Source: an optimization exercise on an open RTL-to-GDS flow (aim: small area, a short achievable clock period and few clock cycles). Production flows keep margins and buffers that such runs may drop.
Function was checked by simulation only, so behaviour that the tests miss may differ from the original.
Some runs may be left out. An edit can pass the tests and still lose a function that they never use.

===== design.v =====
`timescale 1ns / 1ps
module multi_control(
	clk,
	rst,
	OP,
	PCWriteCond,
	PCWrite,
	IorD,
	MemRead,
	MemWrite,
	MemtoReg,
	IRWrite,
	PCSource,
	ALUOp,
	ALUSrcA,
	ALUSrcB,
	RegWrite,
	RegDst,
	LED
);
	input wire clk, rst;
	input wire [5:0] OP;
	output wire PCWriteCond;
	output wire PCWrite;
	output wire IorD;
	output wire MemRead;
	output wire MemWrite;
	output wire MemtoReg;
	output wire IRWrite;
	output wire [1:0] PCSource;
	output wire [1:0] ALUOp;
	output wire ALUSrcA;
	output wire [1:0] ALUSrcB;
	output wire RegWrite;
	output wire RegDst;
	output wire [4:0] LED;
	reg [3:0] state;
	wire R, LW, SW, BEQ, J;		
	assign PCWriteCond 	= (state == 4'd8);
	assign PCWrite 		= (state == 4'd0) || (state == 4'd9);
	assign IorD				= (state == 4'd3) || (state == 4'd5);
	assign MemRead 		= (state == 4'd0) || (state == 4'd3);
	assign MemWrite		= (state == 4'd5);
	assign MemtoReg		= (state == 4'd4);
	assign IRWrite			= (state == 4'd0);
	assign PCSource		= {state == 4'd9, state == 4'd8};
	assign ALUOp			= {state == 4'd6, state == 4'd8};
	assign ALUSrcA			= (state == 4'd2) || (state == 4'd6) || (state == 4'd8);
	assign ALUSrcB			= {(state == 4'd1) || (state == 4'd2), (state == 4'd0) || (state == 4'd1)};
	assign RegWrite		= (state == 4'd4) || (state == 4'd7);
	assign RegDst			= (state == 4'd7);
	assign R   = ~OP[0] & ~OP[1] & ~OP[2] & ~OP[3] & ~OP[4] & ~OP[5];
	assign LW  =  OP[0] &  OP[1] & ~OP[2] & ~OP[3] & ~OP[4] &  OP[5];
	assign SW  =  OP[0] &  OP[1] & ~OP[2] &  OP[3] & ~OP[4] &  OP[5];
	assign BEQ = ~OP[0] & ~OP[1] &  OP[2] & ~OP[3] & ~OP[4] & ~OP[5];
	assign J   = ~OP[0] &  OP[1] & ~OP[2] & ~OP[3] & ~OP[4] & ~OP[5];
	assign LED[0] = (state == 4'd0);
	assign LED[1] = (state == 4'd1);
	assign LED[2] = (state == 4'd2) || (state == 4'd6) || (state == 4'd8) || (state == 4'd9);
	assign LED[3] = (state == 4'd3) || (state == 4'd5) || (state == 4'd7);
	assign LED[4] = (state == 4'd4);
	always @(posedge clk or posedge rst)
	begin
		if (rst)
			state <= 4'd0;
		else if (state == 4'd0)
			state <= 4'd1;
		else if (state == 4'd1)
		begin
			if (J)
				state <= 4'd9;
			else if (BEQ)
				state <= 4'd8;
			else if (R)
				state <= 4'd6;
			else if (LW || SW)
				state <= 4'd2;
			else
				state <= 4'd0;
		end else if (state == 4'd6)
			state <= 4'd7;
		else if (state == 4'd2)
		begin
			if (SW)
				state <= 4'd5;
			else
				state <= 4'd3;
		end else if (state == 4'd3)
			state <= 4'd4;
		else if (state == 4'd4 || state == 4'd5 || state == 4'd7 || state == 4'd9)
			state <= 4'd0;
		else
			state <= 4'd0;
	end
endmodule
`timescale 1ns / 1ps
module multi_ALU(
	OP,
	A,
	B,
	res,
	zero
);
	parameter num_one  = 32'h00000001;
	parameter num_zero = 32'h00000000;
	input  wire [31:0] A, B;
	input  wire [2 :0] OP;
	output reg  [31:0] res;
	output wire zero;
	wire [31:0] res_add, res_sub, res_and, res_or, res_nor, res_slt, res_xor, res_srl;
	assign res_add = A + B;
	assign res_sub = A - B;
	assign res_and = A & B;
	assign res_or  = A | B;
	assign res_nor = ~(A | B);
	always @*
		case (OP)
			3'b000: res = res_and;
			3'b001: res = res_or;
			3'b010: res = res_add;
			3'b100: res = res_nor;
			3'b110: res = res_sub;
			default: res = res_add;
		endcase
	assign zero = (res == 0) ? 1'b1 : 1'b0;
endmodule
`timescale 1ns / 1ps
module multi_ALU_Ctrl(
	ALUOp,	
	FUNC,		
	OP			
);
	input wire  [1:0] ALUOp;
	input wire  [5:0] FUNC;
	output wire [2:0] OP;
	wire LS, BEQ, R;
	wire OP_ADD, OP_SUB, OP_AND, OP_OR, OP_SLT;
	assign LS  = ~ALUOp[0] & ~ALUOp[1];
	assign BEQ =  ALUOp[0] & ~ALUOp[1];
	assign R   = ~ALUOp[0] &  ALUOp[1];
	assign OP_ADD = LS  | (FUNC[5] & ~FUNC[4] & ~FUNC[3] & ~FUNC[2] & ~FUNC[1] & ~FUNC[0] & R);
	assign OP_SUB = BEQ | (FUNC[5] & ~FUNC[4] & ~FUNC[3] & ~FUNC[2] &  FUNC[1] & ~FUNC[0] & R);
	assign OP_OR  = FUNC[5] & ~FUNC[4] & ~FUNC[3] &  FUNC[2] & ~FUNC[1] &  FUNC[0] & R;
	assign OP_NOR = FUNC[5] & ~FUNC[4] & ~FUNC[3] &  FUNC[2] &  FUNC[1] &  FUNC[0] & R;
	assign OP[2] =  OP_SUB | OP_NOR;
	assign OP[1] =  OP_ADD | OP_SUB;
	assign OP[0] =  OP_OR;
endmodule
`timescale 1ns / 1ps
module multi_register_files(
	clk, rst,
	AddrA, AddrB, AddrC,
	DataA, DataB, DataC,
	WriteAddr, WriteData, WriteEN
);
	input  wire clk, rst, WriteEN;
	input  wire [ 4:0] AddrA, AddrB, AddrC, WriteAddr;
	input  wire [31:0] WriteData;
	output wire [31:0] DataA, DataB, DataC;
	reg  [31:0] mem[31:0];
	assign DataA = mem[AddrA];
	assign DataB = mem[AddrB];
	assign DataC = mem[AddrC];
	always @(posedge clk or posedge rst)
		if (rst)
		begin
			mem[0]  = {32{1'b0}};
			mem[1]  = {32{1'b0}};
			mem[2]  = {32{1'b0}};
			mem[3]  = {32{1'b0}};
			mem[4]  = {32{1'b0}};
			mem[5]  = {32{1'b0}};
			mem[6]  = {32{1'b0}};
			mem[7]  = {32{1'b0}};
			mem[8]  = {32{1'b0}};
			mem[9]  = {32{1'b0}};
			mem[10] = {32{1'b0}};
			mem[11] = {32{1'b0}};
			mem[12] = {32{1'b0}};
			mem[13] = {32{1'b0}};
			mem[14] = {32{1'b0}};
			mem[15] = {32{1'b0}};
			mem[16] = {32{1'b0}};
			mem[17] = {32{1'b0}};
			mem[18] = {32{1'b0}};
			mem[19] = {32{1'b0}};
			mem[20] = {32{1'b0}};
			mem[21] = {32{1'b0}};
			mem[22] = {32{1'b0}};
			mem[23] = {32{1'b0}};
			mem[24] = {32{1'b0}};
			mem[25] = {32{1'b0}};
			mem[26] = {32{1'b0}};
			mem[27] = {32{1'b0}};
			mem[28] = {32{1'b0}};
			mem[29] = {32{1'b0}};
			mem[30] = {32{1'b0}};
			mem[31] = {32{1'b0}};
		end
		else if (WriteEN)
			mem[WriteAddr] = WriteData;
endmodule
`timescale 1ns / 1ps
module multi_register_EN(
	EN,		
	clk,		
	rst,		
	data_in,	
	data_out	
);
	parameter N = 32;
	input  wire EN;
	input  wire clk, rst;
	input  wire [N - 1 : 0] data_in;
	output reg [N - 1 : 0] data_out;
	always @(posedge clk or posedge rst)
		if (rst)
			data_out <= 0;
		else if (EN == 1'b1)
			data_out <= data_in;
		else
			data_out <= data_out;
endmodule
`timescale 1ns / 1ps
module multi_mux2(
	A,		
	B,		
	Ctrl,	
	S		
);
	parameter N = 32;
	input wire [N - 1: 0] A, B;
	output wire [N - 1: 0] S;
	input wire Ctrl;
	assign S = (Ctrl == 1'b0) ? A : B;
endmodule
`timescale 1ns / 1ps
module multi_mux4(
	A,		
	B,		
	C,		
	D,		
	Ctrl,	
	S		
	);
	parameter N = 16;
	input wire [N - 1: 0] A, B, C, D;
	output wire [N - 1: 0] S;
	input wire [1:0] Ctrl;
	assign S = (Ctrl == 2'b00) ? A :
				  ((Ctrl == 2'b01) ? B :
				  ((Ctrl == 2'b10) ? C : D
				  ));
endmodule
`timescale 1ns / 1ps
module multi_signext(
	input_16,	
	output_32	
);
	input wire [15:0]input_16;
	output wire [31:0]output_32;
assign output_32 = {{16{input_16[15]}}, input_16[15:0]};
endmodule
`timescale 1ns / 1ps
module multi_cpu_core(
	clk,         
	rst,         
	mem_addr,    
	mem_we,      
	mem_wdata,   
	mem_rdata,   
	dbg_addr,    
	dbg_data     
);
	input  wire clk;
	input  wire rst;
	output wire [9:0]  mem_addr;
	output wire        mem_we;
	output wire [31:0] mem_wdata;
	input  wire [31:0] mem_rdata;
	input  wire [4:0]  dbg_addr;
	output wire [31:0] dbg_data;
	wire PCWriteCond;
	wire PCWrite;
	wire IorD;
	wire MemRead;
	wire MemWrite;
	wire MemtoReg;
	wire IRWrite;
	wire [1:0] PCSource;
	wire [1:0] ALUOp;
	wire ALUSrcA;
	wire [1:0] ALUSrcB;
	wire RegWrite;
	wire RegDst;
	wire [4:0] LED;
	wire [31:0] InsReg;
	wire [31:0] ImmeSignext;
	wire [31:0] ImmeSignextShift;
	wire [2:0] ALUCtrl;
	wire [31:0] ALU_A;
	wire [31:0] ALU_B;
	wire [31:0] ALUResult;
	wire Zero;
	wire [31:0] ALUOutReg;
	wire [4:0] ReadRegAddrA;
	wire [4:0] ReadRegAddrB;
	wire [4:0] ReadRegAddrC;
	wire [4:0] WriteRegAddr;
	wire [31:0] WriteRegData;
	wire [31:0] ReadRegDataA;
	wire [31:0] ReadRegDataB;
	wire [31:0] ReadRegDataC;
	wire [31:0] AReg;
	wire [31:0] BReg;
	wire PCCtrl;
	wire [31:0] PCIn;
	wire [31:0] PCOutReg;
	wire [31:0] JumpAddr;
	wire [11:0] MemAddr_byte;
	wire [9:0] MemAddr_word;
	wire [31:0] MemData;
	wire [31:0] MemDataReg;
	assign ImmeSignextShift = {ImmeSignext[29:0], 2'b00};
	assign PCCtrl = (Zero & PCWriteCond) | PCWrite;
	assign JumpAddr = {PCOutReg[31:28], InsReg[25:0], 2'b00};
	assign ReadRegAddrA = InsReg[25:21];
	assign ReadRegAddrB = InsReg[20:16];
	assign ReadRegAddrC = dbg_addr;
	assign MemAddr_word = {MemAddr_byte[11:2]};
	assign mem_addr  = MemAddr_word;
	assign mem_we    = MemWrite;
	assign mem_wdata = BReg;
	assign MemData   = mem_rdata;
	assign dbg_data  = ReadRegDataC;
	multi_control control (
		.clk(clk),
		.rst(rst),
		.OP(InsReg[31:26]),
		.PCWriteCond(PCWriteCond),
		.PCWrite(PCWrite),
		.IorD(IorD),
		.MemRead(MemRead),
		.MemWrite(MemWrite),
		.MemtoReg(MemtoReg),
		.IRWrite(IRWrite),
		.PCSource(PCSource),
		.ALUOp(ALUOp),
		.ALUSrcA(ALUSrcA),
		.ALUSrcB(ALUSrcB),
		.RegWrite(RegWrite),
		.RegDst(RegDst),
		.LED(LED)
	);
	multi_register_files register_files(
		.clk(clk), .rst(rst), .WriteEN(RegWrite),
		.WriteData(WriteRegData), .WriteAddr(WriteRegAddr),
		.AddrA(ReadRegAddrA), .AddrB(ReadRegAddrB), .AddrC(ReadRegAddrC),
		.DataA(ReadRegDataA), .DataB(ReadRegDataB), .DataC(ReadRegDataC)
	);
	multi_ALU ALU(
		.OP(ALUCtrl),
		.A(ALU_A), .B(ALU_B),
		.res(ALUResult), .zero(Zero)
	);
	multi_ALU_Ctrl ALU_Ctrl(.ALUOp(ALUOp), .FUNC(InsReg[5:0]), .OP(ALUCtrl));
	multi_register_EN #(.N(32)) instruction_register(.clk(clk), .rst(rst), .EN(IRWrite), .data_in(MemData), .data_out(InsReg));
	multi_register_EN #(.N(32)) memory_register(.clk(clk), .rst(rst), .EN(MemRead), .data_in(MemData), .data_out(MemDataReg));
	multi_register_EN #(.N(32)) ALU_register(.clk(clk), .rst(rst), .EN(1'b1), .data_in(ALUResult), .data_out(ALUOutReg));
	multi_register_EN #(.N(32)) PC_register(.clk(clk), .rst(rst), .EN(PCCtrl), .data_in(PCIn), .data_out(PCOutReg));
	multi_register_EN #(.N(32)) A_register(.clk(clk), .rst(rst), .EN(1'b1), .data_in(ReadRegDataA), .data_out(AReg));
	multi_register_EN #(.N(32)) B_register(.clk(clk), .rst(rst), .EN(1'b1), .data_in(ReadRegDataB), .data_out(BReg));
	multi_mux2 #(.N(12)) mem_addr_mux(.A(PCOutReg[11:0]), .B(ALUOutReg[11:0]), .Ctrl(IorD), .S(MemAddr_byte));
	multi_mux2 #(.N(32)) ALU_A_mux(.A(PCOutReg), .B(AReg), .Ctrl(ALUSrcA), .S(ALU_A));
	multi_mux2 #(.N(5)) write_addr_mux(.A(InsReg[20:16]), .B(InsReg[15:11]), .Ctrl(RegDst), .S(WriteRegAddr));
	multi_mux2 #(.N(32)) write_data_mux(.A(ALUOutReg), .B(MemDataReg), .Ctrl(MemtoReg), .S(WriteRegData));
	multi_mux4 #(.N(32)) ALU_B_mux(
		.A(BReg), .B(32'd4), .C(ImmeSignext), .D(ImmeSignextShift),
		.Ctrl(ALUSrcB), .S(ALU_B)
	);
	multi_mux4 #(.N(32)) PC_mux(
		.A(ALUResult), .B(ALUOutReg),
		.C(JumpAddr), .D(32'd0),
		.Ctrl(PCSource), .S(PCIn)
	);
	multi_signext signextM(.input_16(InsReg[15:0]), .output_32(ImmeSignext));
endmodule

===== run.sh =====
#!/bin/bash
# synth_recipe.tcl (not shown) runs the flow's synth.tcl, then flattens the netlist and writes it again
# the make line also repeats each setting of config.mk as NAME=value (left out here)
make -C /OpenROAD-flow-scripts/flow DESIGN_CONFIG=/design/flow/config.mk WORK_HOME=/design/flow/orfs CLKGATE_MAP_FILE= SYNTH_SCRIPT=/design/flow/synth_recipe.tcl finish

===== config.mk =====
export PLATFORM = sky130hd
export DESIGN_NAME = multi_cpu_core
export DESIGN_NICKNAME = multi_cpu_core
export VERILOG_FILES = /design/flow/design.v
export SDC_FILE = /design/flow/constraint.sdc
export NUM_CORES = 8
export LEC_CHECK = 0
export CAP_MARGIN = 20
export CORE_MARGIN = 2
export CORE_UTILIZATION = 30
export PLACE_DENSITY = 0.5
export SLEW_MARGIN = 20

===== constraint.sdc =====
create_clock -name core_clock -period 8.0 [get_ports {clk}]
set_input_delay 1.6000 -clock core_clock [delete_from_list [all_inputs] [get_ports {clk}]]
set_output_delay 1.6000 -clock core_clock [all_outputs]
set_load 0.01 [all_outputs]

Run 1, PDN straps and rails:
Scale bar: 100 µm. Pins as bars on the die edge.
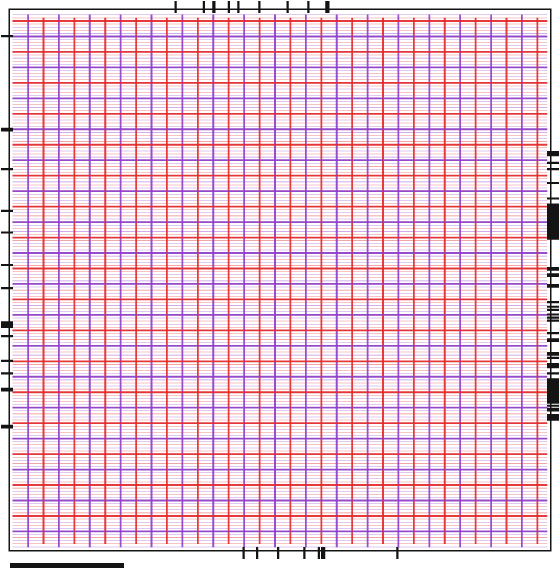
red -> VDD
purple -> VSS
met1 rails = 173
rows = 172
met5 straps = 34
met4 straps = 34
core area: 220000 µm²

Run 1, cell classes on the final placement:
Fill, decap, tap and diode cells in grey.
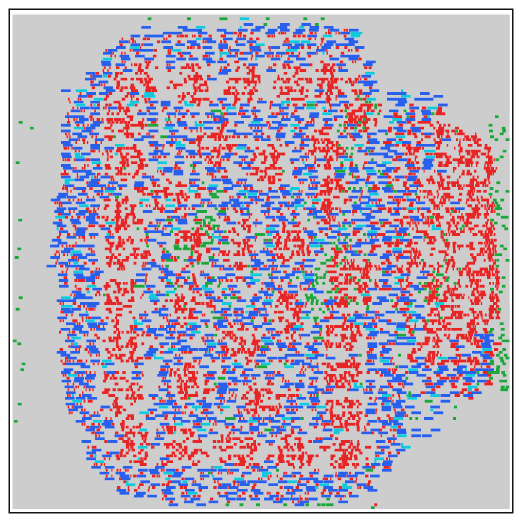
blue -> sequential cells  # cells 1220, share of their area 42%
cyan -> clock drivers and dummy loads  # cells 259, share of their area 6.5%
red -> combinational and other logic  # cells 5318, share of their area 47%
green -> remaining buffers and delay cells  # cells 399, share of their area 5.2%

Run 1, clock network drawn from the DEF:
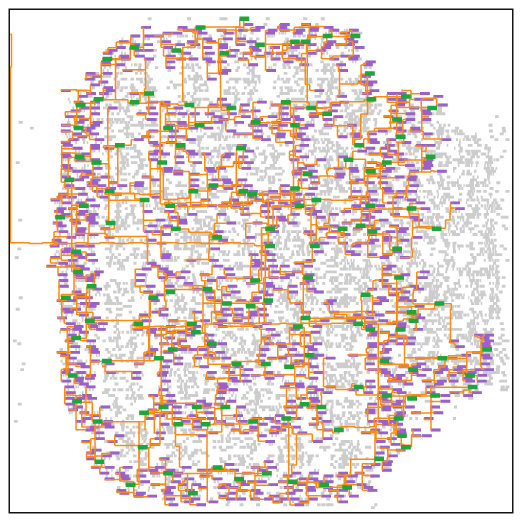
purple -> flip-flops  # count 1220
green -> clock drivers  # count 143
orange -> clock wires  # length 18400 µm
routed clock nets = 144
flops lie = all over the die

Run 1, wiring by layer:
Two of the layers only.
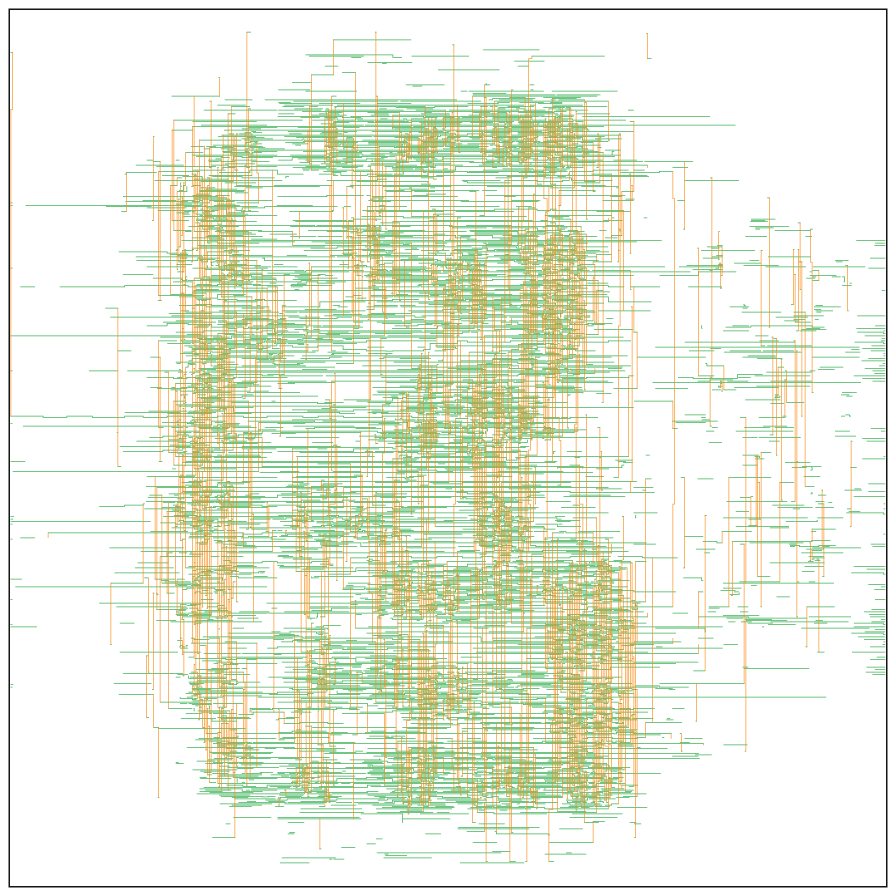
green -> metal 3  # wire length 71.7 mm
orange -> metal 4  # wire length 38.8 mm
final wirelength: 451 mm
Vias: 75000

==> summary.txt, run 1 <==
Global routing
  – Largest net degree at the start of global routing: 163
  – Antenna violations before repair: 57
  – First-pass GRT wire length: 604 mm
  – Grt ovf: 0

Yosys
  – Synth cell types: 99
  – Syn nets: 7311
  – Synth Instances: 7237
  – Post-synthesis area per instance: 9.19 µm²
  – Top cells by area, synth: dfrtp_1 46%, a221oi_1 6.5%, a22o_1 6.4%
  – FF+latch count, synth: 1220
  – Sequential share of the synthesized area: 0.459
  – Ys async rst share: 1.00
  – Post-synth EDFFs: 0

Worst setup path
  – Crit path kind: in2out
  – Critical path required time: 6.40 ns
  – Crit Path Max Fanout: 19
  – CP Capture Type: output pin
  – Arrival time worst endpoint: 5.74 ns

Run
  – Max Cap Viol: 0

Clocking
  – TritonCTS clock tree: built
  – CTS clk-pin slew, worst paths: 0.06 ns
  – CTS Buf Count: 143
  – Clock Tree Buf Depth: 3
  – Root buf cell: clkbuf_16
  – CTS-repair resized insts: 0
  – Post-CTS Setup Bufs: 0

Floorplan
  – Die area: 225000 µm²
  – Row cnt: 172
  – Initial core utilization: 0.302
  – Number of primary I/O pins: 114

Detailed routing
  – DRT iter0 DRCs: 16400
  – 1st-pass router iterations: 14
  – Via-per-instance ratio: 7.33
  – Per-cell routed wire length: 44.1 µm
  – DRC violations left: 0

STA
  – Slew @ Worst Pin: 1.38 ns
  – Hold Fails Final Rpt: 0
  – Final min period: 7.34 ns
  – Final setup fails: 0
  – RSZ-0062 raised after global routing: no

Final layout
  – Layout Utilization: 0.352
  – Largest register FFs: 1024
  – Nets: 7156

Placed design
  – Port buffer count: 113
  – DP HPWL: 265 mm
  – Setup WS pre-CTS: 0.821 ns

Run status
  – Outcome: complete, no violations

Hold path
  – Hold_sp: PC_register.data_out[0]
Testbench counts for the RTL of run 1, summed over its fixed seeds: cycles 107,698.
==> run 1: through the flow <==
step                cell area (µm²)  std cells
floorplan                     66500       7237
global placement              72100       9881
detailed placement            72200       9884
CTS                           77000      10100
global route                  77300      10200
finish                        77500      10200
==> run 1: synth_stat cells (68+ instances only) <==
cell type,count
dfrtp_1,1220
nand2_1,726
o21ai_0,659
nor2_1,651
a21oi_1,646
clkbuf_1,624
a22oi_1,493
a221oi_1,492
a22o_1,485
nand4_1,217
nand3_1,135
o32a_1,96
mux2_2,82
mux2i_1,68
==> run 1: how the worst max path moves through the flow <==
stage | endpoint | slack, ns | start | depth (start not counted)
2_1_floorplan | ALU_register.data_out[0] | -10.46 | rst | 1
3_3_place_gp | PC_register.data_out[19] | 0.89 | control.state[2] | 24
3_5_place_dp | PC_register.data_out[1] | 0.82 | control.state[2] | 23
4_1_cts | PC_register.data_out[1] | 0.79 | control.state[2] | 23
5_1_grt | PC_register.data_out[24] | 0.27 | control.state[2] | 23
6_report | dbg_data[13] | 0.66 | dbg_addr[1] | 9
==> run 1: per-layer routing <==
metal	wire, µm	vias to the layer above	part of all wire	track usage
met5	522	-	0.0012	0.0186
met4	38800	54	0.086	0.241
met3	71700	2855	0.16	0.217
met2	172000	8169	0.38	0.518
met1	168000	36400	0.37	0.480
li1	-	27500	-	-
==> run 1: worst max-delay path: stages <==
cell	delay (ns)
clkdlybuf4s50_1	0.61
or3b_2	0.60
nor2_4	1.05
buf_4	0.48
a22o_1	0.21
a221oi_1	0.05
nand4_1	0.14
o32a_1	0.36
clkdlybuf4s50_1	0.61
==> run 1: area by class of cell <==
type | instances | area [µm²]
diodes | 73 | 183
clock buffers | 199 | 4110
clock inverters | 60 | 699
fillers | 22300 | 142000
inverters | 35 | 135
multi-input cells | 5283 | 34300
flip-flops and latches | 1220 | 30500
well taps | 2958 | 3700
repair buffers | 399 | 3810
==> run 1: cells by family after synthesis <==
logic type | synth area share
xor gates and xnor gates | 0.00724
buffers and inverters | 0.0439
DFF | 0.459
muxes | 0.0276
AOI/OAI and AO/OA | 0.324
adders and majority gates | 0.00670
and+or+nand+nor | 0.131
--- run 2 (changed files replaced; the others as in run 1) ---
removed: run.sh
==> design.v <==
`timescale 1ns / 1ps
module multi_control(
	clk,
	rst,
	OP,
	PCWriteCond,
	PCWrite,
	IorD,
	MemRead,
	MemWrite,
	MemtoReg,
	IRWrite,
	PCSource,
	ALUOp,
	ALUSrcA,
	ALUSrcB,
	RegWrite,
	RegDst,
	LED
);
	input wire clk, rst;
	input wire [5:0] OP;
	output wire PCWriteCond;
	output wire PCWrite;
	output wire IorD;
	output wire MemRead;
	output wire MemWrite;
	output wire MemtoReg;
	output wire IRWrite;
	output wire [1:0] PCSource;
	output wire [1:0] ALUOp;
	output wire ALUSrcA;
	output wire [1:0] ALUSrcB;
	output wire RegWrite;
	output wire RegDst;
	output wire [4:0] LED;
	reg [3:0] state;
	wire R, LW, SW, BEQ, J;		
	assign PCWriteCond 	= (state == 4'd8);
	assign PCWrite 		= (state == 4'd0) || (state == 4'd9);
	assign IorD				= (state == 4'd3) || (state == 4'd5);
	assign MemRead 		= (state == 4'd0) || (state == 4'd3);
	assign MemWrite		= (state == 4'd5);
	assign MemtoReg		= (state == 4'd4);
	assign IRWrite			= (state == 4'd0);
	assign PCSource		= {state == 4'd9, state == 4'd8};
	assign ALUOp			= {state == 4'd6, state == 4'd8};
	assign ALUSrcA			= (state == 4'd2) || (state == 4'd6) || (state == 4'd8);
	assign ALUSrcB			= {(state == 4'd1) || (state == 4'd2), (state == 4'd0) || (state == 4'd1)};
	assign RegWrite		= (state == 4'd4) || (state == 4'd7);
	assign RegDst			= (state == 4'd7);
	assign R   = ~OP[0] & ~OP[1] & ~OP[2] & ~OP[3] & ~OP[4] & ~OP[5];
	assign LW  =  OP[0] &  OP[1] & ~OP[2] & ~OP[3] & ~OP[4] &  OP[5];
	assign SW  =  OP[0] &  OP[1] & ~OP[2] &  OP[3] & ~OP[4] &  OP[5];
	assign BEQ = ~OP[0] & ~OP[1] &  OP[2] & ~OP[3] & ~OP[4] & ~OP[5];
	assign J   = ~OP[0] &  OP[1] & ~OP[2] & ~OP[3] & ~OP[4] & ~OP[5];
	assign LED[0] = (state == 4'd0);
	assign LED[1] = (state == 4'd1);
	assign LED[2] = (state == 4'd2) || (state == 4'd6) || (state == 4'd8) || (state == 4'd9);
	assign LED[3] = (state == 4'd3) || (state == 4'd5) || (state == 4'd7);
	assign LED[4] = (state == 4'd4);
	always @(posedge clk or posedge rst)
	begin
		if (rst)
			state <= 4'd0;
		else if (state == 4'd0)
			state <= 4'd1;
		else if (state == 4'd1)
		begin
			if (J)
				state <= 4'd9;
			else if (BEQ)
				state <= 4'd8;
			else if (R)
				state <= 4'd6;
			else if (LW || SW)
				state <= 4'd2;
			else
				state <= 4'd0;
		end else if (state == 4'd6)
			state <= 4'd7;
		else if (state == 4'd2)
		begin
			if (SW)
				state <= 4'd5;
			else
				state <= 4'd3;
		end else if (state == 4'd3)
			state <= 4'd4;
		else if (state == 4'd4 || state == 4'd5 || state == 4'd7 || state == 4'd9)
			state <= 4'd0;
		else
			state <= 4'd0;
	end
endmodule
`timescale 1ns / 1ps
module multi_ALU(
	A,
	B,
	SUB,
	OP,
	res,
	eq
);
	input  wire [31:0] A, B;
	input  wire SUB;
	input  wire [1:0] OP;
	output reg  [31:0] res;
	output wire eq;
	wire [31:0] b = B ^ {32{SUB}};
	wire [31:0] p = A ^ b;
	wire [31:0] g = A & b;
	reg  [31:0] gk, pk;
	integer l, i, j;
	always @* begin
		gk = g;
		pk = p;
		gk[0] = g[0] | (p[0] & SUB);
		for (l = 0; l < 5; l = l + 1)
			for (i = 0; i < 32; i = i + 1)
				if (i[l]) begin
					j = (i & ~((2 << l) - 1)) + (1 << l) - 1;
					gk[i] = gk[i] | (pk[i] & gk[j]);
					pk[i] = pk[i] & pk[j];
				end
	end
	wire [31:0] sum = p ^ {gk[30:0], SUB};
	always @*
		case (OP)
			2'd0: res = sum;
			2'd1: res = p | g;
			2'd2: res = ~(p | g);
			default: res = g;
		endcase
	assign eq = (A == B);
endmodule
`timescale 1ns / 1ps
module multi_ALU_Ctrl(
	ALUOp,	
	FUNC,		
	OP			
);
	input wire  [1:0] ALUOp;
	input wire  [5:0] FUNC;
	output wire [2:0] OP;
	wire LS, BEQ, R;
	wire OP_ADD, OP_SUB, OP_AND, OP_OR, OP_SLT;
	assign LS  = ~ALUOp[0] & ~ALUOp[1];
	assign BEQ =  ALUOp[0] & ~ALUOp[1];
	assign R   = ~ALUOp[0] &  ALUOp[1];
	assign OP_ADD = LS  | (FUNC[5] & ~FUNC[4] & ~FUNC[3] & ~FUNC[2] & ~FUNC[1] & ~FUNC[0] & R);
	assign OP_SUB = BEQ | (FUNC[5] & ~FUNC[4] & ~FUNC[3] & ~FUNC[2] &  FUNC[1] & ~FUNC[0] & R);
	assign OP_OR  = FUNC[5] & ~FUNC[4] & ~FUNC[3] &  FUNC[2] & ~FUNC[1] &  FUNC[0] & R;
	assign OP_NOR = FUNC[5] & ~FUNC[4] & ~FUNC[3] &  FUNC[2] &  FUNC[1] &  FUNC[0] & R;
	assign OP[2] =  OP_SUB | OP_NOR;
	assign OP[1] =  OP_ADD | OP_SUB;
	assign OP[0] =  OP_OR;
endmodule
`timescale 1ns / 1ps
module multi_register_files(
	clk, rst,
	NextA, NextB, HoldB, AddrC,
	DataA, DataB, DataC,
	WriteAddr, WriteData, WriteEN
);
	input  wire clk, rst, WriteEN, HoldB;
	input  wire [ 4:0] NextA, NextB, AddrC, WriteAddr;
	input  wire [31:0] WriteData;
	output wire [31:0] DataA, DataB, DataC;
	reg  [1023:0] mem;
	reg  [31:0] valid;
	reg  [31:0] selA, selB;
	wire [31:0] wsel  = WriteEN ? (32'd1 << WriteAddr) : 32'd0;
	wire [31:0] vnext = valid | wsel;
	genvar r, b;
	generate
		for (r = 0; r < 32; r = r + 1) begin : regs
			always @(posedge clk)
				if (wsel[r])
					mem[r*32 +: 32] <= WriteData;
			always @(posedge clk or posedge rst)
				if (rst)
					valid[r] <= 1'b0;
				else if (wsel[r])
					valid[r] <= 1'b1;
		end
	endgenerate
	always @(posedge clk) begin
		selA <= (32'd1 << NextA) & vnext;
		if (!HoldB)
			selB <= (32'd1 << NextB) & vnext;
	end
	wire [31:0] selC;
	generate
		for (r = 0; r < 32; r = r + 1) begin : dec
			assign selC[r] = (AddrC == r) & valid[r];
		end
		for (b = 0; b < 32; b = b + 1) begin : rd
			wire [31:0] col;
			for (r = 0; r < 32; r = r + 1) begin : c
				assign col[r] = mem[r*32 + b];
			end
			multi_rf_read ra(.sel(selA), .d(col), .y(DataA[b]));
			multi_rf_read rb(.sel(selB), .d(col), .y(DataB[b]));
			multi_rf_read rc(.sel(selC), .d(col), .y(DataC[b]));
		end
	endgenerate
endmodule
module multi_rf_read(sel, d, y);
	input  wire [31:0] sel, d;
	output wire y;
	wire [3:0] g;
	wire [1:0] n;
	multi_rf_and8 g0(.sel(sel[ 7: 0]), .d(d[ 7: 0]), .y(g[0]));
	multi_rf_and8 g1(.sel(sel[15: 8]), .d(d[15: 8]), .y(g[1]));
	multi_rf_and8 g2(.sel(sel[23:16]), .d(d[23:16]), .y(g[2]));
	multi_rf_and8 g3(.sel(sel[31:24]), .d(d[31:24]), .y(g[3]));
	multi_nor2 n0(.a(g[0]), .b(g[1]), .y(n[0]));
	multi_nor2 n1(.a(g[2]), .b(g[3]), .y(n[1]));
	multi_nand2 o(.a(n[0]), .b(n[1]), .y(y));
endmodule
module multi_rf_and8(sel, d, y);
	input  wire [7:0] sel, d;
	output wire y;
	assign y = |(sel & d);
endmodule
module multi_nor2(a, b, y);
	input  wire a, b;
	output wire y;
	assign y = ~(a | b);
endmodule
module multi_nand2(a, b, y);
	input  wire a, b;
	output wire y;
	assign y = ~(a & b);
endmodule
`timescale 1ns / 1ps
module multi_register_EN(
	EN,		
	clk,		
	rst,		
	data_in,	
	data_out	
);
	parameter N = 32;
	input  wire EN;
	input  wire clk, rst;
	input  wire [N - 1 : 0] data_in;
	output reg [N - 1 : 0] data_out;
	always @(posedge clk or posedge rst)
		if (rst)
			data_out <= 0;
		else if (EN == 1'b1)
			data_out <= data_in;
		else
			data_out <= data_out;
endmodule
`timescale 1ns / 1ps
module multi_mux2(
	A,		
	B,		
	Ctrl,	
	S		
);
	parameter N = 32;
	input wire [N - 1: 0] A, B;
	output wire [N - 1: 0] S;
	input wire Ctrl;
	assign S = (Ctrl == 1'b0) ? A : B;
endmodule
`timescale 1ns / 1ps
module multi_mux4(
	A,		
	B,		
	C,		
	D,		
	Ctrl,	
	S		
	);
	parameter N = 16;
	input wire [N - 1: 0] A, B, C, D;
	output wire [N - 1: 0] S;
	input wire [1:0] Ctrl;
	assign S = (Ctrl == 2'b00) ? A :
				  ((Ctrl == 2'b01) ? B :
				  ((Ctrl == 2'b10) ? C : D
				  ));
endmodule
`timescale 1ns / 1ps
module multi_signext(
	input_16,	
	output_32	
);
	input wire [15:0]input_16;
	output wire [31:0]output_32;
assign output_32 = {{16{input_16[15]}}, input_16[15:0]};
endmodule
`timescale 1ns / 1ps
module multi_cpu_core(
	clk,         
	rst,         
	mem_addr,    
	mem_we,      
	mem_wdata,   
	mem_rdata,   
	dbg_addr,    
	dbg_data     
);
	input  wire clk;
	input  wire rst;
	output wire [9:0]  mem_addr;
	output wire        mem_we;
	output wire [31:0] mem_wdata;
	input  wire [31:0] mem_rdata;
	input  wire [4:0]  dbg_addr;
	output wire [31:0] dbg_data;
	reg  [11:2] pc;           
	reg         e_r, e_lw, e_sw, e_beq;
	reg         e_sub;        
	reg  [1:0]  e_op;         
	reg  [25:0] ir;
	reg  [4:0]  mrt;          
	reg         mc, m_we;
	reg  [9:0]  maddr;
	wire [31:0] ra, rb;
	wire        rf_we;
	wire [4:0]  rf_wa;
	wire [31:0] rf_wd;
	wire [31:0] ins = mem_rdata;    
	wire [31:0] alu_res;
	wire        eq;
	wire [11:0] ea;           
	multi_ALU ALU(
		.A(ra), .B(rb),
		.SUB(e_sub), .OP(e_op),
		.res(alu_res), .eq(eq)
	);
	assign ea = ra[11:0] + ir[11:0];
	wire e_go    = ~mc;                        
	wire br_take = e_beq & eq & e_go;
	wire smc     = e_sw & e_go & (ea[11:2] == pc[11:2]);
	assign rf_we = (e_r & e_go) | (mc & ~m_we);
	assign rf_wa = mc ? mrt : ir[15:11];
	assign rf_wd = mc ? mem_rdata : alu_res;
	multi_register_files register_files(
		.clk(clk), .rst(rst), .WriteEN(rf_we),
		.WriteData(rf_wd), .WriteAddr(rf_wa),
		.NextA(mc ? ir[25:21] : ins[25:21]), .NextB(mc ? ir[20:16] : ins[20:16]),
		.HoldB(e_go & e_sw), .AddrC(dbg_addr),
		.DataA(ra), .DataB(rb), .DataC(dbg_data)
	);
	wire [5:0]  fop = ins[31:26];
	wire [5:0]  ffn = ins[5:0];
	wire f_r   = (fop == 6'd0);
	wire f_lw  = (fop == 6'd35);
	wire f_sw  = (fop == 6'd43);
	wire f_j   = (fop == 6'd2);
	wire f_beq = (fop == 6'd4);
	wire f_bsame = f_beq & (ins[25:21] == ins[20:16]);    
	wire [11:2] pc1    = pc + 10'd1;
	wire [11:2] e_btgt = pc  + ir[9:0];        
	wire [11:2] f_btgt = pc1 + ins[9:0];
	wire [11:2] f_jtgt = ins[9:0];
	wire f_kill  = br_take | smc;              
	wire f_redir = f_j | f_bsame;
	wire [11:2] pc_f = f_j ? f_jtgt : (f_bsame ? f_btgt : pc1);
	wire [11:2] pc_s, pc_n;
	multi_mux2 #(.N(10)) pc_smc(.A(pc_f), .B(pc), .Ctrl(smc), .S(pc_s));
	multi_mux2 #(.N(10)) pc_br(.A(pc_s), .B(e_btgt), .Ctrl(br_take), .S(pc_n));
	always @(posedge clk or posedge rst)
		if (rst)
			pc <= 10'd0;
		else if (e_go)
			pc <= pc_n;
	always @(posedge clk or posedge rst)
		if (rst) begin
			e_r   <= 1'b0;
			e_lw  <= 1'b0;
			e_sw  <= 1'b0;
			e_beq <= 1'b0;
		end else if (e_go) begin
			e_r   <= ~f_kill & f_r;
			e_lw  <= ~f_kill & f_lw;
			e_sw  <= ~f_kill & f_sw;
			e_beq <= ~f_kill & f_beq & ~f_bsame;
		end
	always @(posedge clk)
		if (e_go) begin
			ir    <= ins[25:0];
			e_sub <= (ffn == 6'h22);
			e_op  <= (ffn == 6'h20 || ffn == 6'h22) ? 2'd0 :
			         (ffn == 6'h25) ? 2'd1 :
			         (ffn == 6'h27) ? 2'd2 : 2'd3;
		end
	always @(posedge clk or posedge rst)
		if (rst) begin
			mc   <= 1'b0;
			m_we <= 1'b0;
		end else begin
			mc   <= e_go & (e_lw | e_sw);
			m_we <= e_go & e_sw;
		end
	always @(posedge clk)
		if (e_go) begin
			maddr <= ea[11:2];
			mrt   <= ir[20:16];
		end
	assign mem_addr  = mc ? maddr : pc[11:2];
	assign mem_we    = m_we;
	assign mem_wdata = rb;
endmodule
==> flow/run.sh <==
#!/bin/bash
# The standard layout (standard.sh: ORFS synthesis through finish), with
# one change: the buffers buffer_ports puts on every input and output port
# are sky130_fd_sc_hd__buf_4 cells instead of the default pick (a clkdlybuf4s
# delay cell, which repair cannot resize into a fast buffer).
# All tool output goes to standard.log here; ORFS keeps its per-step logs
# under orfs/logs/.
set -euo pipefail
export BUFFER_PORTS_ARGS="-buffer_cell sky130_fd_sc_hd__buf_4"
bash standard.sh > standard.log 2>&1
==> standard.sh <==
#!/bin/bash
# synth_recipe.tcl (not shown) runs the flow's synth.tcl, then flattens the netlist and writes it again
# the make line also repeats each setting of config.mk as NAME=value (left out here)
make -C /OpenROAD-flow-scripts/flow DESIGN_CONFIG=/design/flow/config.mk WORK_HOME=/design/flow/orfs CLKGATE_MAP_FILE= SYNTH_SCRIPT=/design/flow/synth_recipe.tcl "${@:-finish}"
==> config.mk <==
export PLATFORM = sky130hd
export DESIGN_NAME = multi_cpu_core
export DESIGN_NICKNAME = multi_cpu_core
export VERILOG_FILES = /design/flow/design.v
export SDC_FILE = /design/flow/constraint.sdc
export NUM_CORES = 8
export LEC_CHECK = 0
export CAP_MARGIN = 20
export CORE_MARGIN = 2
export CORE_UTILIZATION = 50
export PLACE_DENSITY = 0.65
export SETUP_SLACK_MARGIN = 3.0
export SLEW_MARGIN = 20
export SYNTH_HIERARCHICAL = 1
export TNS_END_PERCENT = 10
==> run 2 against run 1 <==
Compared with the run above:
- still clean
- non-clock buffer count fell by 31
- core utilization rose by 25 points
- sequential share of layout area rose by 11 points
- fmax rose by 39%
- cell count fell by 35%
- global-route usage rose by 5.8 points
- first-iteration DRC count fell by 30%
- clock skew fell by 0.011 ns
- worst hold slack got worse by 0.040 ns
- design area fell by 10%
- critical path type unchanged
- highest routed layer unchanged
==> summary.txt, run 2 <==
Floorplan
  – Core area: 115000 µm² (was 220000 µm²)
  – Row cnt: 124 (was 172)
  – Die area: 118000 µm² (was 225000 µm²)

Detailed routing
  – 1st-pass router iterations: 12 (was 14)
  – Vias: 53400 (was 75000)
  – Via-per-instance ratio: 8.08 (was 7.33)
  – Final wirelength: 276 mm (was 451 mm)
  – DRT iter0 DRCs: 11400 (was 16400)

Global routing
  – Grt peak-use layer: met2 (unchanged)
  – Met1 Use GR: 0.531 (was 0.480)
  – First-pass GRT wire length: 372 mm (was 604 mm)
  – Grt met3 use: 0.212 (was 0.217)

Clocking
  – Root buf cell: clkbuf_16 (unchanged)
  – Clock Tree Buf Depth: 3 (unchanged)
  – TritonCTS clock tree: built (unchanged)
  – CTS clk-pin slew, worst paths: 0.06 ns (about the same)
  – CTS Buf Count: 121 (was 143)

STA
  – Final min period: 5.27 ns (was 7.34 ns)

Run
  – Max Cap Viol: 0 (unchanged)

Worst setup path
  – Crit path kind: in2out (unchanged)
  – Critical path launch point: dbg_addr[4] (was dbg_addr[1])
  – Critical path required time: 6.40 ns (about the same)
  – Arrival time worst endpoint: 3.67 ns (was 5.74 ns)
  – Worst Setup EP: dbg_data[0] (was dbg_data[13])
  – CP Capture Type: output pin (unchanged)
  – Crit-path slowest cell: nand4_1 (was nor2_4)

Run status
  – Outcome: complete, no violations (unchanged)

Final layout
  – # fillers: 8938 (was 22300)
  – Nets: 5128 (was 7156)
  – Multi-input logic area: 24600 µm² (was 34300 µm²)

Yosys
  – Synth Instances: 4508 (was 7237)
  – Syn nets: 4645 (was 7311)
  – Post-synthesis area per instance: 12.8 µm² (was 9.19 µm²)
  – Post-synth EDFFs: 1100 (was 0)
  – Synth top cells by count: 1537 x a22oi_1, 1100 x edfxtp_1, 392 x nand4_1, 282 x nor2_1, 159 x nand2_1 (was 1220 x dfrtp_1, 726 x nand2_1, 659 x o21ai_0, 651 x nor2_1, 646 x a21oi_1)
  – Sequential share of the synthesized area: 0.603 (was 0.459)
  – FF+latch count, synth: 1180 (was 1220)

Placed design
  – Placed cell count: 6210 (was 9884)
  – Port buffer count: 113 (unchanged)

Hold path
  – Hold_sp: ir[18] (was PC_register.data_out[0])
Testbench counts for the RTL of run 2, summed over its fixed seeds: cycles 36,474.
-- run 2: changes by cell type in the layout (fill, tap and decap cells not counted), moves of 581 or more --
cell and change:
dfrtp_1 -1171, edfxtp_1 +1100, a22oi_1 +1011, nand2_1 -601, a21oi_1 -581, o21ai_0 -617
-- run 2: layout make-up --
| cell class | instances | share of cell area |
|---|---|---|
| repair buffers | 368 | 0.0511 |
| inverters | 122 | 0.00664 |
| flip-flops and latches | 1180 | 0.503 |
| diodes | 13 | 0.000469 |
| clock inverters | 83 | 0.0123 |
| well taps | 1512 | 0.0273 |
| clock buffers | 137 | 0.0448 |
| multi-input cells | 3198 | 0.354 |
-- run 2: Yosys stat by module (local to each module, per instance), excerpt --
module,times used,cells,area (µm²),flops+latches
multi_cpu_core,1,387,4360,60
multi_register_files,1,1400,34700,1120
multi_nor2,192,1,3.75,0
multi_ALU,1,491,3520,0
multi_rf_and8,384,5,36.3,0
multi_nand2,96,1,3.75,0
-- run 2: metal layers --
metal  vias up  wire, µm  part of all wire
met5         -       569            0.0021
met3      1724     50600              0.18
met2      5752    113000              0.41
met4        34     26800             0.097
li1      20300         -                 -
met1     25700     85200              0.31
-- run 2: logic make-up after synthesis --
group,Yosys count,share of synthesized area
simple gates,1067,0.0967
fa+ha+maj,98,0.0221
xor+xnor,124,0.0194
flops,1180,0.603
compound gates,1743,0.222
mux,123,0.0246
buf+inv,173,0.0122
-- run 2: what timing repair did --
action | CTS | global route
gates resized for setup | 305 | 209
endpoints found under the setup margin | 977 | 746
pin swaps | 96 | 81
endpoints found under the hold margin | 0 | 0
setup buffers | 92 | 26
gates cloned | 40 | 12
-- run 2: metrics by stage --
stage	area (µm²)	setup WS, ns	hold WS [ns]
floorplan	57900	3.33	0.420
global placement	61600	1.95	0.428
detailed placement	61600	1.91	0.437
CTS	68000	2.94	0.452
global route	69400	2.77	0.460
finish	69400	2.73	0.451
-- run 2: critical path: cells and delay by family --
kind / cells / cell delay (ns)
compound gates: 1 / 0.19
buf+inv: 3 / 0.47
simple gates: 5 / 1.35
Run 2, finished layout with every layer on:
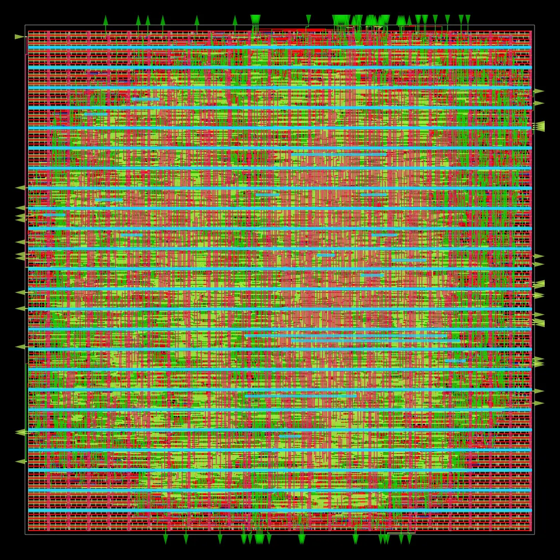
Post-Layout Cell Count: 6613
Layout Utilization: 0.606

Run 2, cell classes on the final placement:
Fill, decap, tap and diode cells in grey.
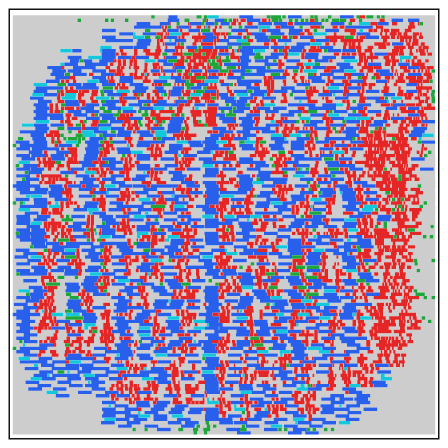
red -> combinational and other logic  # cells 3320, share of their area 37%
green -> remaining buffers and delay cells  # cells 368, share of their area 5.3%
blue -> sequential cells  # cells 1180, share of their area 52%
cyan -> clock drivers and dummy loads  # cells 220, share of their area 5.9%

## Run 3: files that changed since run 2, shown whole
==> design.v <==
`timescale 1ns / 1ps
module multi_control(
	clk,
	rst,
	OP,
	PCWriteCond,
	PCWrite,
	IorD,
	MemRead,
	MemWrite,
	MemtoReg,
	IRWrite,
	PCSource,
	ALUOp,
	ALUSrcA,
	ALUSrcB,
	RegWrite,
	RegDst,
	LED
);
	input wire clk, rst;
	input wire [5:0] OP;
	output wire PCWriteCond;
	output wire PCWrite;
	output wire IorD;
	output wire MemRead;
	output wire MemWrite;
	output wire MemtoReg;
	output wire IRWrite;
	output wire [1:0] PCSource;
	output wire [1:0] ALUOp;
	output wire ALUSrcA;
	output wire [1:0] ALUSrcB;
	output wire RegWrite;
	output wire RegDst;
	output wire [4:0] LED;
	reg [3:0] state;
	wire R, LW, SW, BEQ, J;		
	assign PCWriteCond 	= (state == 4'd8);
	assign PCWrite 		= (state == 4'd0) || (state == 4'd9);
	assign IorD				= (state == 4'd3) || (state == 4'd5);
	assign MemRead 		= (state == 4'd0) || (state == 4'd3);
	assign MemWrite		= (state == 4'd5);
	assign MemtoReg		= (state == 4'd4);
	assign IRWrite			= (state == 4'd0);
	assign PCSource		= {state == 4'd9, state == 4'd8};
	assign ALUOp			= {state == 4'd6, state == 4'd8};
	assign ALUSrcA			= (state == 4'd2) || (state == 4'd6) || (state == 4'd8);
	assign ALUSrcB			= {(state == 4'd1) || (state == 4'd2), (state == 4'd0) || (state == 4'd1)};
	assign RegWrite		= (state == 4'd4) || (state == 4'd7);
	assign RegDst			= (state == 4'd7);
	assign R   = ~OP[0] & ~OP[1] & ~OP[2] & ~OP[3] & ~OP[4] & ~OP[5];
	assign LW  =  OP[0] &  OP[1] & ~OP[2] & ~OP[3] & ~OP[4] &  OP[5];
	assign SW  =  OP[0] &  OP[1] & ~OP[2] &  OP[3] & ~OP[4] &  OP[5];
	assign BEQ = ~OP[0] & ~OP[1] &  OP[2] & ~OP[3] & ~OP[4] & ~OP[5];
	assign J   = ~OP[0] &  OP[1] & ~OP[2] & ~OP[3] & ~OP[4] & ~OP[5];
	assign LED[0] = (state == 4'd0);
	assign LED[1] = (state == 4'd1);
	assign LED[2] = (state == 4'd2) || (state == 4'd6) || (state == 4'd8) || (state == 4'd9);
	assign LED[3] = (state == 4'd3) || (state == 4'd5) || (state == 4'd7);
	assign LED[4] = (state == 4'd4);
	always @(posedge clk or posedge rst)
	begin
		if (rst)
			state <= 4'd0;
		else if (state == 4'd0)
			state <= 4'd1;
		else if (state == 4'd1)
		begin
			if (J)
				state <= 4'd9;
			else if (BEQ)
				state <= 4'd8;
			else if (R)
				state <= 4'd6;
			else if (LW || SW)
				state <= 4'd2;
			else
				state <= 4'd0;
		end else if (state == 4'd6)
			state <= 4'd7;
		else if (state == 4'd2)
		begin
			if (SW)
				state <= 4'd5;
			else
				state <= 4'd3;
		end else if (state == 4'd3)
			state <= 4'd4;
		else if (state == 4'd4 || state == 4'd5 || state == 4'd7 || state == 4'd9)
			state <= 4'd0;
		else
			state <= 4'd0;
	end
endmodule
`timescale 1ns / 1ps
module multi_ALU(A, B, SUB, OP, LD, D, res, eq);
	input  wire [31:0] A, B, D;
	input  wire SUB, LD;
	input  wire [1:0] OP;
	output wire [31:0] res;
	output wire eq;
	wire [31:0] b = B ^ {32{SUB}};
	wire [31:0] p = A ^ b;
	wire [31:0] g = A & b;
	wire [31:0] gn;     
	multi_ALU_carry carry(.G(g), .P(p), .CI(SUB), .GN(gn));
	wire [31:0] sum = p ^ ~{gn[30:0], ~SUB};
	wire [31:0] lor = p | g;
	assign res = LD ? D :
	             (OP == 2'd0) ? sum :
	             (OP == 2'd1) ? lor :
	             (OP == 2'd2) ? ~lor : g;
	assign eq = (A == B);
endmodule
module multi_ALU_carry(G, P, CI, GN);
	input  wire [31:0] G, P;
	input  wire CI;
	output wire [31:0] GN;
	wire [31:0] g0, p0;
	wire [31:0] g1, p1;
	wire [31:0] g2, p2;
	wire [31:0] g3, p3;
	wire [31:0] g4, p4;
	wire [31:0] g5, p5;
	assign g0 = {G[31:1], G[0] | (P[0] & CI)};
	assign p0 = P;
	multi_inv ig0_0(.a(g0[0]), .y(g1[0]));
	assign p1[0] = 1'b0;
	assign p1[1] = 1'b0;
	multi_ks_n n0_1(.gi(g0[1]), .pi(p0[1]), .gj(g0[0]), .go(g1[1]));
	multi_ks_np n0_2(.gi(g0[2]), .pi(p0[2]), .gj(g0[1]), .pj(p0[1]), .po(p1[2]), .go(g1[2]));
	multi_ks_np n0_3(.gi(g0[3]), .pi(p0[3]), .gj(g0[2]), .pj(p0[2]), .po(p1[3]), .go(g1[3]));
	multi_ks_np n0_4(.gi(g0[4]), .pi(p0[4]), .gj(g0[3]), .pj(p0[3]), .po(p1[4]), .go(g1[4]));
	multi_ks_np n0_5(.gi(g0[5]), .pi(p0[5]), .gj(g0[4]), .pj(p0[4]), .po(p1[5]), .go(g1[5]));
	multi_ks_np n0_6(.gi(g0[6]), .pi(p0[6]), .gj(g0[5]), .pj(p0[5]), .po(p1[6]), .go(g1[6]));
	multi_ks_np n0_7(.gi(g0[7]), .pi(p0[7]), .gj(g0[6]), .pj(p0[6]), .po(p1[7]), .go(g1[7]));
	multi_ks_np n0_8(.gi(g0[8]), .pi(p0[8]), .gj(g0[7]), .pj(p0[7]), .po(p1[8]), .go(g1[8]));
	multi_ks_np n0_9(.gi(g0[9]), .pi(p0[9]), .gj(g0[8]), .pj(p0[8]), .po(p1[9]), .go(g1[9]));
	multi_ks_np n0_10(.gi(g0[10]), .pi(p0[10]), .gj(g0[9]), .pj(p0[9]), .po(p1[10]), .go(g1[10]));
	multi_ks_np n0_11(.gi(g0[11]), .pi(p0[11]), .gj(g0[10]), .pj(p0[10]), .po(p1[11]), .go(g1[11]));
	multi_ks_np n0_12(.gi(g0[12]), .pi(p0[12]), .gj(g0[11]), .pj(p0[11]), .po(p1[12]), .go(g1[12]));
	multi_ks_np n0_13(.gi(g0[13]), .pi(p0[13]), .gj(g0[12]), .pj(p0[12]), .po(p1[13]), .go(g1[13]));
	multi_ks_np n0_14(.gi(g0[14]), .pi(p0[14]), .gj(g0[13]), .pj(p0[13]), .po(p1[14]), .go(g1[14]));
	multi_ks_np n0_15(.gi(g0[15]), .pi(p0[15]), .gj(g0[14]), .pj(p0[14]), .po(p1[15]), .go(g1[15]));
	multi_ks_np n0_16(.gi(g0[16]), .pi(p0[16]), .gj(g0[15]), .pj(p0[15]), .po(p1[16]), .go(g1[16]));
	multi_ks_np n0_17(.gi(g0[17]), .pi(p0[17]), .gj(g0[16]), .pj(p0[16]), .po(p1[17]), .go(g1[17]));
	multi_ks_np n0_18(.gi(g0[18]), .pi(p0[18]), .gj(g0[17]), .pj(p0[17]), .po(p1[18]), .go(g1[18]));
	multi_ks_np n0_19(.gi(g0[19]), .pi(p0[19]), .gj(g0[18]), .pj(p0[18]), .po(p1[19]), .go(g1[19]));
	multi_ks_np n0_20(.gi(g0[20]), .pi(p0[20]), .gj(g0[19]), .pj(p0[19]), .po(p1[20]), .go(g1[20]));
	multi_ks_np n0_21(.gi(g0[21]), .pi(p0[21]), .gj(g0[20]), .pj(p0[20]), .po(p1[21]), .go(g1[21]));
	multi_ks_np n0_22(.gi(g0[22]), .pi(p0[22]), .gj(g0[21]), .pj(p0[21]), .po(p1[22]), .go(g1[22]));
	multi_ks_np n0_23(.gi(g0[23]), .pi(p0[23]), .gj(g0[22]), .pj(p0[22]), .po(p1[23]), .go(g1[23]));
	multi_ks_np n0_24(.gi(g0[24]), .pi(p0[24]), .gj(g0[23]), .pj(p0[23]), .po(p1[24]), .go(g1[24]));
	multi_ks_np n0_25(.gi(g0[25]), .pi(p0[25]), .gj(g0[24]), .pj(p0[24]), .po(p1[25]), .go(g1[25]));
	multi_ks_np n0_26(.gi(g0[26]), .pi(p0[26]), .gj(g0[25]), .pj(p0[25]), .po(p1[26]), .go(g1[26]));
	multi_ks_np n0_27(.gi(g0[27]), .pi(p0[27]), .gj(g0[26]), .pj(p0[26]), .po(p1[27]), .go(g1[27]));
	multi_ks_np n0_28(.gi(g0[28]), .pi(p0[28]), .gj(g0[27]), .pj(p0[27]), .po(p1[28]), .go(g1[28]));
	multi_ks_np n0_29(.gi(g0[29]), .pi(p0[29]), .gj(g0[28]), .pj(p0[28]), .po(p1[29]), .go(g1[29]));
	multi_ks_np n0_30(.gi(g0[30]), .pi(p0[30]), .gj(g0[29]), .pj(p0[29]), .po(p1[30]), .go(g1[30]));
	multi_ks_np n0_31(.gi(g0[31]), .pi(p0[31]), .gj(g0[30]), .pj(p0[30]), .po(p1[31]), .go(g1[31]));
	multi_inv ig1_0(.a(g1[0]), .y(g2[0]));
	assign p2[0] = 1'b0;
	multi_inv ig1_1(.a(g1[1]), .y(g2[1]));
	assign p2[1] = 1'b0;
	assign p2[2] = 1'b0;
	multi_ks_p n1_2(.gi(g1[2]), .pi(p1[2]), .gj(g1[0]), .go(g2[2]));
	assign p2[3] = 1'b0;
	multi_ks_p n1_3(.gi(g1[3]), .pi(p1[3]), .gj(g1[1]), .go(g2[3]));
	multi_ks_pp n1_4(.gi(g1[4]), .pi(p1[4]), .gj(g1[2]), .pj(p1[2]), .po(p2[4]), .go(g2[4]));
	multi_ks_pp n1_5(.gi(g1[5]), .pi(p1[5]), .gj(g1[3]), .pj(p1[3]), .po(p2[5]), .go(g2[5]));
	multi_ks_pp n1_6(.gi(g1[6]), .pi(p1[6]), .gj(g1[4]), .pj(p1[4]), .po(p2[6]), .go(g2[6]));
	multi_ks_pp n1_7(.gi(g1[7]), .pi(p1[7]), .gj(g1[5]), .pj(p1[5]), .po(p2[7]), .go(g2[7]));
	multi_ks_pp n1_8(.gi(g1[8]), .pi(p1[8]), .gj(g1[6]), .pj(p1[6]), .po(p2[8]), .go(g2[8]));
	multi_ks_pp n1_9(.gi(g1[9]), .pi(p1[9]), .gj(g1[7]), .pj(p1[7]), .po(p2[9]), .go(g2[9]));
	multi_ks_pp n1_10(.gi(g1[10]), .pi(p1[10]), .gj(g1[8]), .pj(p1[8]), .po(p2[10]), .go(g2[10]));
	multi_ks_pp n1_11(.gi(g1[11]), .pi(p1[11]), .gj(g1[9]), .pj(p1[9]), .po(p2[11]), .go(g2[11]));
	multi_ks_pp n1_12(.gi(g1[12]), .pi(p1[12]), .gj(g1[10]), .pj(p1[10]), .po(p2[12]), .go(g2[12]));
	multi_ks_pp n1_13(.gi(g1[13]), .pi(p1[13]), .gj(g1[11]), .pj(p1[11]), .po(p2[13]), .go(g2[13]));
	multi_ks_pp n1_14(.gi(g1[14]), .pi(p1[14]), .gj(g1[12]), .pj(p1[12]), .po(p2[14]), .go(g2[14]));
	multi_ks_pp n1_15(.gi(g1[15]), .pi(p1[15]), .gj(g1[13]), .pj(p1[13]), .po(p2[15]), .go(g2[15]));
	multi_ks_pp n1_16(.gi(g1[16]), .pi(p1[16]), .gj(g1[14]), .pj(p1[14]), .po(p2[16]), .go(g2[16]));
	multi_ks_pp n1_17(.gi(g1[17]), .pi(p1[17]), .gj(g1[15]), .pj(p1[15]), .po(p2[17]), .go(g2[17]));
	multi_ks_pp n1_18(.gi(g1[18]), .pi(p1[18]), .gj(g1[16]), .pj(p1[16]), .po(p2[18]), .go(g2[18]));
	multi_ks_pp n1_19(.gi(g1[19]), .pi(p1[19]), .gj(g1[17]), .pj(p1[17]), .po(p2[19]), .go(g2[19]));
	multi_ks_pp n1_20(.gi(g1[20]), .pi(p1[20]), .gj(g1[18]), .pj(p1[18]), .po(p2[20]), .go(g2[20]));
	multi_ks_pp n1_21(.gi(g1[21]), .pi(p1[21]), .gj(g1[19]), .pj(p1[19]), .po(p2[21]), .go(g2[21]));
	multi_ks_pp n1_22(.gi(g1[22]), .pi(p1[22]), .gj(g1[20]), .pj(p1[20]), .po(p2[22]), .go(g2[22]));
	multi_ks_pp n1_23(.gi(g1[23]), .pi(p1[23]), .gj(g1[21]), .pj(p1[21]), .po(p2[23]), .go(g2[23]));
	multi_ks_pp n1_24(.gi(g1[24]), .pi(p1[24]), .gj(g1[22]), .pj(p1[22]), .po(p2[24]), .go(g2[24]));
	multi_ks_pp n1_25(.gi(g1[25]), .pi(p1[25]), .gj(g1[23]), .pj(p1[23]), .po(p2[25]), .go(g2[25]));
	multi_ks_pp n1_26(.gi(g1[26]), .pi(p1[26]), .gj(g1[24]), .pj(p1[24]), .po(p2[26]), .go(g2[26]));
	multi_ks_pp n1_27(.gi(g1[27]), .pi(p1[27]), .gj(g1[25]), .pj(p1[25]), .po(p2[27]), .go(g2[27]));
	multi_ks_pp n1_28(.gi(g1[28]), .pi(p1[28]), .gj(g1[26]), .pj(p1[26]), .po(p2[28]), .go(g2[28]));
	multi_ks_pp n1_29(.gi(g1[29]), .pi(p1[29]), .gj(g1[27]), .pj(p1[27]), .po(p2[29]), .go(g2[29]));
	multi_ks_pp n1_30(.gi(g1[30]), .pi(p1[30]), .gj(g1[28]), .pj(p1[28]), .po(p2[30]), .go(g2[30]));
	multi_ks_pp n1_31(.gi(g1[31]), .pi(p1[31]), .gj(g1[29]), .pj(p1[29]), .po(p2[31]), .go(g2[31]));
	multi_inv ig2_0(.a(g2[0]), .y(g3[0]));
	assign p3[0] = 1'b0;
	multi_inv ig2_1(.a(g2[1]), .y(g3[1]));
	assign p3[1] = 1'b0;
	multi_inv ig2_2(.a(g2[2]), .y(g3[2]));
	assign p3[2] = 1'b0;
	multi_inv ig2_3(.a(g2[3]), .y(g3[3]));
	assign p3[3] = 1'b0;
	assign p3[4] = 1'b0;
	multi_ks_n n2_4(.gi(g2[4]), .pi(p2[4]), .gj(g2[0]), .go(g3[4]));
	assign p3[5] = 1'b0;
	multi_ks_n n2_5(.gi(g2[5]), .pi(p2[5]), .gj(g2[1]), .go(g3[5]));
	assign p3[6] = 1'b0;
	multi_ks_n n2_6(.gi(g2[6]), .pi(p2[6]), .gj(g2[2]), .go(g3[6]));
	assign p3[7] = 1'b0;
	multi_ks_n n2_7(.gi(g2[7]), .pi(p2[7]), .gj(g2[3]), .go(g3[7]));
	multi_ks_np n2_8(.gi(g2[8]), .pi(p2[8]), .gj(g2[4]), .pj(p2[4]), .po(p3[8]), .go(g3[8]));
	multi_ks_np n2_9(.gi(g2[9]), .pi(p2[9]), .gj(g2[5]), .pj(p2[5]), .po(p3[9]), .go(g3[9]));
	multi_ks_np n2_10(.gi(g2[10]), .pi(p2[10]), .gj(g2[6]), .pj(p2[6]), .po(p3[10]), .go(g3[10]));
	multi_ks_np n2_11(.gi(g2[11]), .pi(p2[11]), .gj(g2[7]), .pj(p2[7]), .po(p3[11]), .go(g3[11]));
	multi_ks_np n2_12(.gi(g2[12]), .pi(p2[12]), .gj(g2[8]), .pj(p2[8]), .po(p3[12]), .go(g3[12]));
	multi_ks_np n2_13(.gi(g2[13]), .pi(p2[13]), .gj(g2[9]), .pj(p2[9]), .po(p3[13]), .go(g3[13]));
	multi_ks_np n2_14(.gi(g2[14]), .pi(p2[14]), .gj(g2[10]), .pj(p2[10]), .po(p3[14]), .go(g3[14]));
	multi_ks_np n2_15(.gi(g2[15]), .pi(p2[15]), .gj(g2[11]), .pj(p2[11]), .po(p3[15]), .go(g3[15]));
	multi_ks_np n2_16(.gi(g2[16]), .pi(p2[16]), .gj(g2[12]), .pj(p2[12]), .po(p3[16]), .go(g3[16]));
	multi_ks_np n2_17(.gi(g2[17]), .pi(p2[17]), .gj(g2[13]), .pj(p2[13]), .po(p3[17]), .go(g3[17]));
	multi_ks_np n2_18(.gi(g2[18]), .pi(p2[18]), .gj(g2[14]), .pj(p2[14]), .po(p3[18]), .go(g3[18]));
	multi_ks_np n2_19(.gi(g2[19]), .pi(p2[19]), .gj(g2[15]), .pj(p2[15]), .po(p3[19]), .go(g3[19]));
	multi_ks_np n2_20(.gi(g2[20]), .pi(p2[20]), .gj(g2[16]), .pj(p2[16]), .po(p3[20]), .go(g3[20]));
	multi_ks_np n2_21(.gi(g2[21]), .pi(p2[21]), .gj(g2[17]), .pj(p2[17]), .po(p3[21]), .go(g3[21]));
	multi_ks_np n2_22(.gi(g2[22]), .pi(p2[22]), .gj(g2[18]), .pj(p2[18]), .po(p3[22]), .go(g3[22]));
	multi_ks_np n2_23(.gi(g2[23]), .pi(p2[23]), .gj(g2[19]), .pj(p2[19]), .po(p3[23]), .go(g3[23]));
	multi_ks_np n2_24(.gi(g2[24]), .pi(p2[24]), .gj(g2[20]), .pj(p2[20]), .po(p3[24]), .go(g3[24]));
	multi_ks_np n2_25(.gi(g2[25]), .pi(p2[25]), .gj(g2[21]), .pj(p2[21]), .po(p3[25]), .go(g3[25]));
	multi_ks_np n2_26(.gi(g2[26]), .pi(p2[26]), .gj(g2[22]), .pj(p2[22]), .po(p3[26]), .go(g3[26]));
	multi_ks_np n2_27(.gi(g2[27]), .pi(p2[27]), .gj(g2[23]), .pj(p2[23]), .po(p3[27]), .go(g3[27]));
	multi_ks_np n2_28(.gi(g2[28]), .pi(p2[28]), .gj(g2[24]), .pj(p2[24]), .po(p3[28]), .go(g3[28]));
	multi_ks_np n2_29(.gi(g2[29]), .pi(p2[29]), .gj(g2[25]), .pj(p2[25]), .po(p3[29]), .go(g3[29]));
	multi_ks_np n2_30(.gi(g2[30]), .pi(p2[30]), .gj(g2[26]), .pj(p2[26]), .po(p3[30]), .go(g3[30]));
	multi_ks_np n2_31(.gi(g2[31]), .pi(p2[31]), .gj(g2[27]), .pj(p2[27]), .po(p3[31]), .go(g3[31]));
	multi_inv ig3_0(.a(g3[0]), .y(g4[0]));
	assign p4[0] = 1'b0;
	multi_inv ig3_1(.a(g3[1]), .y(g4[1]));
	assign p4[1] = 1'b0;
	multi_inv ig3_2(.a(g3[2]), .y(g4[2]));
	assign p4[2] = 1'b0;
	multi_inv ig3_3(.a(g3[3]), .y(g4[3]));
	assign p4[3] = 1'b0;
	multi_inv ig3_4(.a(g3[4]), .y(g4[4]));
	assign p4[4] = 1'b0;
	multi_inv ig3_5(.a(g3[5]), .y(g4[5]));
	assign p4[5] = 1'b0;
	multi_inv ig3_6(.a(g3[6]), .y(g4[6]));
	assign p4[6] = 1'b0;
	multi_inv ig3_7(.a(g3[7]), .y(g4[7]));
	assign p4[7] = 1'b0;
	assign p4[8] = 1'b0;
	multi_ks_p n3_8(.gi(g3[8]), .pi(p3[8]), .gj(g3[0]), .go(g4[8]));
	assign p4[9] = 1'b0;
	multi_ks_p n3_9(.gi(g3[9]), .pi(p3[9]), .gj(g3[1]), .go(g4[9]));
	assign p4[10] = 1'b0;
	multi_ks_p n3_10(.gi(g3[10]), .pi(p3[10]), .gj(g3[2]), .go(g4[10]));
	assign p4[11] = 1'b0;
	multi_ks_p n3_11(.gi(g3[11]), .pi(p3[11]), .gj(g3[3]), .go(g4[11]));
	assign p4[12] = 1'b0;
	multi_ks_p n3_12(.gi(g3[12]), .pi(p3[12]), .gj(g3[4]), .go(g4[12]));
	assign p4[13] = 1'b0;
	multi_ks_p n3_13(.gi(g3[13]), .pi(p3[13]), .gj(g3[5]), .go(g4[13]));
	assign p4[14] = 1'b0;
	multi_ks_p n3_14(.gi(g3[14]), .pi(p3[14]), .gj(g3[6]), .go(g4[14]));
	assign p4[15] = 1'b0;
	multi_ks_p n3_15(.gi(g3[15]), .pi(p3[15]), .gj(g3[7]), .go(g4[15]));
	multi_ks_pp n3_16(.gi(g3[16]), .pi(p3[16]), .gj(g3[8]), .pj(p3[8]), .po(p4[16]), .go(g4[16]));
	multi_ks_pp n3_17(.gi(g3[17]), .pi(p3[17]), .gj(g3[9]), .pj(p3[9]), .po(p4[17]), .go(g4[17]));
	multi_ks_pp n3_18(.gi(g3[18]), .pi(p3[18]), .gj(g3[10]), .pj(p3[10]), .po(p4[18]), .go(g4[18]));
	multi_ks_pp n3_19(.gi(g3[19]), .pi(p3[19]), .gj(g3[11]), .pj(p3[11]), .po(p4[19]), .go(g4[19]));
	multi_ks_pp n3_20(.gi(g3[20]), .pi(p3[20]), .gj(g3[12]), .pj(p3[12]), .po(p4[20]), .go(g4[20]));
	multi_ks_pp n3_21(.gi(g3[21]), .pi(p3[21]), .gj(g3[13]), .pj(p3[13]), .po(p4[21]), .go(g4[21]));
	multi_ks_pp n3_22(.gi(g3[22]), .pi(p3[22]), .gj(g3[14]), .pj(p3[14]), .po(p4[22]), .go(g4[22]));
	multi_ks_pp n3_23(.gi(g3[23]), .pi(p3[23]), .gj(g3[15]), .pj(p3[15]), .po(p4[23]), .go(g4[23]));
	multi_ks_pp n3_24(.gi(g3[24]), .pi(p3[24]), .gj(g3[16]), .pj(p3[16]), .po(p4[24]), .go(g4[24]));
	multi_ks_pp n3_25(.gi(g3[25]), .pi(p3[25]), .gj(g3[17]), .pj(p3[17]), .po(p4[25]), .go(g4[25]));
	multi_ks_pp n3_26(.gi(g3[26]), .pi(p3[26]), .gj(g3[18]), .pj(p3[18]), .po(p4[26]), .go(g4[26]));
	multi_ks_pp n3_27(.gi(g3[27]), .pi(p3[27]), .gj(g3[19]), .pj(p3[19]), .po(p4[27]), .go(g4[27]));
	multi_ks_pp n3_28(.gi(g3[28]), .pi(p3[28]), .gj(g3[20]), .pj(p3[20]), .po(p4[28]), .go(g4[28]));
	multi_ks_pp n3_29(.gi(g3[29]), .pi(p3[29]), .gj(g3[21]), .pj(p3[21]), .po(p4[29]), .go(g4[29]));
	multi_ks_pp n3_30(.gi(g3[30]), .pi(p3[30]), .gj(g3[22]), .pj(p3[22]), .po(p4[30]), .go(g4[30]));
	multi_ks_pp n3_31(.gi(g3[31]), .pi(p3[31]), .gj(g3[23]), .pj(p3[23]), .po(p4[31]), .go(g4[31]));
	multi_inv ig4_0(.a(g4[0]), .y(g5[0]));
	assign p5[0] = 1'b0;
	multi_inv ig4_1(.a(g4[1]), .y(g5[1]));
	assign p5[1] = 1'b0;
	multi_inv ig4_2(.a(g4[2]), .y(g5[2]));
	assign p5[2] = 1'b0;
	multi_inv ig4_3(.a(g4[3]), .y(g5[3]));
	assign p5[3] = 1'b0;
	multi_inv ig4_4(.a(g4[4]), .y(g5[4]));
	assign p5[4] = 1'b0;
	multi_inv ig4_5(.a(g4[5]), .y(g5[5]));
	assign p5[5] = 1'b0;
	multi_inv ig4_6(.a(g4[6]), .y(g5[6]));
	assign p5[6] = 1'b0;
	multi_inv ig4_7(.a(g4[7]), .y(g5[7]));
	assign p5[7] = 1'b0;
	multi_inv ig4_8(.a(g4[8]), .y(g5[8]));
	assign p5[8] = 1'b0;
	multi_inv ig4_9(.a(g4[9]), .y(g5[9]));
	assign p5[9] = 1'b0;
	multi_inv ig4_10(.a(g4[10]), .y(g5[10]));
	assign p5[10] = 1'b0;
	multi_inv ig4_11(.a(g4[11]), .y(g5[11]));
	assign p5[11] = 1'b0;
	multi_inv ig4_12(.a(g4[12]), .y(g5[12]));
	assign p5[12] = 1'b0;
	multi_inv ig4_13(.a(g4[13]), .y(g5[13]));
	assign p5[13] = 1'b0;
	multi_inv ig4_14(.a(g4[14]), .y(g5[14]));
	assign p5[14] = 1'b0;
	multi_inv ig4_15(.a(g4[15]), .y(g5[15]));
	assign p5[15] = 1'b0;
	assign p5[16] = 1'b0;
	multi_ks_n n4_16(.gi(g4[16]), .pi(p4[16]), .gj(g4[0]), .go(g5[16]));
	assign p5[17] = 1'b0;
	multi_ks_n n4_17(.gi(g4[17]), .pi(p4[17]), .gj(g4[1]), .go(g5[17]));
	assign p5[18] = 1'b0;
	multi_ks_n n4_18(.gi(g4[18]), .pi(p4[18]), .gj(g4[2]), .go(g5[18]));
	assign p5[19] = 1'b0;
	multi_ks_n n4_19(.gi(g4[19]), .pi(p4[19]), .gj(g4[3]), .go(g5[19]));
	assign p5[20] = 1'b0;
	multi_ks_n n4_20(.gi(g4[20]), .pi(p4[20]), .gj(g4[4]), .go(g5[20]));
	assign p5[21] = 1'b0;
	multi_ks_n n4_21(.gi(g4[21]), .pi(p4[21]), .gj(g4[5]), .go(g5[21]));
	assign p5[22] = 1'b0;
	multi_ks_n n4_22(.gi(g4[22]), .pi(p4[22]), .gj(g4[6]), .go(g5[22]));
	assign p5[23] = 1'b0;
	multi_ks_n n4_23(.gi(g4[23]), .pi(p4[23]), .gj(g4[7]), .go(g5[23]));
	assign p5[24] = 1'b0;
	multi_ks_n n4_24(.gi(g4[24]), .pi(p4[24]), .gj(g4[8]), .go(g5[24]));
	assign p5[25] = 1'b0;
	multi_ks_n n4_25(.gi(g4[25]), .pi(p4[25]), .gj(g4[9]), .go(g5[25]));
	assign p5[26] = 1'b0;
	multi_ks_n n4_26(.gi(g4[26]), .pi(p4[26]), .gj(g4[10]), .go(g5[26]));
	assign p5[27] = 1'b0;
	multi_ks_n n4_27(.gi(g4[27]), .pi(p4[27]), .gj(g4[11]), .go(g5[27]));
	assign p5[28] = 1'b0;
	multi_ks_n n4_28(.gi(g4[28]), .pi(p4[28]), .gj(g4[12]), .go(g5[28]));
	assign p5[29] = 1'b0;
	multi_ks_n n4_29(.gi(g4[29]), .pi(p4[29]), .gj(g4[13]), .go(g5[29]));
	assign p5[30] = 1'b0;
	multi_ks_n n4_30(.gi(g4[30]), .pi(p4[30]), .gj(g4[14]), .go(g5[30]));
	assign p5[31] = 1'b0;
	multi_ks_n n4_31(.gi(g4[31]), .pi(p4[31]), .gj(g4[15]), .go(g5[31]));
	assign GN = g5;
endmodule
module multi_ks_np(gi, pi, gj, pj, go, po);
	input  wire gi, pi, gj, pj;
	output wire go, po;
	assign go = ~(gi | (pi & gj));
	assign po = ~(pi & pj);
endmodule
module multi_ks_n(gi, pi, gj, go);
	input  wire gi, pi, gj;
	output wire go;
	assign go = ~(gi | (pi & gj));
endmodule
module multi_ks_pp(gi, pi, gj, pj, go, po);
	input  wire gi, pi, gj, pj;
	output wire go, po;
	assign go = ~(gi & (pi | gj));
	assign po = ~(pi | pj);
endmodule
module multi_ks_p(gi, pi, gj, go);
	input  wire gi, pi, gj;
	output wire go;
	assign go = ~(gi & (pi | gj));
endmodule
module multi_inv(a, y);
	input  wire a;
	output wire y;
	assign y = ~a;
endmodule
`timescale 1ns / 1ps
module multi_ALU_Ctrl(
	ALUOp,	
	FUNC,		
	OP			
);
	input wire  [1:0] ALUOp;
	input wire  [5:0] FUNC;
	output wire [2:0] OP;
	wire LS, BEQ, R;
	wire OP_ADD, OP_SUB, OP_AND, OP_OR, OP_SLT;
	assign LS  = ~ALUOp[0] & ~ALUOp[1];
	assign BEQ =  ALUOp[0] & ~ALUOp[1];
	assign R   = ~ALUOp[0] &  ALUOp[1];
	assign OP_ADD = LS  | (FUNC[5] & ~FUNC[4] & ~FUNC[3] & ~FUNC[2] & ~FUNC[1] & ~FUNC[0] & R);
	assign OP_SUB = BEQ | (FUNC[5] & ~FUNC[4] & ~FUNC[3] & ~FUNC[2] &  FUNC[1] & ~FUNC[0] & R);
	assign OP_OR  = FUNC[5] & ~FUNC[4] & ~FUNC[3] &  FUNC[2] & ~FUNC[1] &  FUNC[0] & R;
	assign OP_NOR = FUNC[5] & ~FUNC[4] & ~FUNC[3] &  FUNC[2] &  FUNC[1] &  FUNC[0] & R;
	assign OP[2] =  OP_SUB | OP_NOR;
	assign OP[1] =  OP_ADD | OP_SUB;
	assign OP[0] =  OP_OR;
endmodule
`timescale 1ns / 1ps
module multi_register_files(
	clk, rst,
	NextA, NextB, AddrC,
	DataA, DataB, DataC,
	WriteAddr, WriteData, WriteEN
);
	input  wire clk, rst, WriteEN;
	input  wire [ 4:0] NextA, NextB, AddrC, WriteAddr;
	input  wire [31:0] WriteData;
	output wire [31:0] DataA, DataB, DataC;
	reg  [1023:0] mem;
	reg  [31:0] valid;
	reg  [31:0] selA, selB;
	wire [31:0] wsel  = WriteEN ? (32'd1 << WriteAddr) : 32'd0;
	wire [31:0] vnext = valid | wsel;
	genvar r, b;
	generate
		for (r = 0; r < 32; r = r + 1) begin : regs
			always @(posedge clk)
				if (wsel[r])
					mem[r*32 +: 32] <= WriteData;
			always @(posedge clk or posedge rst)
				if (rst)
					valid[r] <= 1'b0;
				else if (wsel[r])
					valid[r] <= 1'b1;
		end
	endgenerate
	always @(posedge clk) begin
		selA <= (32'd1 << NextA) & vnext;
		selB <= (32'd1 << NextB) & vnext;
	end
	wire [31:0] selC;
	generate
		for (r = 0; r < 32; r = r + 1) begin : dec
			assign selC[r] = (AddrC == r) & valid[r];
		end
		for (b = 0; b < 32; b = b + 1) begin : rd
			wire [31:0] col;
			for (r = 0; r < 32; r = r + 1) begin : c
				assign col[r] = mem[r*32 + b];
			end
			multi_rf_read_s ra(.sel(selA), .d(col), .y(DataA[b]));
			multi_rf_read_s rb(.sel(selB), .d(col), .y(DataB[b]));
			multi_rf_read rc(.sel(selC), .d(col), .y(DataC[b]));
		end
	endgenerate
endmodule
module multi_rf_read(sel, d, y);
	input  wire [31:0] sel, d;
	output wire y;
	wire [3:0] g;
	wire [1:0] n;
	multi_rf_and8 g0(.sel(sel[ 7: 0]), .d(d[ 7: 0]), .y(g[0]));
	multi_rf_and8 g1(.sel(sel[15: 8]), .d(d[15: 8]), .y(g[1]));
	multi_rf_and8 g2(.sel(sel[23:16]), .d(d[23:16]), .y(g[2]));
	multi_rf_and8 g3(.sel(sel[31:24]), .d(d[31:24]), .y(g[3]));
	multi_nor2 n0(.a(g[0]), .b(g[1]), .y(n[0]));
	multi_nor2 n1(.a(g[2]), .b(g[3]), .y(n[1]));
	multi_nand2 o(.a(n[0]), .b(n[1]), .y(y));
endmodule
module multi_rf_and8(sel, d, y);
	input  wire [7:0] sel, d;
	output wire y;
	assign y = |(sel & d);
endmodule
module multi_nor2(a, b, y);
	input  wire a, b;
	output wire y;
	assign y = ~(a | b);
endmodule
module multi_nand2(a, b, y);
	input  wire a, b;
	output wire y;
	assign y = ~(a & b);
endmodule
module multi_rf_read_s(sel, d, y);
	input  wire [31:0] sel, d;
	output wire y;
	wire [2:0] g;
	wire n, i2;
	multi_rf_and12 g0(.sel(sel[11: 0]), .d(d[11: 0]), .y(g[0]));
	multi_rf_and12 g1(.sel(sel[23:12]), .d(d[23:12]), .y(g[1]));
	multi_rf_and8  g2(.sel(sel[31:24]), .d(d[31:24]), .y(g[2]));
	multi_nor2 n0(.a(g[0]), .b(g[1]), .y(n));
	multi_inv  v2(.a(g[2]), .y(i2));
	multi_nand2 o(.a(n), .b(i2), .y(y));
endmodule
module multi_rf_and12(sel, d, y);
	input  wire [11:0] sel, d;
	output wire y;
	wire [3:0] t;
	genvar k;
	generate
		for (k = 0; k < 4; k = k + 1) begin : a
			multi_aoi222 c(.a0(sel[3*k]), .b0(d[3*k]), .a1(sel[3*k+1]), .b1(d[3*k+1]),
			               .a2(sel[3*k+2]), .b2(d[3*k+2]), .y(t[k]));
		end
	endgenerate
	assign y = ~&t;
endmodule
module multi_aoi222(a0, b0, a1, b1, a2, b2, y);
	input  wire a0, b0, a1, b1, a2, b2;
	output wire y;
	assign y = ~((a0 & b0) | (a1 & b1) | (a2 & b2));
endmodule
`timescale 1ns / 1ps
module multi_register_EN(
	EN,		
	clk,		
	rst,		
	data_in,	
	data_out	
);
	parameter N = 32;
	input  wire EN;
	input  wire clk, rst;
	input  wire [N - 1 : 0] data_in;
	output reg [N - 1 : 0] data_out;
	always @(posedge clk or posedge rst)
		if (rst)
			data_out <= 0;
		else if (EN == 1'b1)
			data_out <= data_in;
		else
			data_out <= data_out;
endmodule
`timescale 1ns / 1ps
module multi_mux2(
	A,		
	B,		
	Ctrl,	
	S		
);
	parameter N = 32;
	input wire [N - 1: 0] A, B;
	output wire [N - 1: 0] S;
	input wire Ctrl;
	assign S = (Ctrl == 1'b0) ? A : B;
endmodule
`timescale 1ns / 1ps
module multi_mux4(
	A,		
	B,		
	C,		
	D,		
	Ctrl,	
	S		
	);
	parameter N = 16;
	input wire [N - 1: 0] A, B, C, D;
	output wire [N - 1: 0] S;
	input wire [1:0] Ctrl;
	assign S = (Ctrl == 2'b00) ? A :
				  ((Ctrl == 2'b01) ? B :
				  ((Ctrl == 2'b10) ? C : D
				  ));
endmodule
`timescale 1ns / 1ps
module multi_signext(
	input_16,	
	output_32	
);
	input wire [15:0]input_16;
	output wire [31:0]output_32;
assign output_32 = {{16{input_16[15]}}, input_16[15:0]};
endmodule
`timescale 1ns / 1ps
module multi_cpu_core(
	clk,         
	rst,         
	mem_addr,    
	mem_we,      
	mem_wdata,   
	mem_rdata,   
	dbg_addr,    
	dbg_data     
);
	input  wire clk;
	input  wire rst;
	output wire [9:0]  mem_addr;
	output wire        mem_we;
	output wire [31:0] mem_wdata;
	input  wire [31:0] mem_rdata;
	input  wire [4:0]  dbg_addr;
	output wire [31:0] dbg_data;
	reg  [11:2] pc;           
	reg         e_r, e_lw, e_sw, e_beq;
	reg         e_sub;        
	reg  [1:0]  e_op;         
	reg  [25:0] ir;
	reg  [4:0]  mrt;          
	reg         mc, m_we;
	reg  [9:0]  maddr;
	wire [31:0] ra, rb;
	wire        rf_we;
	wire [4:0]  rf_wa;
	wire [31:0] rf_wd;
	wire [31:0] ins = mem_rdata;    
	wire        eq;
	wire [11:0] ea;           
	multi_ALU ALU(
		.A(ra), .B(rb),
		.SUB(e_sub), .OP(e_op), .LD(mc), .D(mem_rdata),
		.res(rf_wd), .eq(eq)
	);
	assign ea = ra[11:0] + ir[11:0];
	wire [11:0] st_t  = {pc, 2'b00} - ir[11:0];
	wire [11:2] st_t1 = st_t[11:2] + 10'd1;
	wire st_hit = (ra[1:0] >= st_t[1:0]) ? (ra[11:2] == st_t[11:2])
	                                     : (ra[11:2] == st_t1);
	wire e_go    = ~mc;                        
	wire br_take = e_beq & eq & e_go;
	wire smc     = e_sw & e_go & st_hit;
	assign rf_we = (e_r & e_go) | (mc & ~m_we);
	assign rf_wa = mc ? mrt : ir[15:11];
	multi_register_files register_files(
		.clk(clk), .rst(rst), .WriteEN(rf_we),
		.WriteData(rf_wd), .WriteAddr(rf_wa),
		.NextA(mc ? ir[25:21] : ins[25:21]),
		.NextB((mc | e_sw) ? ir[20:16] : ins[20:16]),    
		.AddrC(dbg_addr),
		.DataA(ra), .DataB(rb), .DataC(dbg_data)
	);
	wire [5:0]  fop = ins[31:26];
	wire [5:0]  ffn = ins[5:0];
	wire f_r   = (fop == 6'd0);
	wire f_lw  = (fop == 6'd35);
	wire f_sw  = (fop == 6'd43);
	wire f_j   = (fop == 6'd2);
	wire f_beq = (fop == 6'd4);
	wire f_bsame = f_beq & (ins[25:21] == ins[20:16]);    
	wire [11:2] pc1    = pc + 10'd1;
	wire [11:2] e_btgt = pc  + ir[9:0];        
	wire [11:2] f_btgt = pc1 + ins[9:0];
	wire [11:2] f_jtgt = ins[9:0];
	wire f_kill  = br_take | smc;              
	wire f_redir = f_j | f_bsame;
	wire [11:2] pc_f = f_j ? f_jtgt : (f_bsame ? f_btgt : pc1);
	wire [11:2] pc_s, pc_n;
	multi_mux2 #(.N(10)) pc_smc(.A(pc_f), .B(pc), .Ctrl(mc | smc), .S(pc_s));
	multi_mux2 #(.N(10)) pc_br(.A(pc_s), .B(e_btgt), .Ctrl(br_take), .S(pc_n));
	always @(posedge clk or posedge rst)
		if (rst)
			pc <= 10'd0;
		else
			pc <= pc_n;
	always @(posedge clk or posedge rst)
		if (rst) begin
			e_r   <= 1'b0;
			e_lw  <= 1'b0;
			e_sw  <= 1'b0;
			e_beq <= 1'b0;
		end else begin
			e_r   <= ~f_kill & (e_go ? f_r : e_r);
			e_lw  <= ~f_kill & (e_go ? f_lw : e_lw);
			e_sw  <= ~f_kill & (e_go ? f_sw : e_sw);
			e_beq <= ~f_kill & (e_go ? f_beq & ~f_bsame : e_beq);
		end
	always @(posedge clk)
		if (e_go) begin
			ir    <= ins[25:0];
			e_sub <= (ffn == 6'h22);
			e_op  <= (ffn == 6'h20 || ffn == 6'h22) ? 2'd0 :
			         (ffn == 6'h25) ? 2'd1 :
			         (ffn == 6'h27) ? 2'd2 : 2'd3;
		end
	always @(posedge clk or posedge rst)
		if (rst) begin
			mc   <= 1'b0;
			m_we <= 1'b0;
		end else begin
			mc   <= e_go & (e_lw | e_sw);
			m_we <= e_go & e_sw;
		end
	always @(posedge clk)
		if (e_go) begin
			maddr <= ea[11:2];
			mrt   <= ir[20:16];
		end
	assign mem_addr  = mc ? maddr : pc[11:2];
	assign mem_we    = m_we;
	assign mem_wdata = rb;
endmodule
==> config.mk <==
export PLATFORM = sky130hd
export DESIGN_NAME = multi_cpu_core
export DESIGN_NICKNAME = multi_cpu_core
export VERILOG_FILES = /design/flow/design.v
export SDC_FILE = /design/flow/constraint.sdc
export NUM_CORES = 8
export LEC_CHECK = 0
export CAP_MARGIN = 20
export CORE_MARGIN = 2
export CORE_UTILIZATION = 50
export CTS_CLUSTER_DIAMETER = 80
export CTS_CLUSTER_SIZE = 20
export PLACE_DENSITY = 0.65
export SETUP_SLACK_MARGIN = 3.0
export SLEW_MARGIN = 20
export SYNTH_HIERARCHICAL = 1
export TNS_END_PERCENT = 10
Run 3, cell classes on the final placement:
Fill, decap, tap and diode cells in grey.
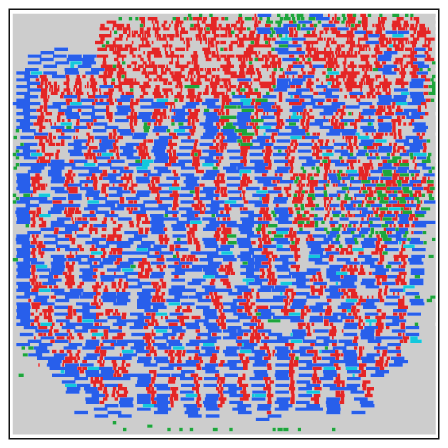
green -> remaining buffers and delay cells  # cells 326, share of their area 5.0%
red -> combinational and other logic  # cells 3132, share of their area 38%
blue -> sequential cells  # cells 1180, share of their area 54%
cyan -> clock drivers and dummy loads  # cells 104, share of their area 3.2%
fraction of area in registers: 0.526
core area: 114000 µm²
final non-filler cell area: 65700 µm²
Layout Utilization: 0.575

==> run 3 against run 2 <==
Compared with the run above:
- global-route usage up 0.23 points
- critical path type unchanged
- cell count down 5.3%
- critical path depth up 1
==> summary.txt, run 3 <==
Run status
  – Outcome: complete, no violations (unchanged)

Clocking
  – CTS clk-pin slew, worst paths: 0.09 ns (was 0.06 ns)
  – Root buf cell: clkbuf_16 (unchanged)
  – Clock Tree Buf Depth: 3 (unchanged)
  – TritonCTS clock tree: built (unchanged)
  – CTS Buf Count: 71 (was 121)

Final layout
  – Largest register FFs: 1024 (unchanged)
  – Nets: 4827 (was 5128)
  – Post-Layout Cell Count: 6262 (was 6613)
  – # fillers: 9203 (was 8938)

Worst setup path
  – CP Capture Type: output pin (unchanged)
  – Crit-path slowest cell: nand4_1 (unchanged)
  – Critical path launch point: dbg_addr[0] (was dbg_addr[4])
  – CP Cell Sequence: buf_8 > and2_4 > nor2b_4 > and3_4 > buf_12 > a22oi_2 > nand4_1 > nor2_2 > nand2_2 > buf_6 (was buf_4 > and3_1 > and3_2 > buf_12 > a22oi_2 > nand4_1 > nor2_4 > nand2_4 > buf_6)
  – CP delay by family, top: simple AND/OR/NAND/NOR gates (unchanged)
  – Crit path kind: in2out (unchanged)
  – Crit Path Max Fanout: 8 (was 32)
  – WP depth: 10 (was 9)
  – Critical path required time: 6.40 ns (about the same)

Detailed routing
  – 1st-pass router iterations: 31 (was 12)
  – Highest metal used: met5 (unchanged)
  – M1 wire length: 90.4 mm (was 85.2 mm)
  – DRT iter0 DRCs: 16200 (was 11400)
  – WL met3: 52.9 mm (was 50.6 mm)
  – Vias: 53100 (was 53400)
  – DRC violations left: 0 (unchanged)
  – Per-cell routed wire length: 43.5 µm (was 41.7 µm)

Floorplan
  – Die area: 118000 µm² (about the same)
  – Number of primary I/O pins: 114 (unchanged)
  – Row cnt: 124 (unchanged)

Placed design
  – Placed cell count: 6099 (was 6210)
  – Port buffer count: 113 (unchanged)

Global routing
  – First-pass GRT wire length: 371 mm (was 372 mm)
  – Antenna violations before repair: 9 (was 24)
  – Grt ovf: 0 (unchanged)
  – Largest net degree at the start of global routing: 51 (was 61)

Hold path
  – Hold_sp: ir[17] (was ir[18])

STA
  – Final min period: 5.28 ns (was 5.27 ns)
  – Slew @ Worst Pin: 1.19 ns (was 1.27 ns)
  – Final setup fails: 0 (unchanged)

Yosys
  – Syn nets: 4477 (was 4645)
Testbench counts for the RTL of run 3, summed over its fixed seeds: cycles 36,474.
Run 3, PDN straps and rails:
Scale bar: 100 µm. Pins as bars on the die edge.
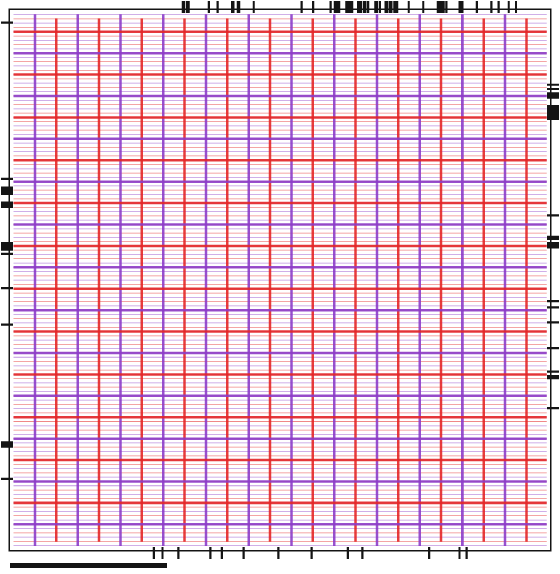
red -> VDD
purple -> VSS
met5 straps = 24
signal pins = 114
met1 rails = 125

[run 3: through the flow]
step | worst slack (ns) | hold WS [ns] | instance area (µm²)
after floorplan | 3.30 | 0.422 | 57400
after detailed placement | 1.87 | 0.435 | 61800
final | 2.72 | 0.459 | 65700
after global placement | 1.96 | 0.431 | 61800
after CTS | 2.96 | 0.457 | 65400
after global routing | 2.78 | 0.461 | 65700
[run 3: what timing repair did]
item | CTS | global route
gates cloned | 17 | 0
pin swaps | 122 | 19
hold buffers | 0 | 0
resized for setup | 269 | 54
setup buffers | 26 | 1
setup endpoints to repair | 683 | 914
[run 3: path summary, 6_finish.rpt]
| path | endpoint | slack, ns |
|---|---|---|
| max | dbg_data[23] | 2.72 |
| min | mrt[1] | 0.46 |
| max reg2reg | pc[5] | 2.76 |
| min reg2reg | mrt[1] | 0.46 |
| max in group asynchronous | mc | 6.38 |
| min in group asynchronous | register_files.valid[27] | 1.01 |
[run 3: layout make-up]
| type | count | area [µm²] | share of cell area |
|---|---|---|---|
| well taps | 1512 | 1890 | 0.0288 |
| clock buffers | 93 | 1890 | 0.0288 |
| flip-flops and latches | 1180 | 34600 | 0.526 |
| clock inverters | 11 | 128 | 0.00194 |
| multi-input cells | 2966 | 23400 | 0.356 |
| inverters | 166 | 623 | 0.00948 |
| diodes | 8 | 20.0 | 0.000305 |
| repair buffers | 326 | 3180 | 0.0484 |
[run 3: routing by layer]
metal	global-route usage	vias to the layer above
met2	0.592	6252
li1	-	19900
met5	0.0104	-
met4	0.303	6
met1	0.578	25400
met3	0.223	1532
==> run 4: changes to the inputs <==
--- a/design.v
+++ b/design.v
@@ -433,7 +433,11 @@
 	end
 	wire [31:0] selC;
+	wire [3:0]  cl;
+	wire [7:0]  ch;
+	multi_dec2 dcl(.a(AddrC[1:0]), .y(cl));
+	multi_dec3 dch(.a(AddrC[4:2]), .y(ch));
 	generate
 		for (r = 0; r < 32; r = r + 1) begin : dec
-			assign selC[r] = (AddrC == r) & valid[r];
+			multi_and3 sc(.a(cl[r % 4]), .b(ch[r / 4]), .c(valid[r]), .y(selC[r]));
 		end
 		for (b = 0; b < 32; b = b + 1) begin : rd
@@ -506,4 +510,19 @@
 	assign y = ~((a0 & b0) | (a1 & b1) | (a2 & b2));
 endmodule
+module multi_dec2(a, y);
+	input  wire [1:0] a;
+	output wire [3:0] y;
+	assign y = 4'd1 << a;
+endmodule
+module multi_dec3(a, y);
+	input  wire [2:0] a;
+	output wire [7:0] y;
+	assign y = 8'd1 << a;
+endmodule
+module multi_and3(a, b, c, y);
+	input  wire a, b, c;
+	output wire y;
+	assign y = a & b & c;
+endmodule
 `timescale 1ns / 1ps
 module multi_register_EN(
@@ -609,6 +628,6 @@
 	wire [11:0] st_t  = {pc, 2'b00} - ir[11:0];
 	wire [11:2] st_t1 = st_t[11:2] + 10'd1;
-	wire st_hit = (ra[1:0] >= st_t[1:0]) ? (ra[11:2] == st_t[11:2])
-	                                     : (ra[11:2] == st_t1);
+	wire st_hit;
+	multi_st_hit sth(.ra(ra[11:0]), .t(st_t), .t1(st_t1), .hit(st_hit));
 	wire e_go    = ~mc;                        
 	wire br_take = e_beq & eq & e_go;
@@ -675,11 +694,16 @@
 			m_we <= e_go & e_sw;
 		end
-	always @(posedge clk)
-		if (e_go) begin
-			maddr <= ea[11:2];
-			mrt   <= ir[20:16];
-		end
+	always @(posedge clk) begin
+		maddr <= ea[11:2];
+		mrt   <= ir[20:16];
+	end
 	assign mem_addr  = mc ? maddr : pc[11:2];
 	assign mem_we    = m_we;
 	assign mem_wdata = rb;
 endmodule
+module multi_st_hit(ra, t, t1, hit);
+	input  wire [11:0] ra, t;
+	input  wire [11:2] t1;
+	output wire hit;
+	assign hit = (ra[1:0] >= t[1:0]) ? (ra[11:2] == t[11:2]) : (ra[11:2] == t1);
+endmodule
--- a/config.mk
+++ b/config.mk
@@ -8,8 +8,8 @@
 export CAP_MARGIN = 20
 export CORE_MARGIN = 2
-export CORE_UTILIZATION = 50
+export CORE_UTILIZATION = 62
 export CTS_CLUSTER_DIAMETER = 80
 export CTS_CLUSTER_SIZE = 20
-export PLACE_DENSITY = 0.65
+export PLACE_DENSITY = 0.72
 export SETUP_SLACK_MARGIN = 3.0
 export SLEW_MARGIN = 20
Run 4, clock network drawn from the DEF:
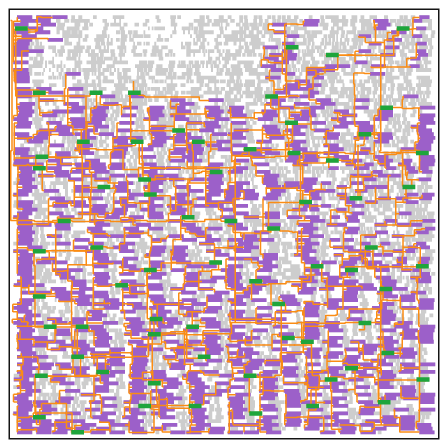
Clk Latency, worst-skew pair: 0.70 ns
clock skew: 0.0347 ns

==> run 4 against run 3 <==
Compared with the run above:
- count of clock-buffer cells in the layout decreased by 5
- highest routed layer unchanged
- sequential cell count unchanged
- critical endpoint is now dbg_data[16]
- setup slack improved by 0.039 ns
- cell count decreased by 4.5%
- clock skew decreased by 0.016 ns
- wire length decreased by 6.6%
==> summary.txt, run 4 <==
Global routing
  – First-pass GRT wire length: 352 mm (was 371 mm)
  – Met1 Use GR: 0.663 (was 0.578)
  – Grt ovf: 0 (unchanged)
  – Grt met3 use: 0.237 (was 0.223)
  – Grt peak-use layer: met2 (unchanged)
  – Largest net degree at the start of global routing: 57 (was 51)

Clocking
  – TritonCTS clock tree: built (unchanged)
  – Clock Tree Buf Depth: 3 (unchanged)
  – Cts hold-fix bufs: 0 (unchanged)
  – Root buf cell: clkbuf_16 (unchanged)
  – CTS Buf Count: 70 (was 71)
  – CTS clk-pin slew, worst paths: 0.09 ns (about the same)

Detailed routing
  – Per-cell routed wire length: 42.5 µm (was 43.5 µm)
  – Post-route ant nets: 0 (unchanged)
  – DRT iter0 DRCs: 17100 (was 16200)
  – Final wirelength: 254 mm (was 273 mm)
  – DRC violations left: 0 (unchanged)
  – Vias: 52800 (was 53100)
  – Via-per-instance ratio: 8.82 (was 8.48)
  – 1st-pass router iterations: 21 (was 31)

Worst setup path
  – CP Capture Type: output pin (unchanged)
  – Arrival time worst endpoint: 3.64 ns (was 3.68 ns)
  – FF-to-FF setup slack: 2.77 ns (was 2.76 ns)
  – Crit Path Max Fanout: 32 (was 8)
  – CP Cell Sequence: buf_6 > and3b_2 > and3_1 > clkbuf_8 > a22oi_1 > nand4_1 > nor2_1 > nand2_2 > buf_4 (was buf_8 > and2_4 > nor2b_4 > and3_4 > buf_12 > a22oi_2 > nand4_1 > nor2_2 > nand2_2 > buf_6)
  – Slowest cell delay on critical path: 0.30 ns (was 0.48 ns)
  – WP buf/inv: 3 (unchanged)
  – Reg2Reg Capture Point: register_files.mem[316] (was pc[5])
  – CP delay by family, top: simple AND/OR/NAND/NOR gates (unchanged)

Final layout
  – Largest register FFs: 1024 (unchanged)
  – # fillers: 6439 (was 9203)
  – Post-Layout Cell Count: 5983 (was 6262)
  – Nets: 4825 (was 4827)

Floorplan
  – Initial core utilization: 0.626 (was 0.503)
  – Number of primary I/O pins: 114 (unchanged)
  – Core area: 91800 µm² (was 114000 µm²)
  – Die area: 95100 µm² (was 118000 µm²)

Run status
  – Outcome: complete, no violations (unchanged)

STA
  – Slew @ Worst Pin: 1.32 ns (was 1.19 ns)
  – RSZ-0062 raised after global routing: yes (unchanged)
  – Final min period: 5.24 ns (was 5.28 ns)
  – Setup WS post-layout: 2.76 ns (was 2.72 ns)
  – Final hold slack: 0.374 ns (was 0.459 ns)
  – Final setup fails: 0 (unchanged)
  – Hold Fails Final Rpt: 0 (unchanged)

Yosys
  – Synth Instances: 4374 (was 4361)
  – Syn nets: 4489 (was 4477)
  – Post-synthesis area per instance: 13.1 µm² (was 13.2 µm²)

Placed design
  – Placed cell count: 5847 (was 6099)
  – DP HPWL: 149 mm (was 153 mm)
  – Setup WS pre-CTS: 2.15 ns (was 1.87 ns)
  – Port buffer count: 113 (unchanged)

Hold path
  – Hold_sp: ir[19] (was ir[17])
  – WHS Endpoint: mrt[3] (was mrt[1])
Testbench counts for the RTL of run 4, summed over its fixed seeds: cycles 36,474.
Run 4, wiring by layer:
Two of the layers only.
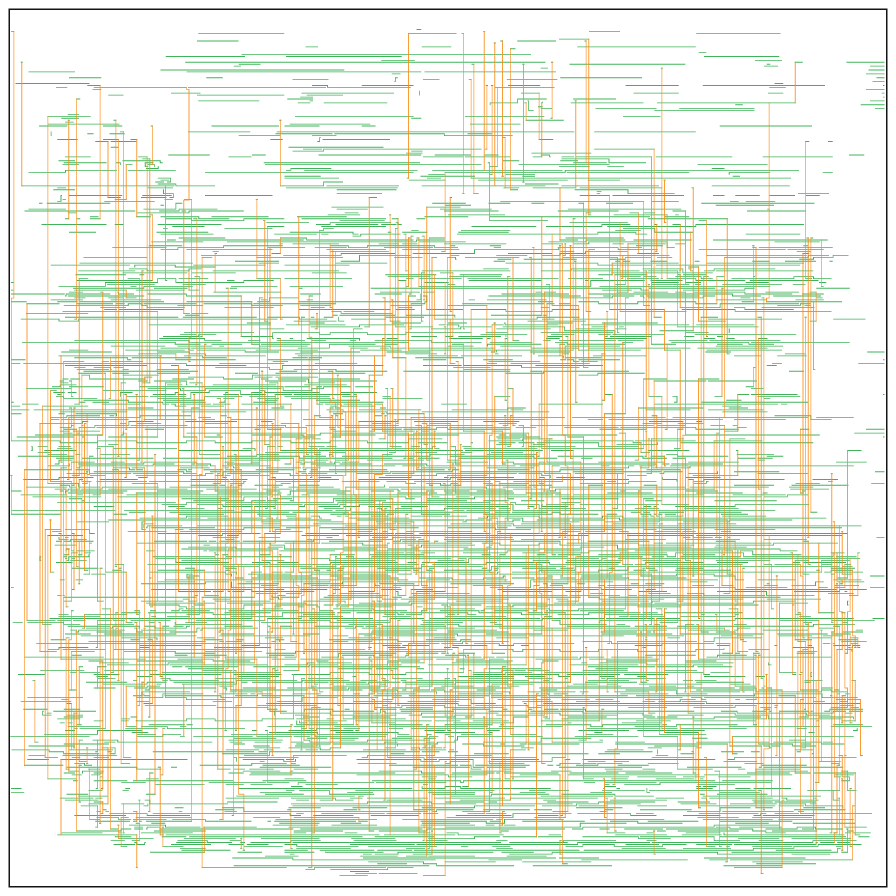
orange -> metal 4  # wire length 25.3 mm
green -> metal 3  # wire length 48.5 mm

-- run 4: repair_timing --
action	in CTS	in global routing
pin swaps	29	22
setup endpoints to repair	687	806
setup buffers	18	5
resized for setup	122	68
gates cloned	1	2
-- run 4: worst max path at each step --
stage / startpoint / endpoint / slack [ns] / cells past startpoint
floorplan: dbg_addr[2] / dbg_data[0] / 3.40 / 6
global placement: dbg_addr[2] / dbg_data[29] / 2.05 / 9
detailed placement: dbg_addr[0] / dbg_data[29] / 2.15 / 9
CTS: dbg_addr[3] / dbg_data[19] / 2.94 / 9
global route: dbg_addr[4] / dbg_data[19] / 2.88 / 9
finish: dbg_addr[2] / dbg_data[16] / 2.76 / 9
-- run 4: layer usage --
layer | share of wire | up-vias | wire, µm
met5 | 0.0015 | - | 392
met4 | 0.10 | 13 | 25300
met3 | 0.19 | 1723 | 48500
met2 | 0.39 | 6488 | 99600
met1 | 0.32 | 24700 | 80600
li1 | - | 19900 | -
-- run 4: final cells by class --
cell class                      instances  area (µm²)  area share
Clock inverter                         10         109     0.00169
Tap cell                             1243        1560      0.0241
Sequential cell                      1180       34400       0.533
Clock buffer                           88        1860      0.0289
Multi-Input combinational cell       2977       23200       0.360
Timing Repair Buffer                  315        2720      0.0422
Inverter                              166         623     0.00966
Antenna cell                            4        10.0    0.000155
-- run 4: stage by stage --
| stage | area, µm² | utilization |
|---|---|---|
| detailed placement | 61600 | 0.671 |
| CTS | 64100 | 0.698 |
| floorplan | 57500 | - |
| global placement | 61500 | 0.670 |
| global route | 64500 | 0.703 |
| finish | 64500 | 0.703 |
==> run 5: changes to the inputs <==
==> flow/run.sh (replaced) <==
#!/bin/bash
# The standard layout (standard.sh: ORFS synthesis through finish), with
# one change: the buffers buffer_ports puts on every input and output port
# are sky130_fd_sc_hd__buf_1 cells instead of the default pick (a clkdlybuf4s
# delay cell, which repair cannot resize into a fast buffer).
# All tool output goes to standard.log here; ORFS keeps its per-step logs
# under orfs/logs/.
set -euo pipefail
export BUFFER_PORTS_ARGS="-buffer_cell sky130_fd_sc_hd__buf_1"
bash standard.sh > standard.log 2>&1
--- a/config.mk
+++ b/config.mk
@@ -9,6 +9,6 @@
 export CORE_MARGIN = 2
 export CORE_UTILIZATION = 62
-export CTS_CLUSTER_DIAMETER = 80
-export CTS_CLUSTER_SIZE = 20
+export CTS_CLUSTER_DIAMETER = 90
+export CTS_CLUSTER_SIZE = 24
 export PLACE_DENSITY = 0.72
 export SETUP_SLACK_MARGIN = 3.0
==> run 5 against run 4 <==
Compared with the run above:
- first-iteration DRC count fell by 2.1%
- sequential cell count did not move
- global-route usage rose by 0.46 points
- still clean
- critical path type unchanged
- count of clock-buffer cells in the layout fell by 10
==> summary.txt, run 5 <==
STA
  – Final min period: 5.25 ns (was 5.24 ns)
  – Hold Fails Final Rpt: 0 (unchanged)
  – RSZ-0062 raised after global routing: yes (unchanged)
  – Final setup fails: 0 (unchanged)

Worst setup path
  – CP Capture Type: output pin (unchanged)
  – Arrival time worst endpoint: 3.65 ns (was 3.64 ns)
  – Reg2Reg Capture Point: pc[5] (was register_files.mem[316])
  – Critical path launch point: dbg_addr[4] (was dbg_addr[2])
  – Crit path kind: in2out (unchanged)
  – Critical path required time: 6.40 ns (about the same)
  – FF-to-FF setup slack: 2.85 ns (was 2.77 ns)

Global routing
  – Met1 Use GR: 0.665 (was 0.663)
  – First-pass GRT wire length: 355 mm (was 352 mm)
  – Antenna violations before repair: 3 (was 6)
  – Largest net degree at the start of global routing: 55 (was 57)
  – Met2 Use GR: 0.702 (was 0.709)
  – Grt ovf: 0 (unchanged)
  – Grt met3 use: 0.261 (was 0.237)
  – Grt peak-use layer: met2 (unchanged)

Clocking
  – Clock Tree Buf Depth: 3 (unchanged)
  – CTS Buf Count: 57 (was 70)
  – TritonCTS clock tree: built (unchanged)
  – CTS clk-pin slew, worst paths: 0.09 ns (about the same)
  – Cts hold-fix bufs: 0 (unchanged)

Run
  – Max Cap Viol: 0 (unchanged)

Placed design
  – DP HPWL: 149 mm (about the same)
  – Port buffer count: 113 (unchanged)

Detailed routing
  – Per-cell routed wire length: 43.0 µm (was 42.5 µm)
  – DRC violations left: 0 (unchanged)
  – 1st-pass router iterations: 28 (was 21)
  – DRT iter0 DRCs: 16700 (was 17100)
  – Post-route ant nets: 0 (unchanged)
  – Via-per-instance ratio: 8.89 (was 8.82)
  – Vias: 53100 (was 52800)

Run status
  – Outcome: complete, no violations (unchanged)

Final layout
  – Layout Utilization: 0.697 (was 0.703)
  – Nets: 4811 (was 4825)
  – Largest register FFs: 1024 (unchanged)

Yosys
  – Post-synthesis area per instance: 13.1 µm² (unchanged)

Floorplan
  – Number of primary I/O pins: 114 (unchanged)
  – Initial core utilization: 0.626 (unchanged)
[run 5: routing by layer]
metal	routed length [µm]	vias up
li1	-	19800
met1	80400	24800
met2	98900	6650
met3	50800	1750
met4	26300	6
met5	123	-
[run 5: timing repair]
item	CTS	global route
setup endpoints to repair	760	887
gates resized for setup	142	111
buffers inserted	17	4
gates cloned	7	2
pin swaps	49	38
[run 5: area by class of cell]
type / instances / area (µm²)
clock buffers: 78 / 1510
fillers: 6415 / 27800
well taps: 1243 / 1560
inverters: 166 / 623
flip-flops and latches: 1180 / 34400
clock inverters: 8 / 146
multi-input cells: 2981 / 23400
diodes: 1 / 2.50
repair buffers: 310 / 2320
[run 5: how the worst min path moves through the flow]
stage | endpoint | slack, ns | from | depth (start not counted)
after floorplan | mrt[0] | 0.34 | ir[16] | 0
after global placement | mrt[4] | 0.35 | ir[20] | 0
after detailed placement | mrt[2] | 0.35 | ir[18] | 0
after CTS | mrt[1] | 0.37 | ir[17] | 0
after global routing | mrt[1] | 0.39 | ir[17] | 0
final | mrt[1] | 0.37 | ir[17] | 0
[run 5: through the flow]
step | std cells | cell area (µm²) | hold slack, ns | setup slack [ns]
after floorplan | 4374 | 57500 | 0.344 | 3.40
after global placement | 5843 | 61100 | 0.350 | 1.94
after detailed placement | 5844 | 61100 | 0.351 | 1.99
after CTS | 5954 | 63500 | 0.373 | 2.98
after global routing | 5967 | 64000 | 0.387 | 2.85
final | 5967 | 64000 | 0.374 | 2.75
[run 5: critical path: stages]
cell and delay (ns):
buf_6 0.11, and3b_2 0.25, and3_4 0.27, buf_12 0.19, a22oi_2 0.17, nand4_1 0.46, nor2_2 0.34, nand2_1 0.09
buf_2 0.14
Run 5, clock network drawn from the DEF:
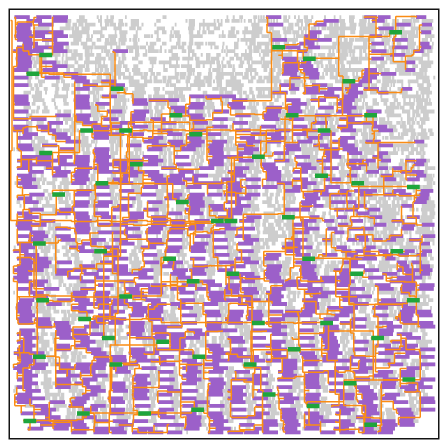
Clk Latency, worst-skew pair: 0.79 ns
clock skew: 0.0773 ns

Run 5, PDN straps and rails:
Scale bar: 100 µm. Pins as bars on the die edge.
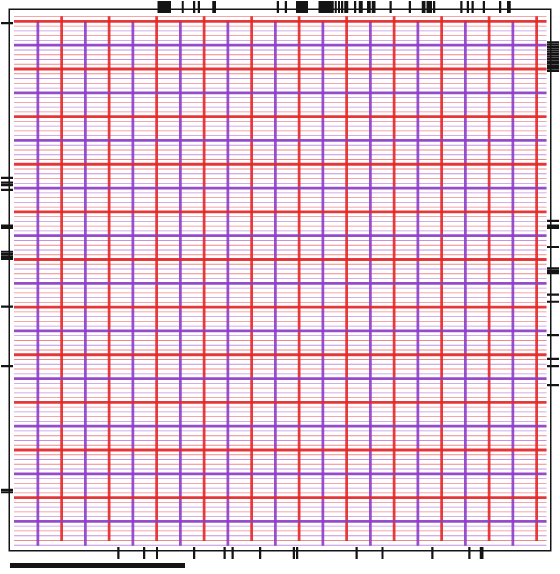
purple -> VSS
red -> VDD
met4 straps = 22
signal pins = 114
met1 rails = 112
met5 straps = 22
core area: 91800 µm²
Die Width: 308 µm
die span in y: 308 µm

Run 5, cell classes on the final placement:
Fill, decap, tap and diode cells in grey.
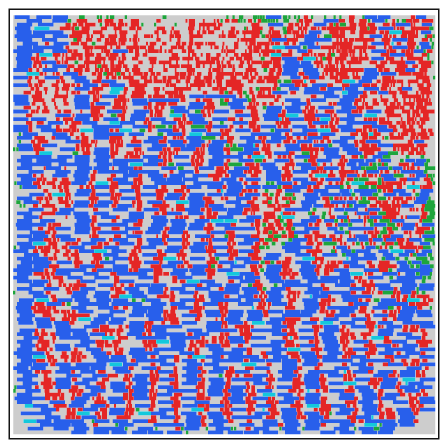

==> run 6: changes to the inputs <==
--- a/config.mk
+++ b/config.mk
@@ -11,5 +11,5 @@
 export CTS_CLUSTER_DIAMETER = 90
 export CTS_CLUSTER_SIZE = 24
-export PLACE_DENSITY = 0.72
+export PLACE_DENSITY = 0.68
 export SETUP_SLACK_MARGIN = 3.0
 export SLEW_MARGIN = 20
Run 6, cell classes on the final placement:
Fill, decap, tap and diode cells in grey.
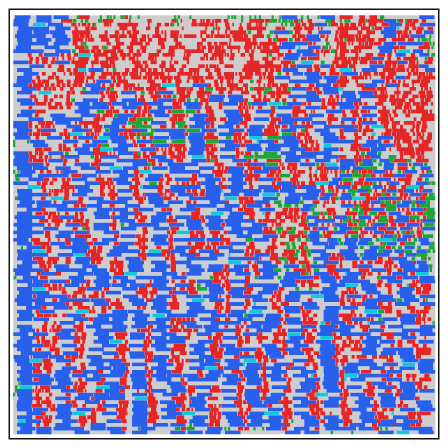
final non-filler cell area: 64500 µm²
fraction of area in registers: 0.534

Run 6, clock network drawn from the DEF:
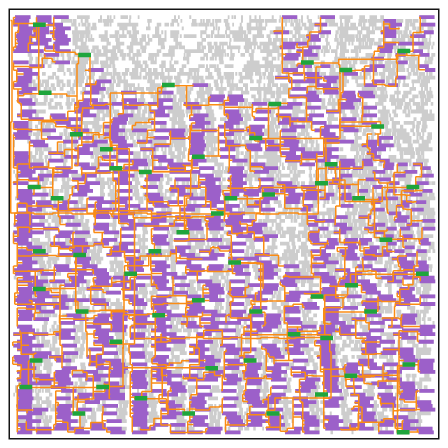
purple -> flip-flops  # count 1180
orange -> clock wires  # length 11800 µm
green -> clock drivers  # count 56
routed clock nets = 57
flops lie = all over the die
Clk Latency, worst-skew pair: 0.76 ns

==> run 6 against run 5 <==
Compared with the run above:
- count of clock-buffer cells in the layout is 2 lower
- die area stayed put
- setup slack better by 0.027 ns
- critical path depth is 1 higher
- largest cell class unchanged
- highest routed layer unchanged
==> summary.txt, run 6 <==
STA
  – RSZ-0062 raised after global routing: yes (unchanged)
  – Hold Fails Final Rpt: 0 (unchanged)
  – Final min period: 5.22 ns (was 5.25 ns)
  – Clock skew: 0.0404 ns (was 0.0773 ns)
  – Slew @ Worst Pin: 1.04 ns (was 1.14 ns)
  – Final setup fails: 0 (unchanged)

Final layout
  – Share of cells above drive strength 1: 0.157 (was 0.151)
  – Largest register FFs: 1024 (unchanged)
  – Nets: 4840 (was 4811)
  – # fillers: 6421 (was 6415)
  – Seq. cell area: 34400 µm² (about the same)
  – Commonest non-fill, non-tap cell in the layout: edfxtp_1 (unchanged)
  – Multi-input logic area: 23500 µm² (was 23400 µm²)

Global routing
  – GR Util All Layers: 0.529 (was 0.528)
  – First-pass GRT wire length: 353 mm (was 355 mm)
  – Grt ovf: 0 (unchanged)
  – Vias in the first global route: 47800 (was 49500)
  – Antenna violations before repair: 16 (was 3)
  – Largest net degree at the start of global routing: 58 (was 55)

Floorplan
  – Core area: 91800 µm² (unchanged)
  – Die Width: 308 µm (unchanged)
  – Initial core utilization: 0.626 (unchanged)
  – Number of primary I/O pins: 114 (unchanged)
  – Die span in y: 308 µm (unchanged)
  – Die area: 95100 µm² (unchanged)
  – Row cnt: 111 (unchanged)

Detailed routing
  – Final wirelength: 259 mm (was 256 mm)
  – Vias: 53200 (was 53100)
  – DRT iter0 DRCs: 17100 (was 16700)
  – Post-route ant nets: 0 (unchanged)
  – Per-cell routed wire length: 43.2 µm (was 43.0 µm)
  – Via-per-instance ratio: 8.86 (was 8.89)
  – DRC violations left: 0 (unchanged)
  – 1st-pass router iterations: 22 (was 28)

Clocking
  – Cts hold-fix bufs: 0 (unchanged)
  – CTS Buf Count: 56 (was 57)
  – TritonCTS clock tree: built (unchanged)
  – Root buf cell: clkbuf_16 (unchanged)
  – Clock Tree Buf Depth: 3 (unchanged)
  – CTS clk-pin slew, worst paths: 0.10 ns (was 0.09 ns)

Yosys
  – Post-synthesis area per instance: 13.1 µm² (unchanged)
  – Syn nets: 4489 (unchanged)
  – Synth Instances: 4374 (unchanged)

Worst setup path
  – Crit Path Max Fanout: 7 (was 8)
  – Crit path kind: in2out (unchanged)
  – Arrival time worst endpoint: 3.62 ns (was 3.65 ns)
  – Critical path required time: 6.40 ns (about the same)
  – CP Capture Type: output pin (unchanged)

Run status
  – Outcome: complete, no violations (unchanged)

Placed design
  – Port buffer count: 113 (unchanged)
  – DP HPWL: 146 mm (was 149 mm)
  – Placed Area: 61100 µm² (about the same)

Run
  – Max Cap Viol: 0 (unchanged)
## run 6: final timing paths
kind | start | endpoint | slack, ns | cells past startpoint
worst max-delay path | dbg_addr[1] | dbg_data[28] | 2.78 | 10
worst min-delay path | ir[18] | mrt[2] | 0.38 | 0
worst max register to register | register_files.selA[14] | register_files.mem[841] | 2.80 | 15
worst min register to register | ir[18] | mrt[2] | 0.38 | 0
max in group asynchronous | rst | mc | 6.44 | 2
min in group asynchronous | rst | register_files.valid[29] | 0.74 | 2
## run 6: per-layer routing
layer,part of all wire,up-vias,GRT usage,wire [µm]
li1,-,19900,-,-
met1,0.31,25000,0.675,81600
met2,0.38,6543,0.697,98500
met3,0.21,1713,0.273,53900
met4,0.097,24,0.356,25200
met5,0.0011,-,0.00827,276
## run 6: worst max-delay path: stages
cell	delay, ns
buf_4	0.14
nor2b_4	0.17
buf_6	0.13
and3_4	0.23
buf_12	0.18
a22oi_2	0.14
nand4_1	0.41
nor2_2	0.34
nand2_2	0.13
buf_6	0.14
## run 6: layout make-up
class,count,area share
Multi-Input combinational cell,2982,0.364
Inverter,166,0.00966
Sequential cell,1180,0.534
Clock buffer,76,0.0229
Clock inverter,8,0.00157
Antenna cell,9,0.000349
Tap cell,1243,0.0241
Timing Repair Buffer,339,0.0437
## run 6: timing repair
action	4_1_cts	5_1_grt
pin swaps	69	34
gates cloned	12	6
gates resized for setup	195	79
setup endpoints to repair	441	866
setup buffers	33	12
## run 6: metrics by stage
stage	hold WS, ns	utilization	worst slack, ns	instances
floorplan	0.344	-	3.40	4374
global placement	0.346	0.665	1.90	5842
detailed placement	0.352	0.665	1.88	5842
CTS	0.384	0.696	2.96	5971
global route	0.406	0.702	2.87	5996
finish	0.382	0.702	2.78	6003
Run 6, PDN straps and rails:
Scale bar: 100 µm. Pins as bars on the die edge.
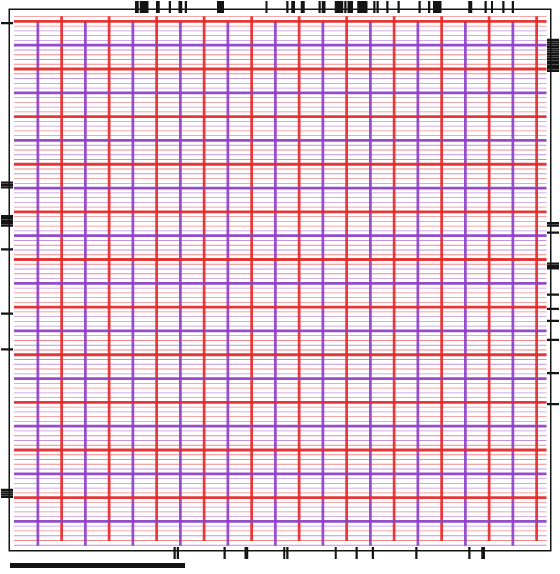

==> run 7: changes to the inputs <==
--- a/config.mk
+++ b/config.mk
@@ -8,8 +8,8 @@
 export CAP_MARGIN = 20
 export CORE_MARGIN = 2
-export CORE_UTILIZATION = 62
+export CORE_UTILIZATION = 66
 export CTS_CLUSTER_DIAMETER = 90
 export CTS_CLUSTER_SIZE = 24
-export PLACE_DENSITY = 0.68
+export PLACE_DENSITY = 0.76
 export SETUP_SLACK_MARGIN = 3.0
 export SLEW_MARGIN = 20
Run 7, PDN straps and rails:
Scale bar: 100 µm. Pins as bars on the die edge.
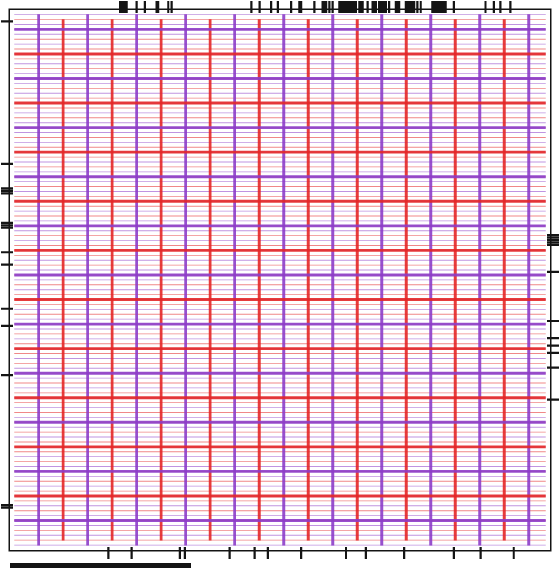
die span in y: 299 µm
Die Width: 299 µm
core area: 86500 µm²

Run 7, clock network drawn from the DEF:
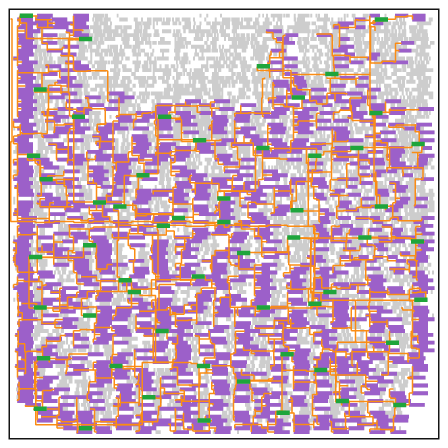
clock skew: 0.0539 ns
Clk Latency, worst-skew pair: 0.73 ns

==> run 7 against run 6 <==
Compared with the run above:
- still clean on timing, DRC and antenna
- sequential share of layout area rose by 0.23 points
- critical path depth fell by 1
- fmax fell by 2.9%
- clock skew rose by 0.013 ns
- design area fell by 0.45%
- wire length fell by 4.1%
==> summary.txt, run 7 <==
Worst setup path
  – Crit Path Max Fanout: 16 (was 7)
  – CP Cell Sequence: buf_4 > and2_4 > and3_4 > buf_12 > a22oi_2 > nand4_1 > nor2_2 > nand2_2 > buf_6 (was buf_4 > nor2b_4 > buf_6 > and3_4 > buf_12 > a22oi_2 > nand4_1 > nor2_2 > nand2_2 > buf_6)
  – Critical path required time: 6.40 ns (about the same)
  – WP buf/inv: 3 (was 4)
  – Crit-path slowest cell: nand4_1 (unchanged)
  – CP delay by family, top: simple AND/OR/NAND/NOR gates (unchanged)
  – Slowest cell delay on critical path: 0.56 ns (was 0.41 ns)
  – CP Capture Type: output pin (unchanged)

Floorplan
  – Number of primary I/O pins: 114 (unchanged)
  – Initial core utilization: 0.664 (was 0.626)
  – Die area: 89400 µm² (was 95100 µm²)
  – Row cnt: 108 (was 111)

Yosys
  – Post-synthesis area per instance: 13.1 µm² (unchanged)
  – Syn nets: 4489 (unchanged)
  – Synth Instances: 4374 (unchanged)

Final layout
  – Final non-filler cell area: 64200 µm² (was 64500 µm²)
  – Commonest non-fill, non-tap cell in the layout: edfxtp_1 (unchanged)
  – Post-Layout Cell Count: 5894 (was 6003)
  – Seq. cell area: 34400 µm² (about the same)
  – Share of cells above drive strength 1: 0.148 (was 0.157)
  – Multi-input logic area: 23300 µm² (was 23500 µm²)

Placed design
  – Port buffer count: 113 (unchanged)
  – Placed Area: 61000 µm² (was 61100 µm²)
  – Placed cell count: 5757 (was 5842)
  – DP HPWL: 147 mm (was 146 mm)

Global routing
  – Met1 Use GR: 0.676 (was 0.675)
  – Antenna violations before repair: 4 (was 16)
  – Grt ovf: 0 (unchanged)
  – Vias in the first global route: 49800 (was 47800)
  – First-pass GRT wire length: 348 mm (was 353 mm)
  – GR Util All Layers: 0.541 (was 0.529)
  – Grt peak-use layer: met2 (unchanged)
  – Largest net degree at the start of global routing: 39 (was 58)
  – Met2 Use GR: 0.727 (was 0.697)

Clocking
  – Cts hold-fix bufs: 0 (unchanged)
  – Root buf cell: clkbuf_16 (unchanged)
  – Clock Tree Buf Depth: 3 (unchanged)

STA
  – Slew @ Worst Pin: 1.13 ns (was 1.04 ns)
  – Final hold slack: 0.367 ns (was 0.382 ns)
  – RSZ-0062 raised after global routing: yes (unchanged)
  – Hold Fails Final Rpt: 0 (unchanged)

Detailed routing
  – DRT iter0 DRCs: 17100 (about the same)
  – Final wirelength: 249 mm (was 259 mm)
  – Per-cell routed wire length: 42.2 µm (was 43.2 µm)
  – 1st-pass router iterations: 32 (was 22)
  – Post-route ant nets: 0 (unchanged)

Run
  – Max Cap Viol: 0 (unchanged)

Run status
  – Outcome: complete, no violations (unchanged)
[run 7: layout make-up]
class                      count  area share
antenna                        3    0.000117
clock buffer                  76      0.0237
clock inverter                 8     0.00152
inverter                     166     0.00971
multi-input combinational   2976       0.364
sequential                  1180       0.536
tap                         1155      0.0225
timing repair buffer         330      0.0429
[run 7: what timing repair did]
action	4_1_cts	5_1_grt
gates resized for setup	170	71
setup endpoints to repair	230	946
cloned	6	2
buffers inserted	18	15
hold endpoints to repair	0	0
pin swaps	46	23
[run 7: through the flow]
step / setup WS [ns] / util
after floorplan: 3.40 / -
after global placement: 2.04 / 0.705
after detailed placement: 2.04 / 0.706
after CTS: 2.90 / 0.736
after global routing: 2.79 / 0.742
final: 2.62 / 0.742
[run 7: metal layers]
layer | wire length [µm] | part of all wire
met1 | 75200 | 0.30
met2 | 96700 | 0.39
met3 | 49900 | 0.20
met4 | 26900 | 0.11
met5 | 116 | 0.00047
[run 7: worst paths after layout]
path	end	startpoint	slack [ns]	depth (start not counted)
min	mrt[2]	ir[18]	0.37	0
min in group asynchronous	register_files.valid[21]	rst	1.06	3
max	dbg_data[1]	dbg_addr[0]	2.62	9
min reg2reg	mrt[2]	ir[18]	0.37	0
max in group asynchronous	mc	rst	6.30	2
max reg2reg	register_files.mem[508]	register_files.selA[0]	2.80	15

## afterwards: timing with drivers on the ports
The flow's constraints put no driver on any port. The routed layouts listed below were extracted and timed again, unchanged, in two steps. Step 1 assumes that a clkbuf_16 drives the clock port and a buf_2 every other input. Step 2 adds t to the input delays and takes it off the output delays; t is the mean of the earliest and latest rising clock arrival at the registers after step 1. Input paths then give back, and output paths get back, about the clock's delay inside the block. a / b / c = ideal / step 1 / step 2; a / b = the first two.
run | t, ns | setup slack, ns | worst setup path after step 2 | worst data-port slew with drivers (ns)
run 1 | 0.930 | 0.657 / 0.462 / 0.462 | input to output | 0.20
run 2 | 0.835 | 2.728 / 2.678 / 2.678 | input to output | 0.07
run 3 | 0.760 | 2.725 / 2.681 / 2.681 | input to output | 0.06
run 4 | 0.754 | 2.764 / 2.732 / 2.732 | input to output | 0.07
run 5 | 0.828 | 2.750 / 2.712 / 2.712 | input to output | 0.05
run 6 | 0.808 | 2.777 / 2.741 / 2.741 | input to output | 0.07
run 7 | 0.780 | 2.619 / 2.558 / 2.558 | input to output | 0.07
After both steps every run listed still meets setup and hold. For run 1, which loses most, drivers alone change the setup slack by -0.195 ns; drivers and shift together by -0.195 ns.
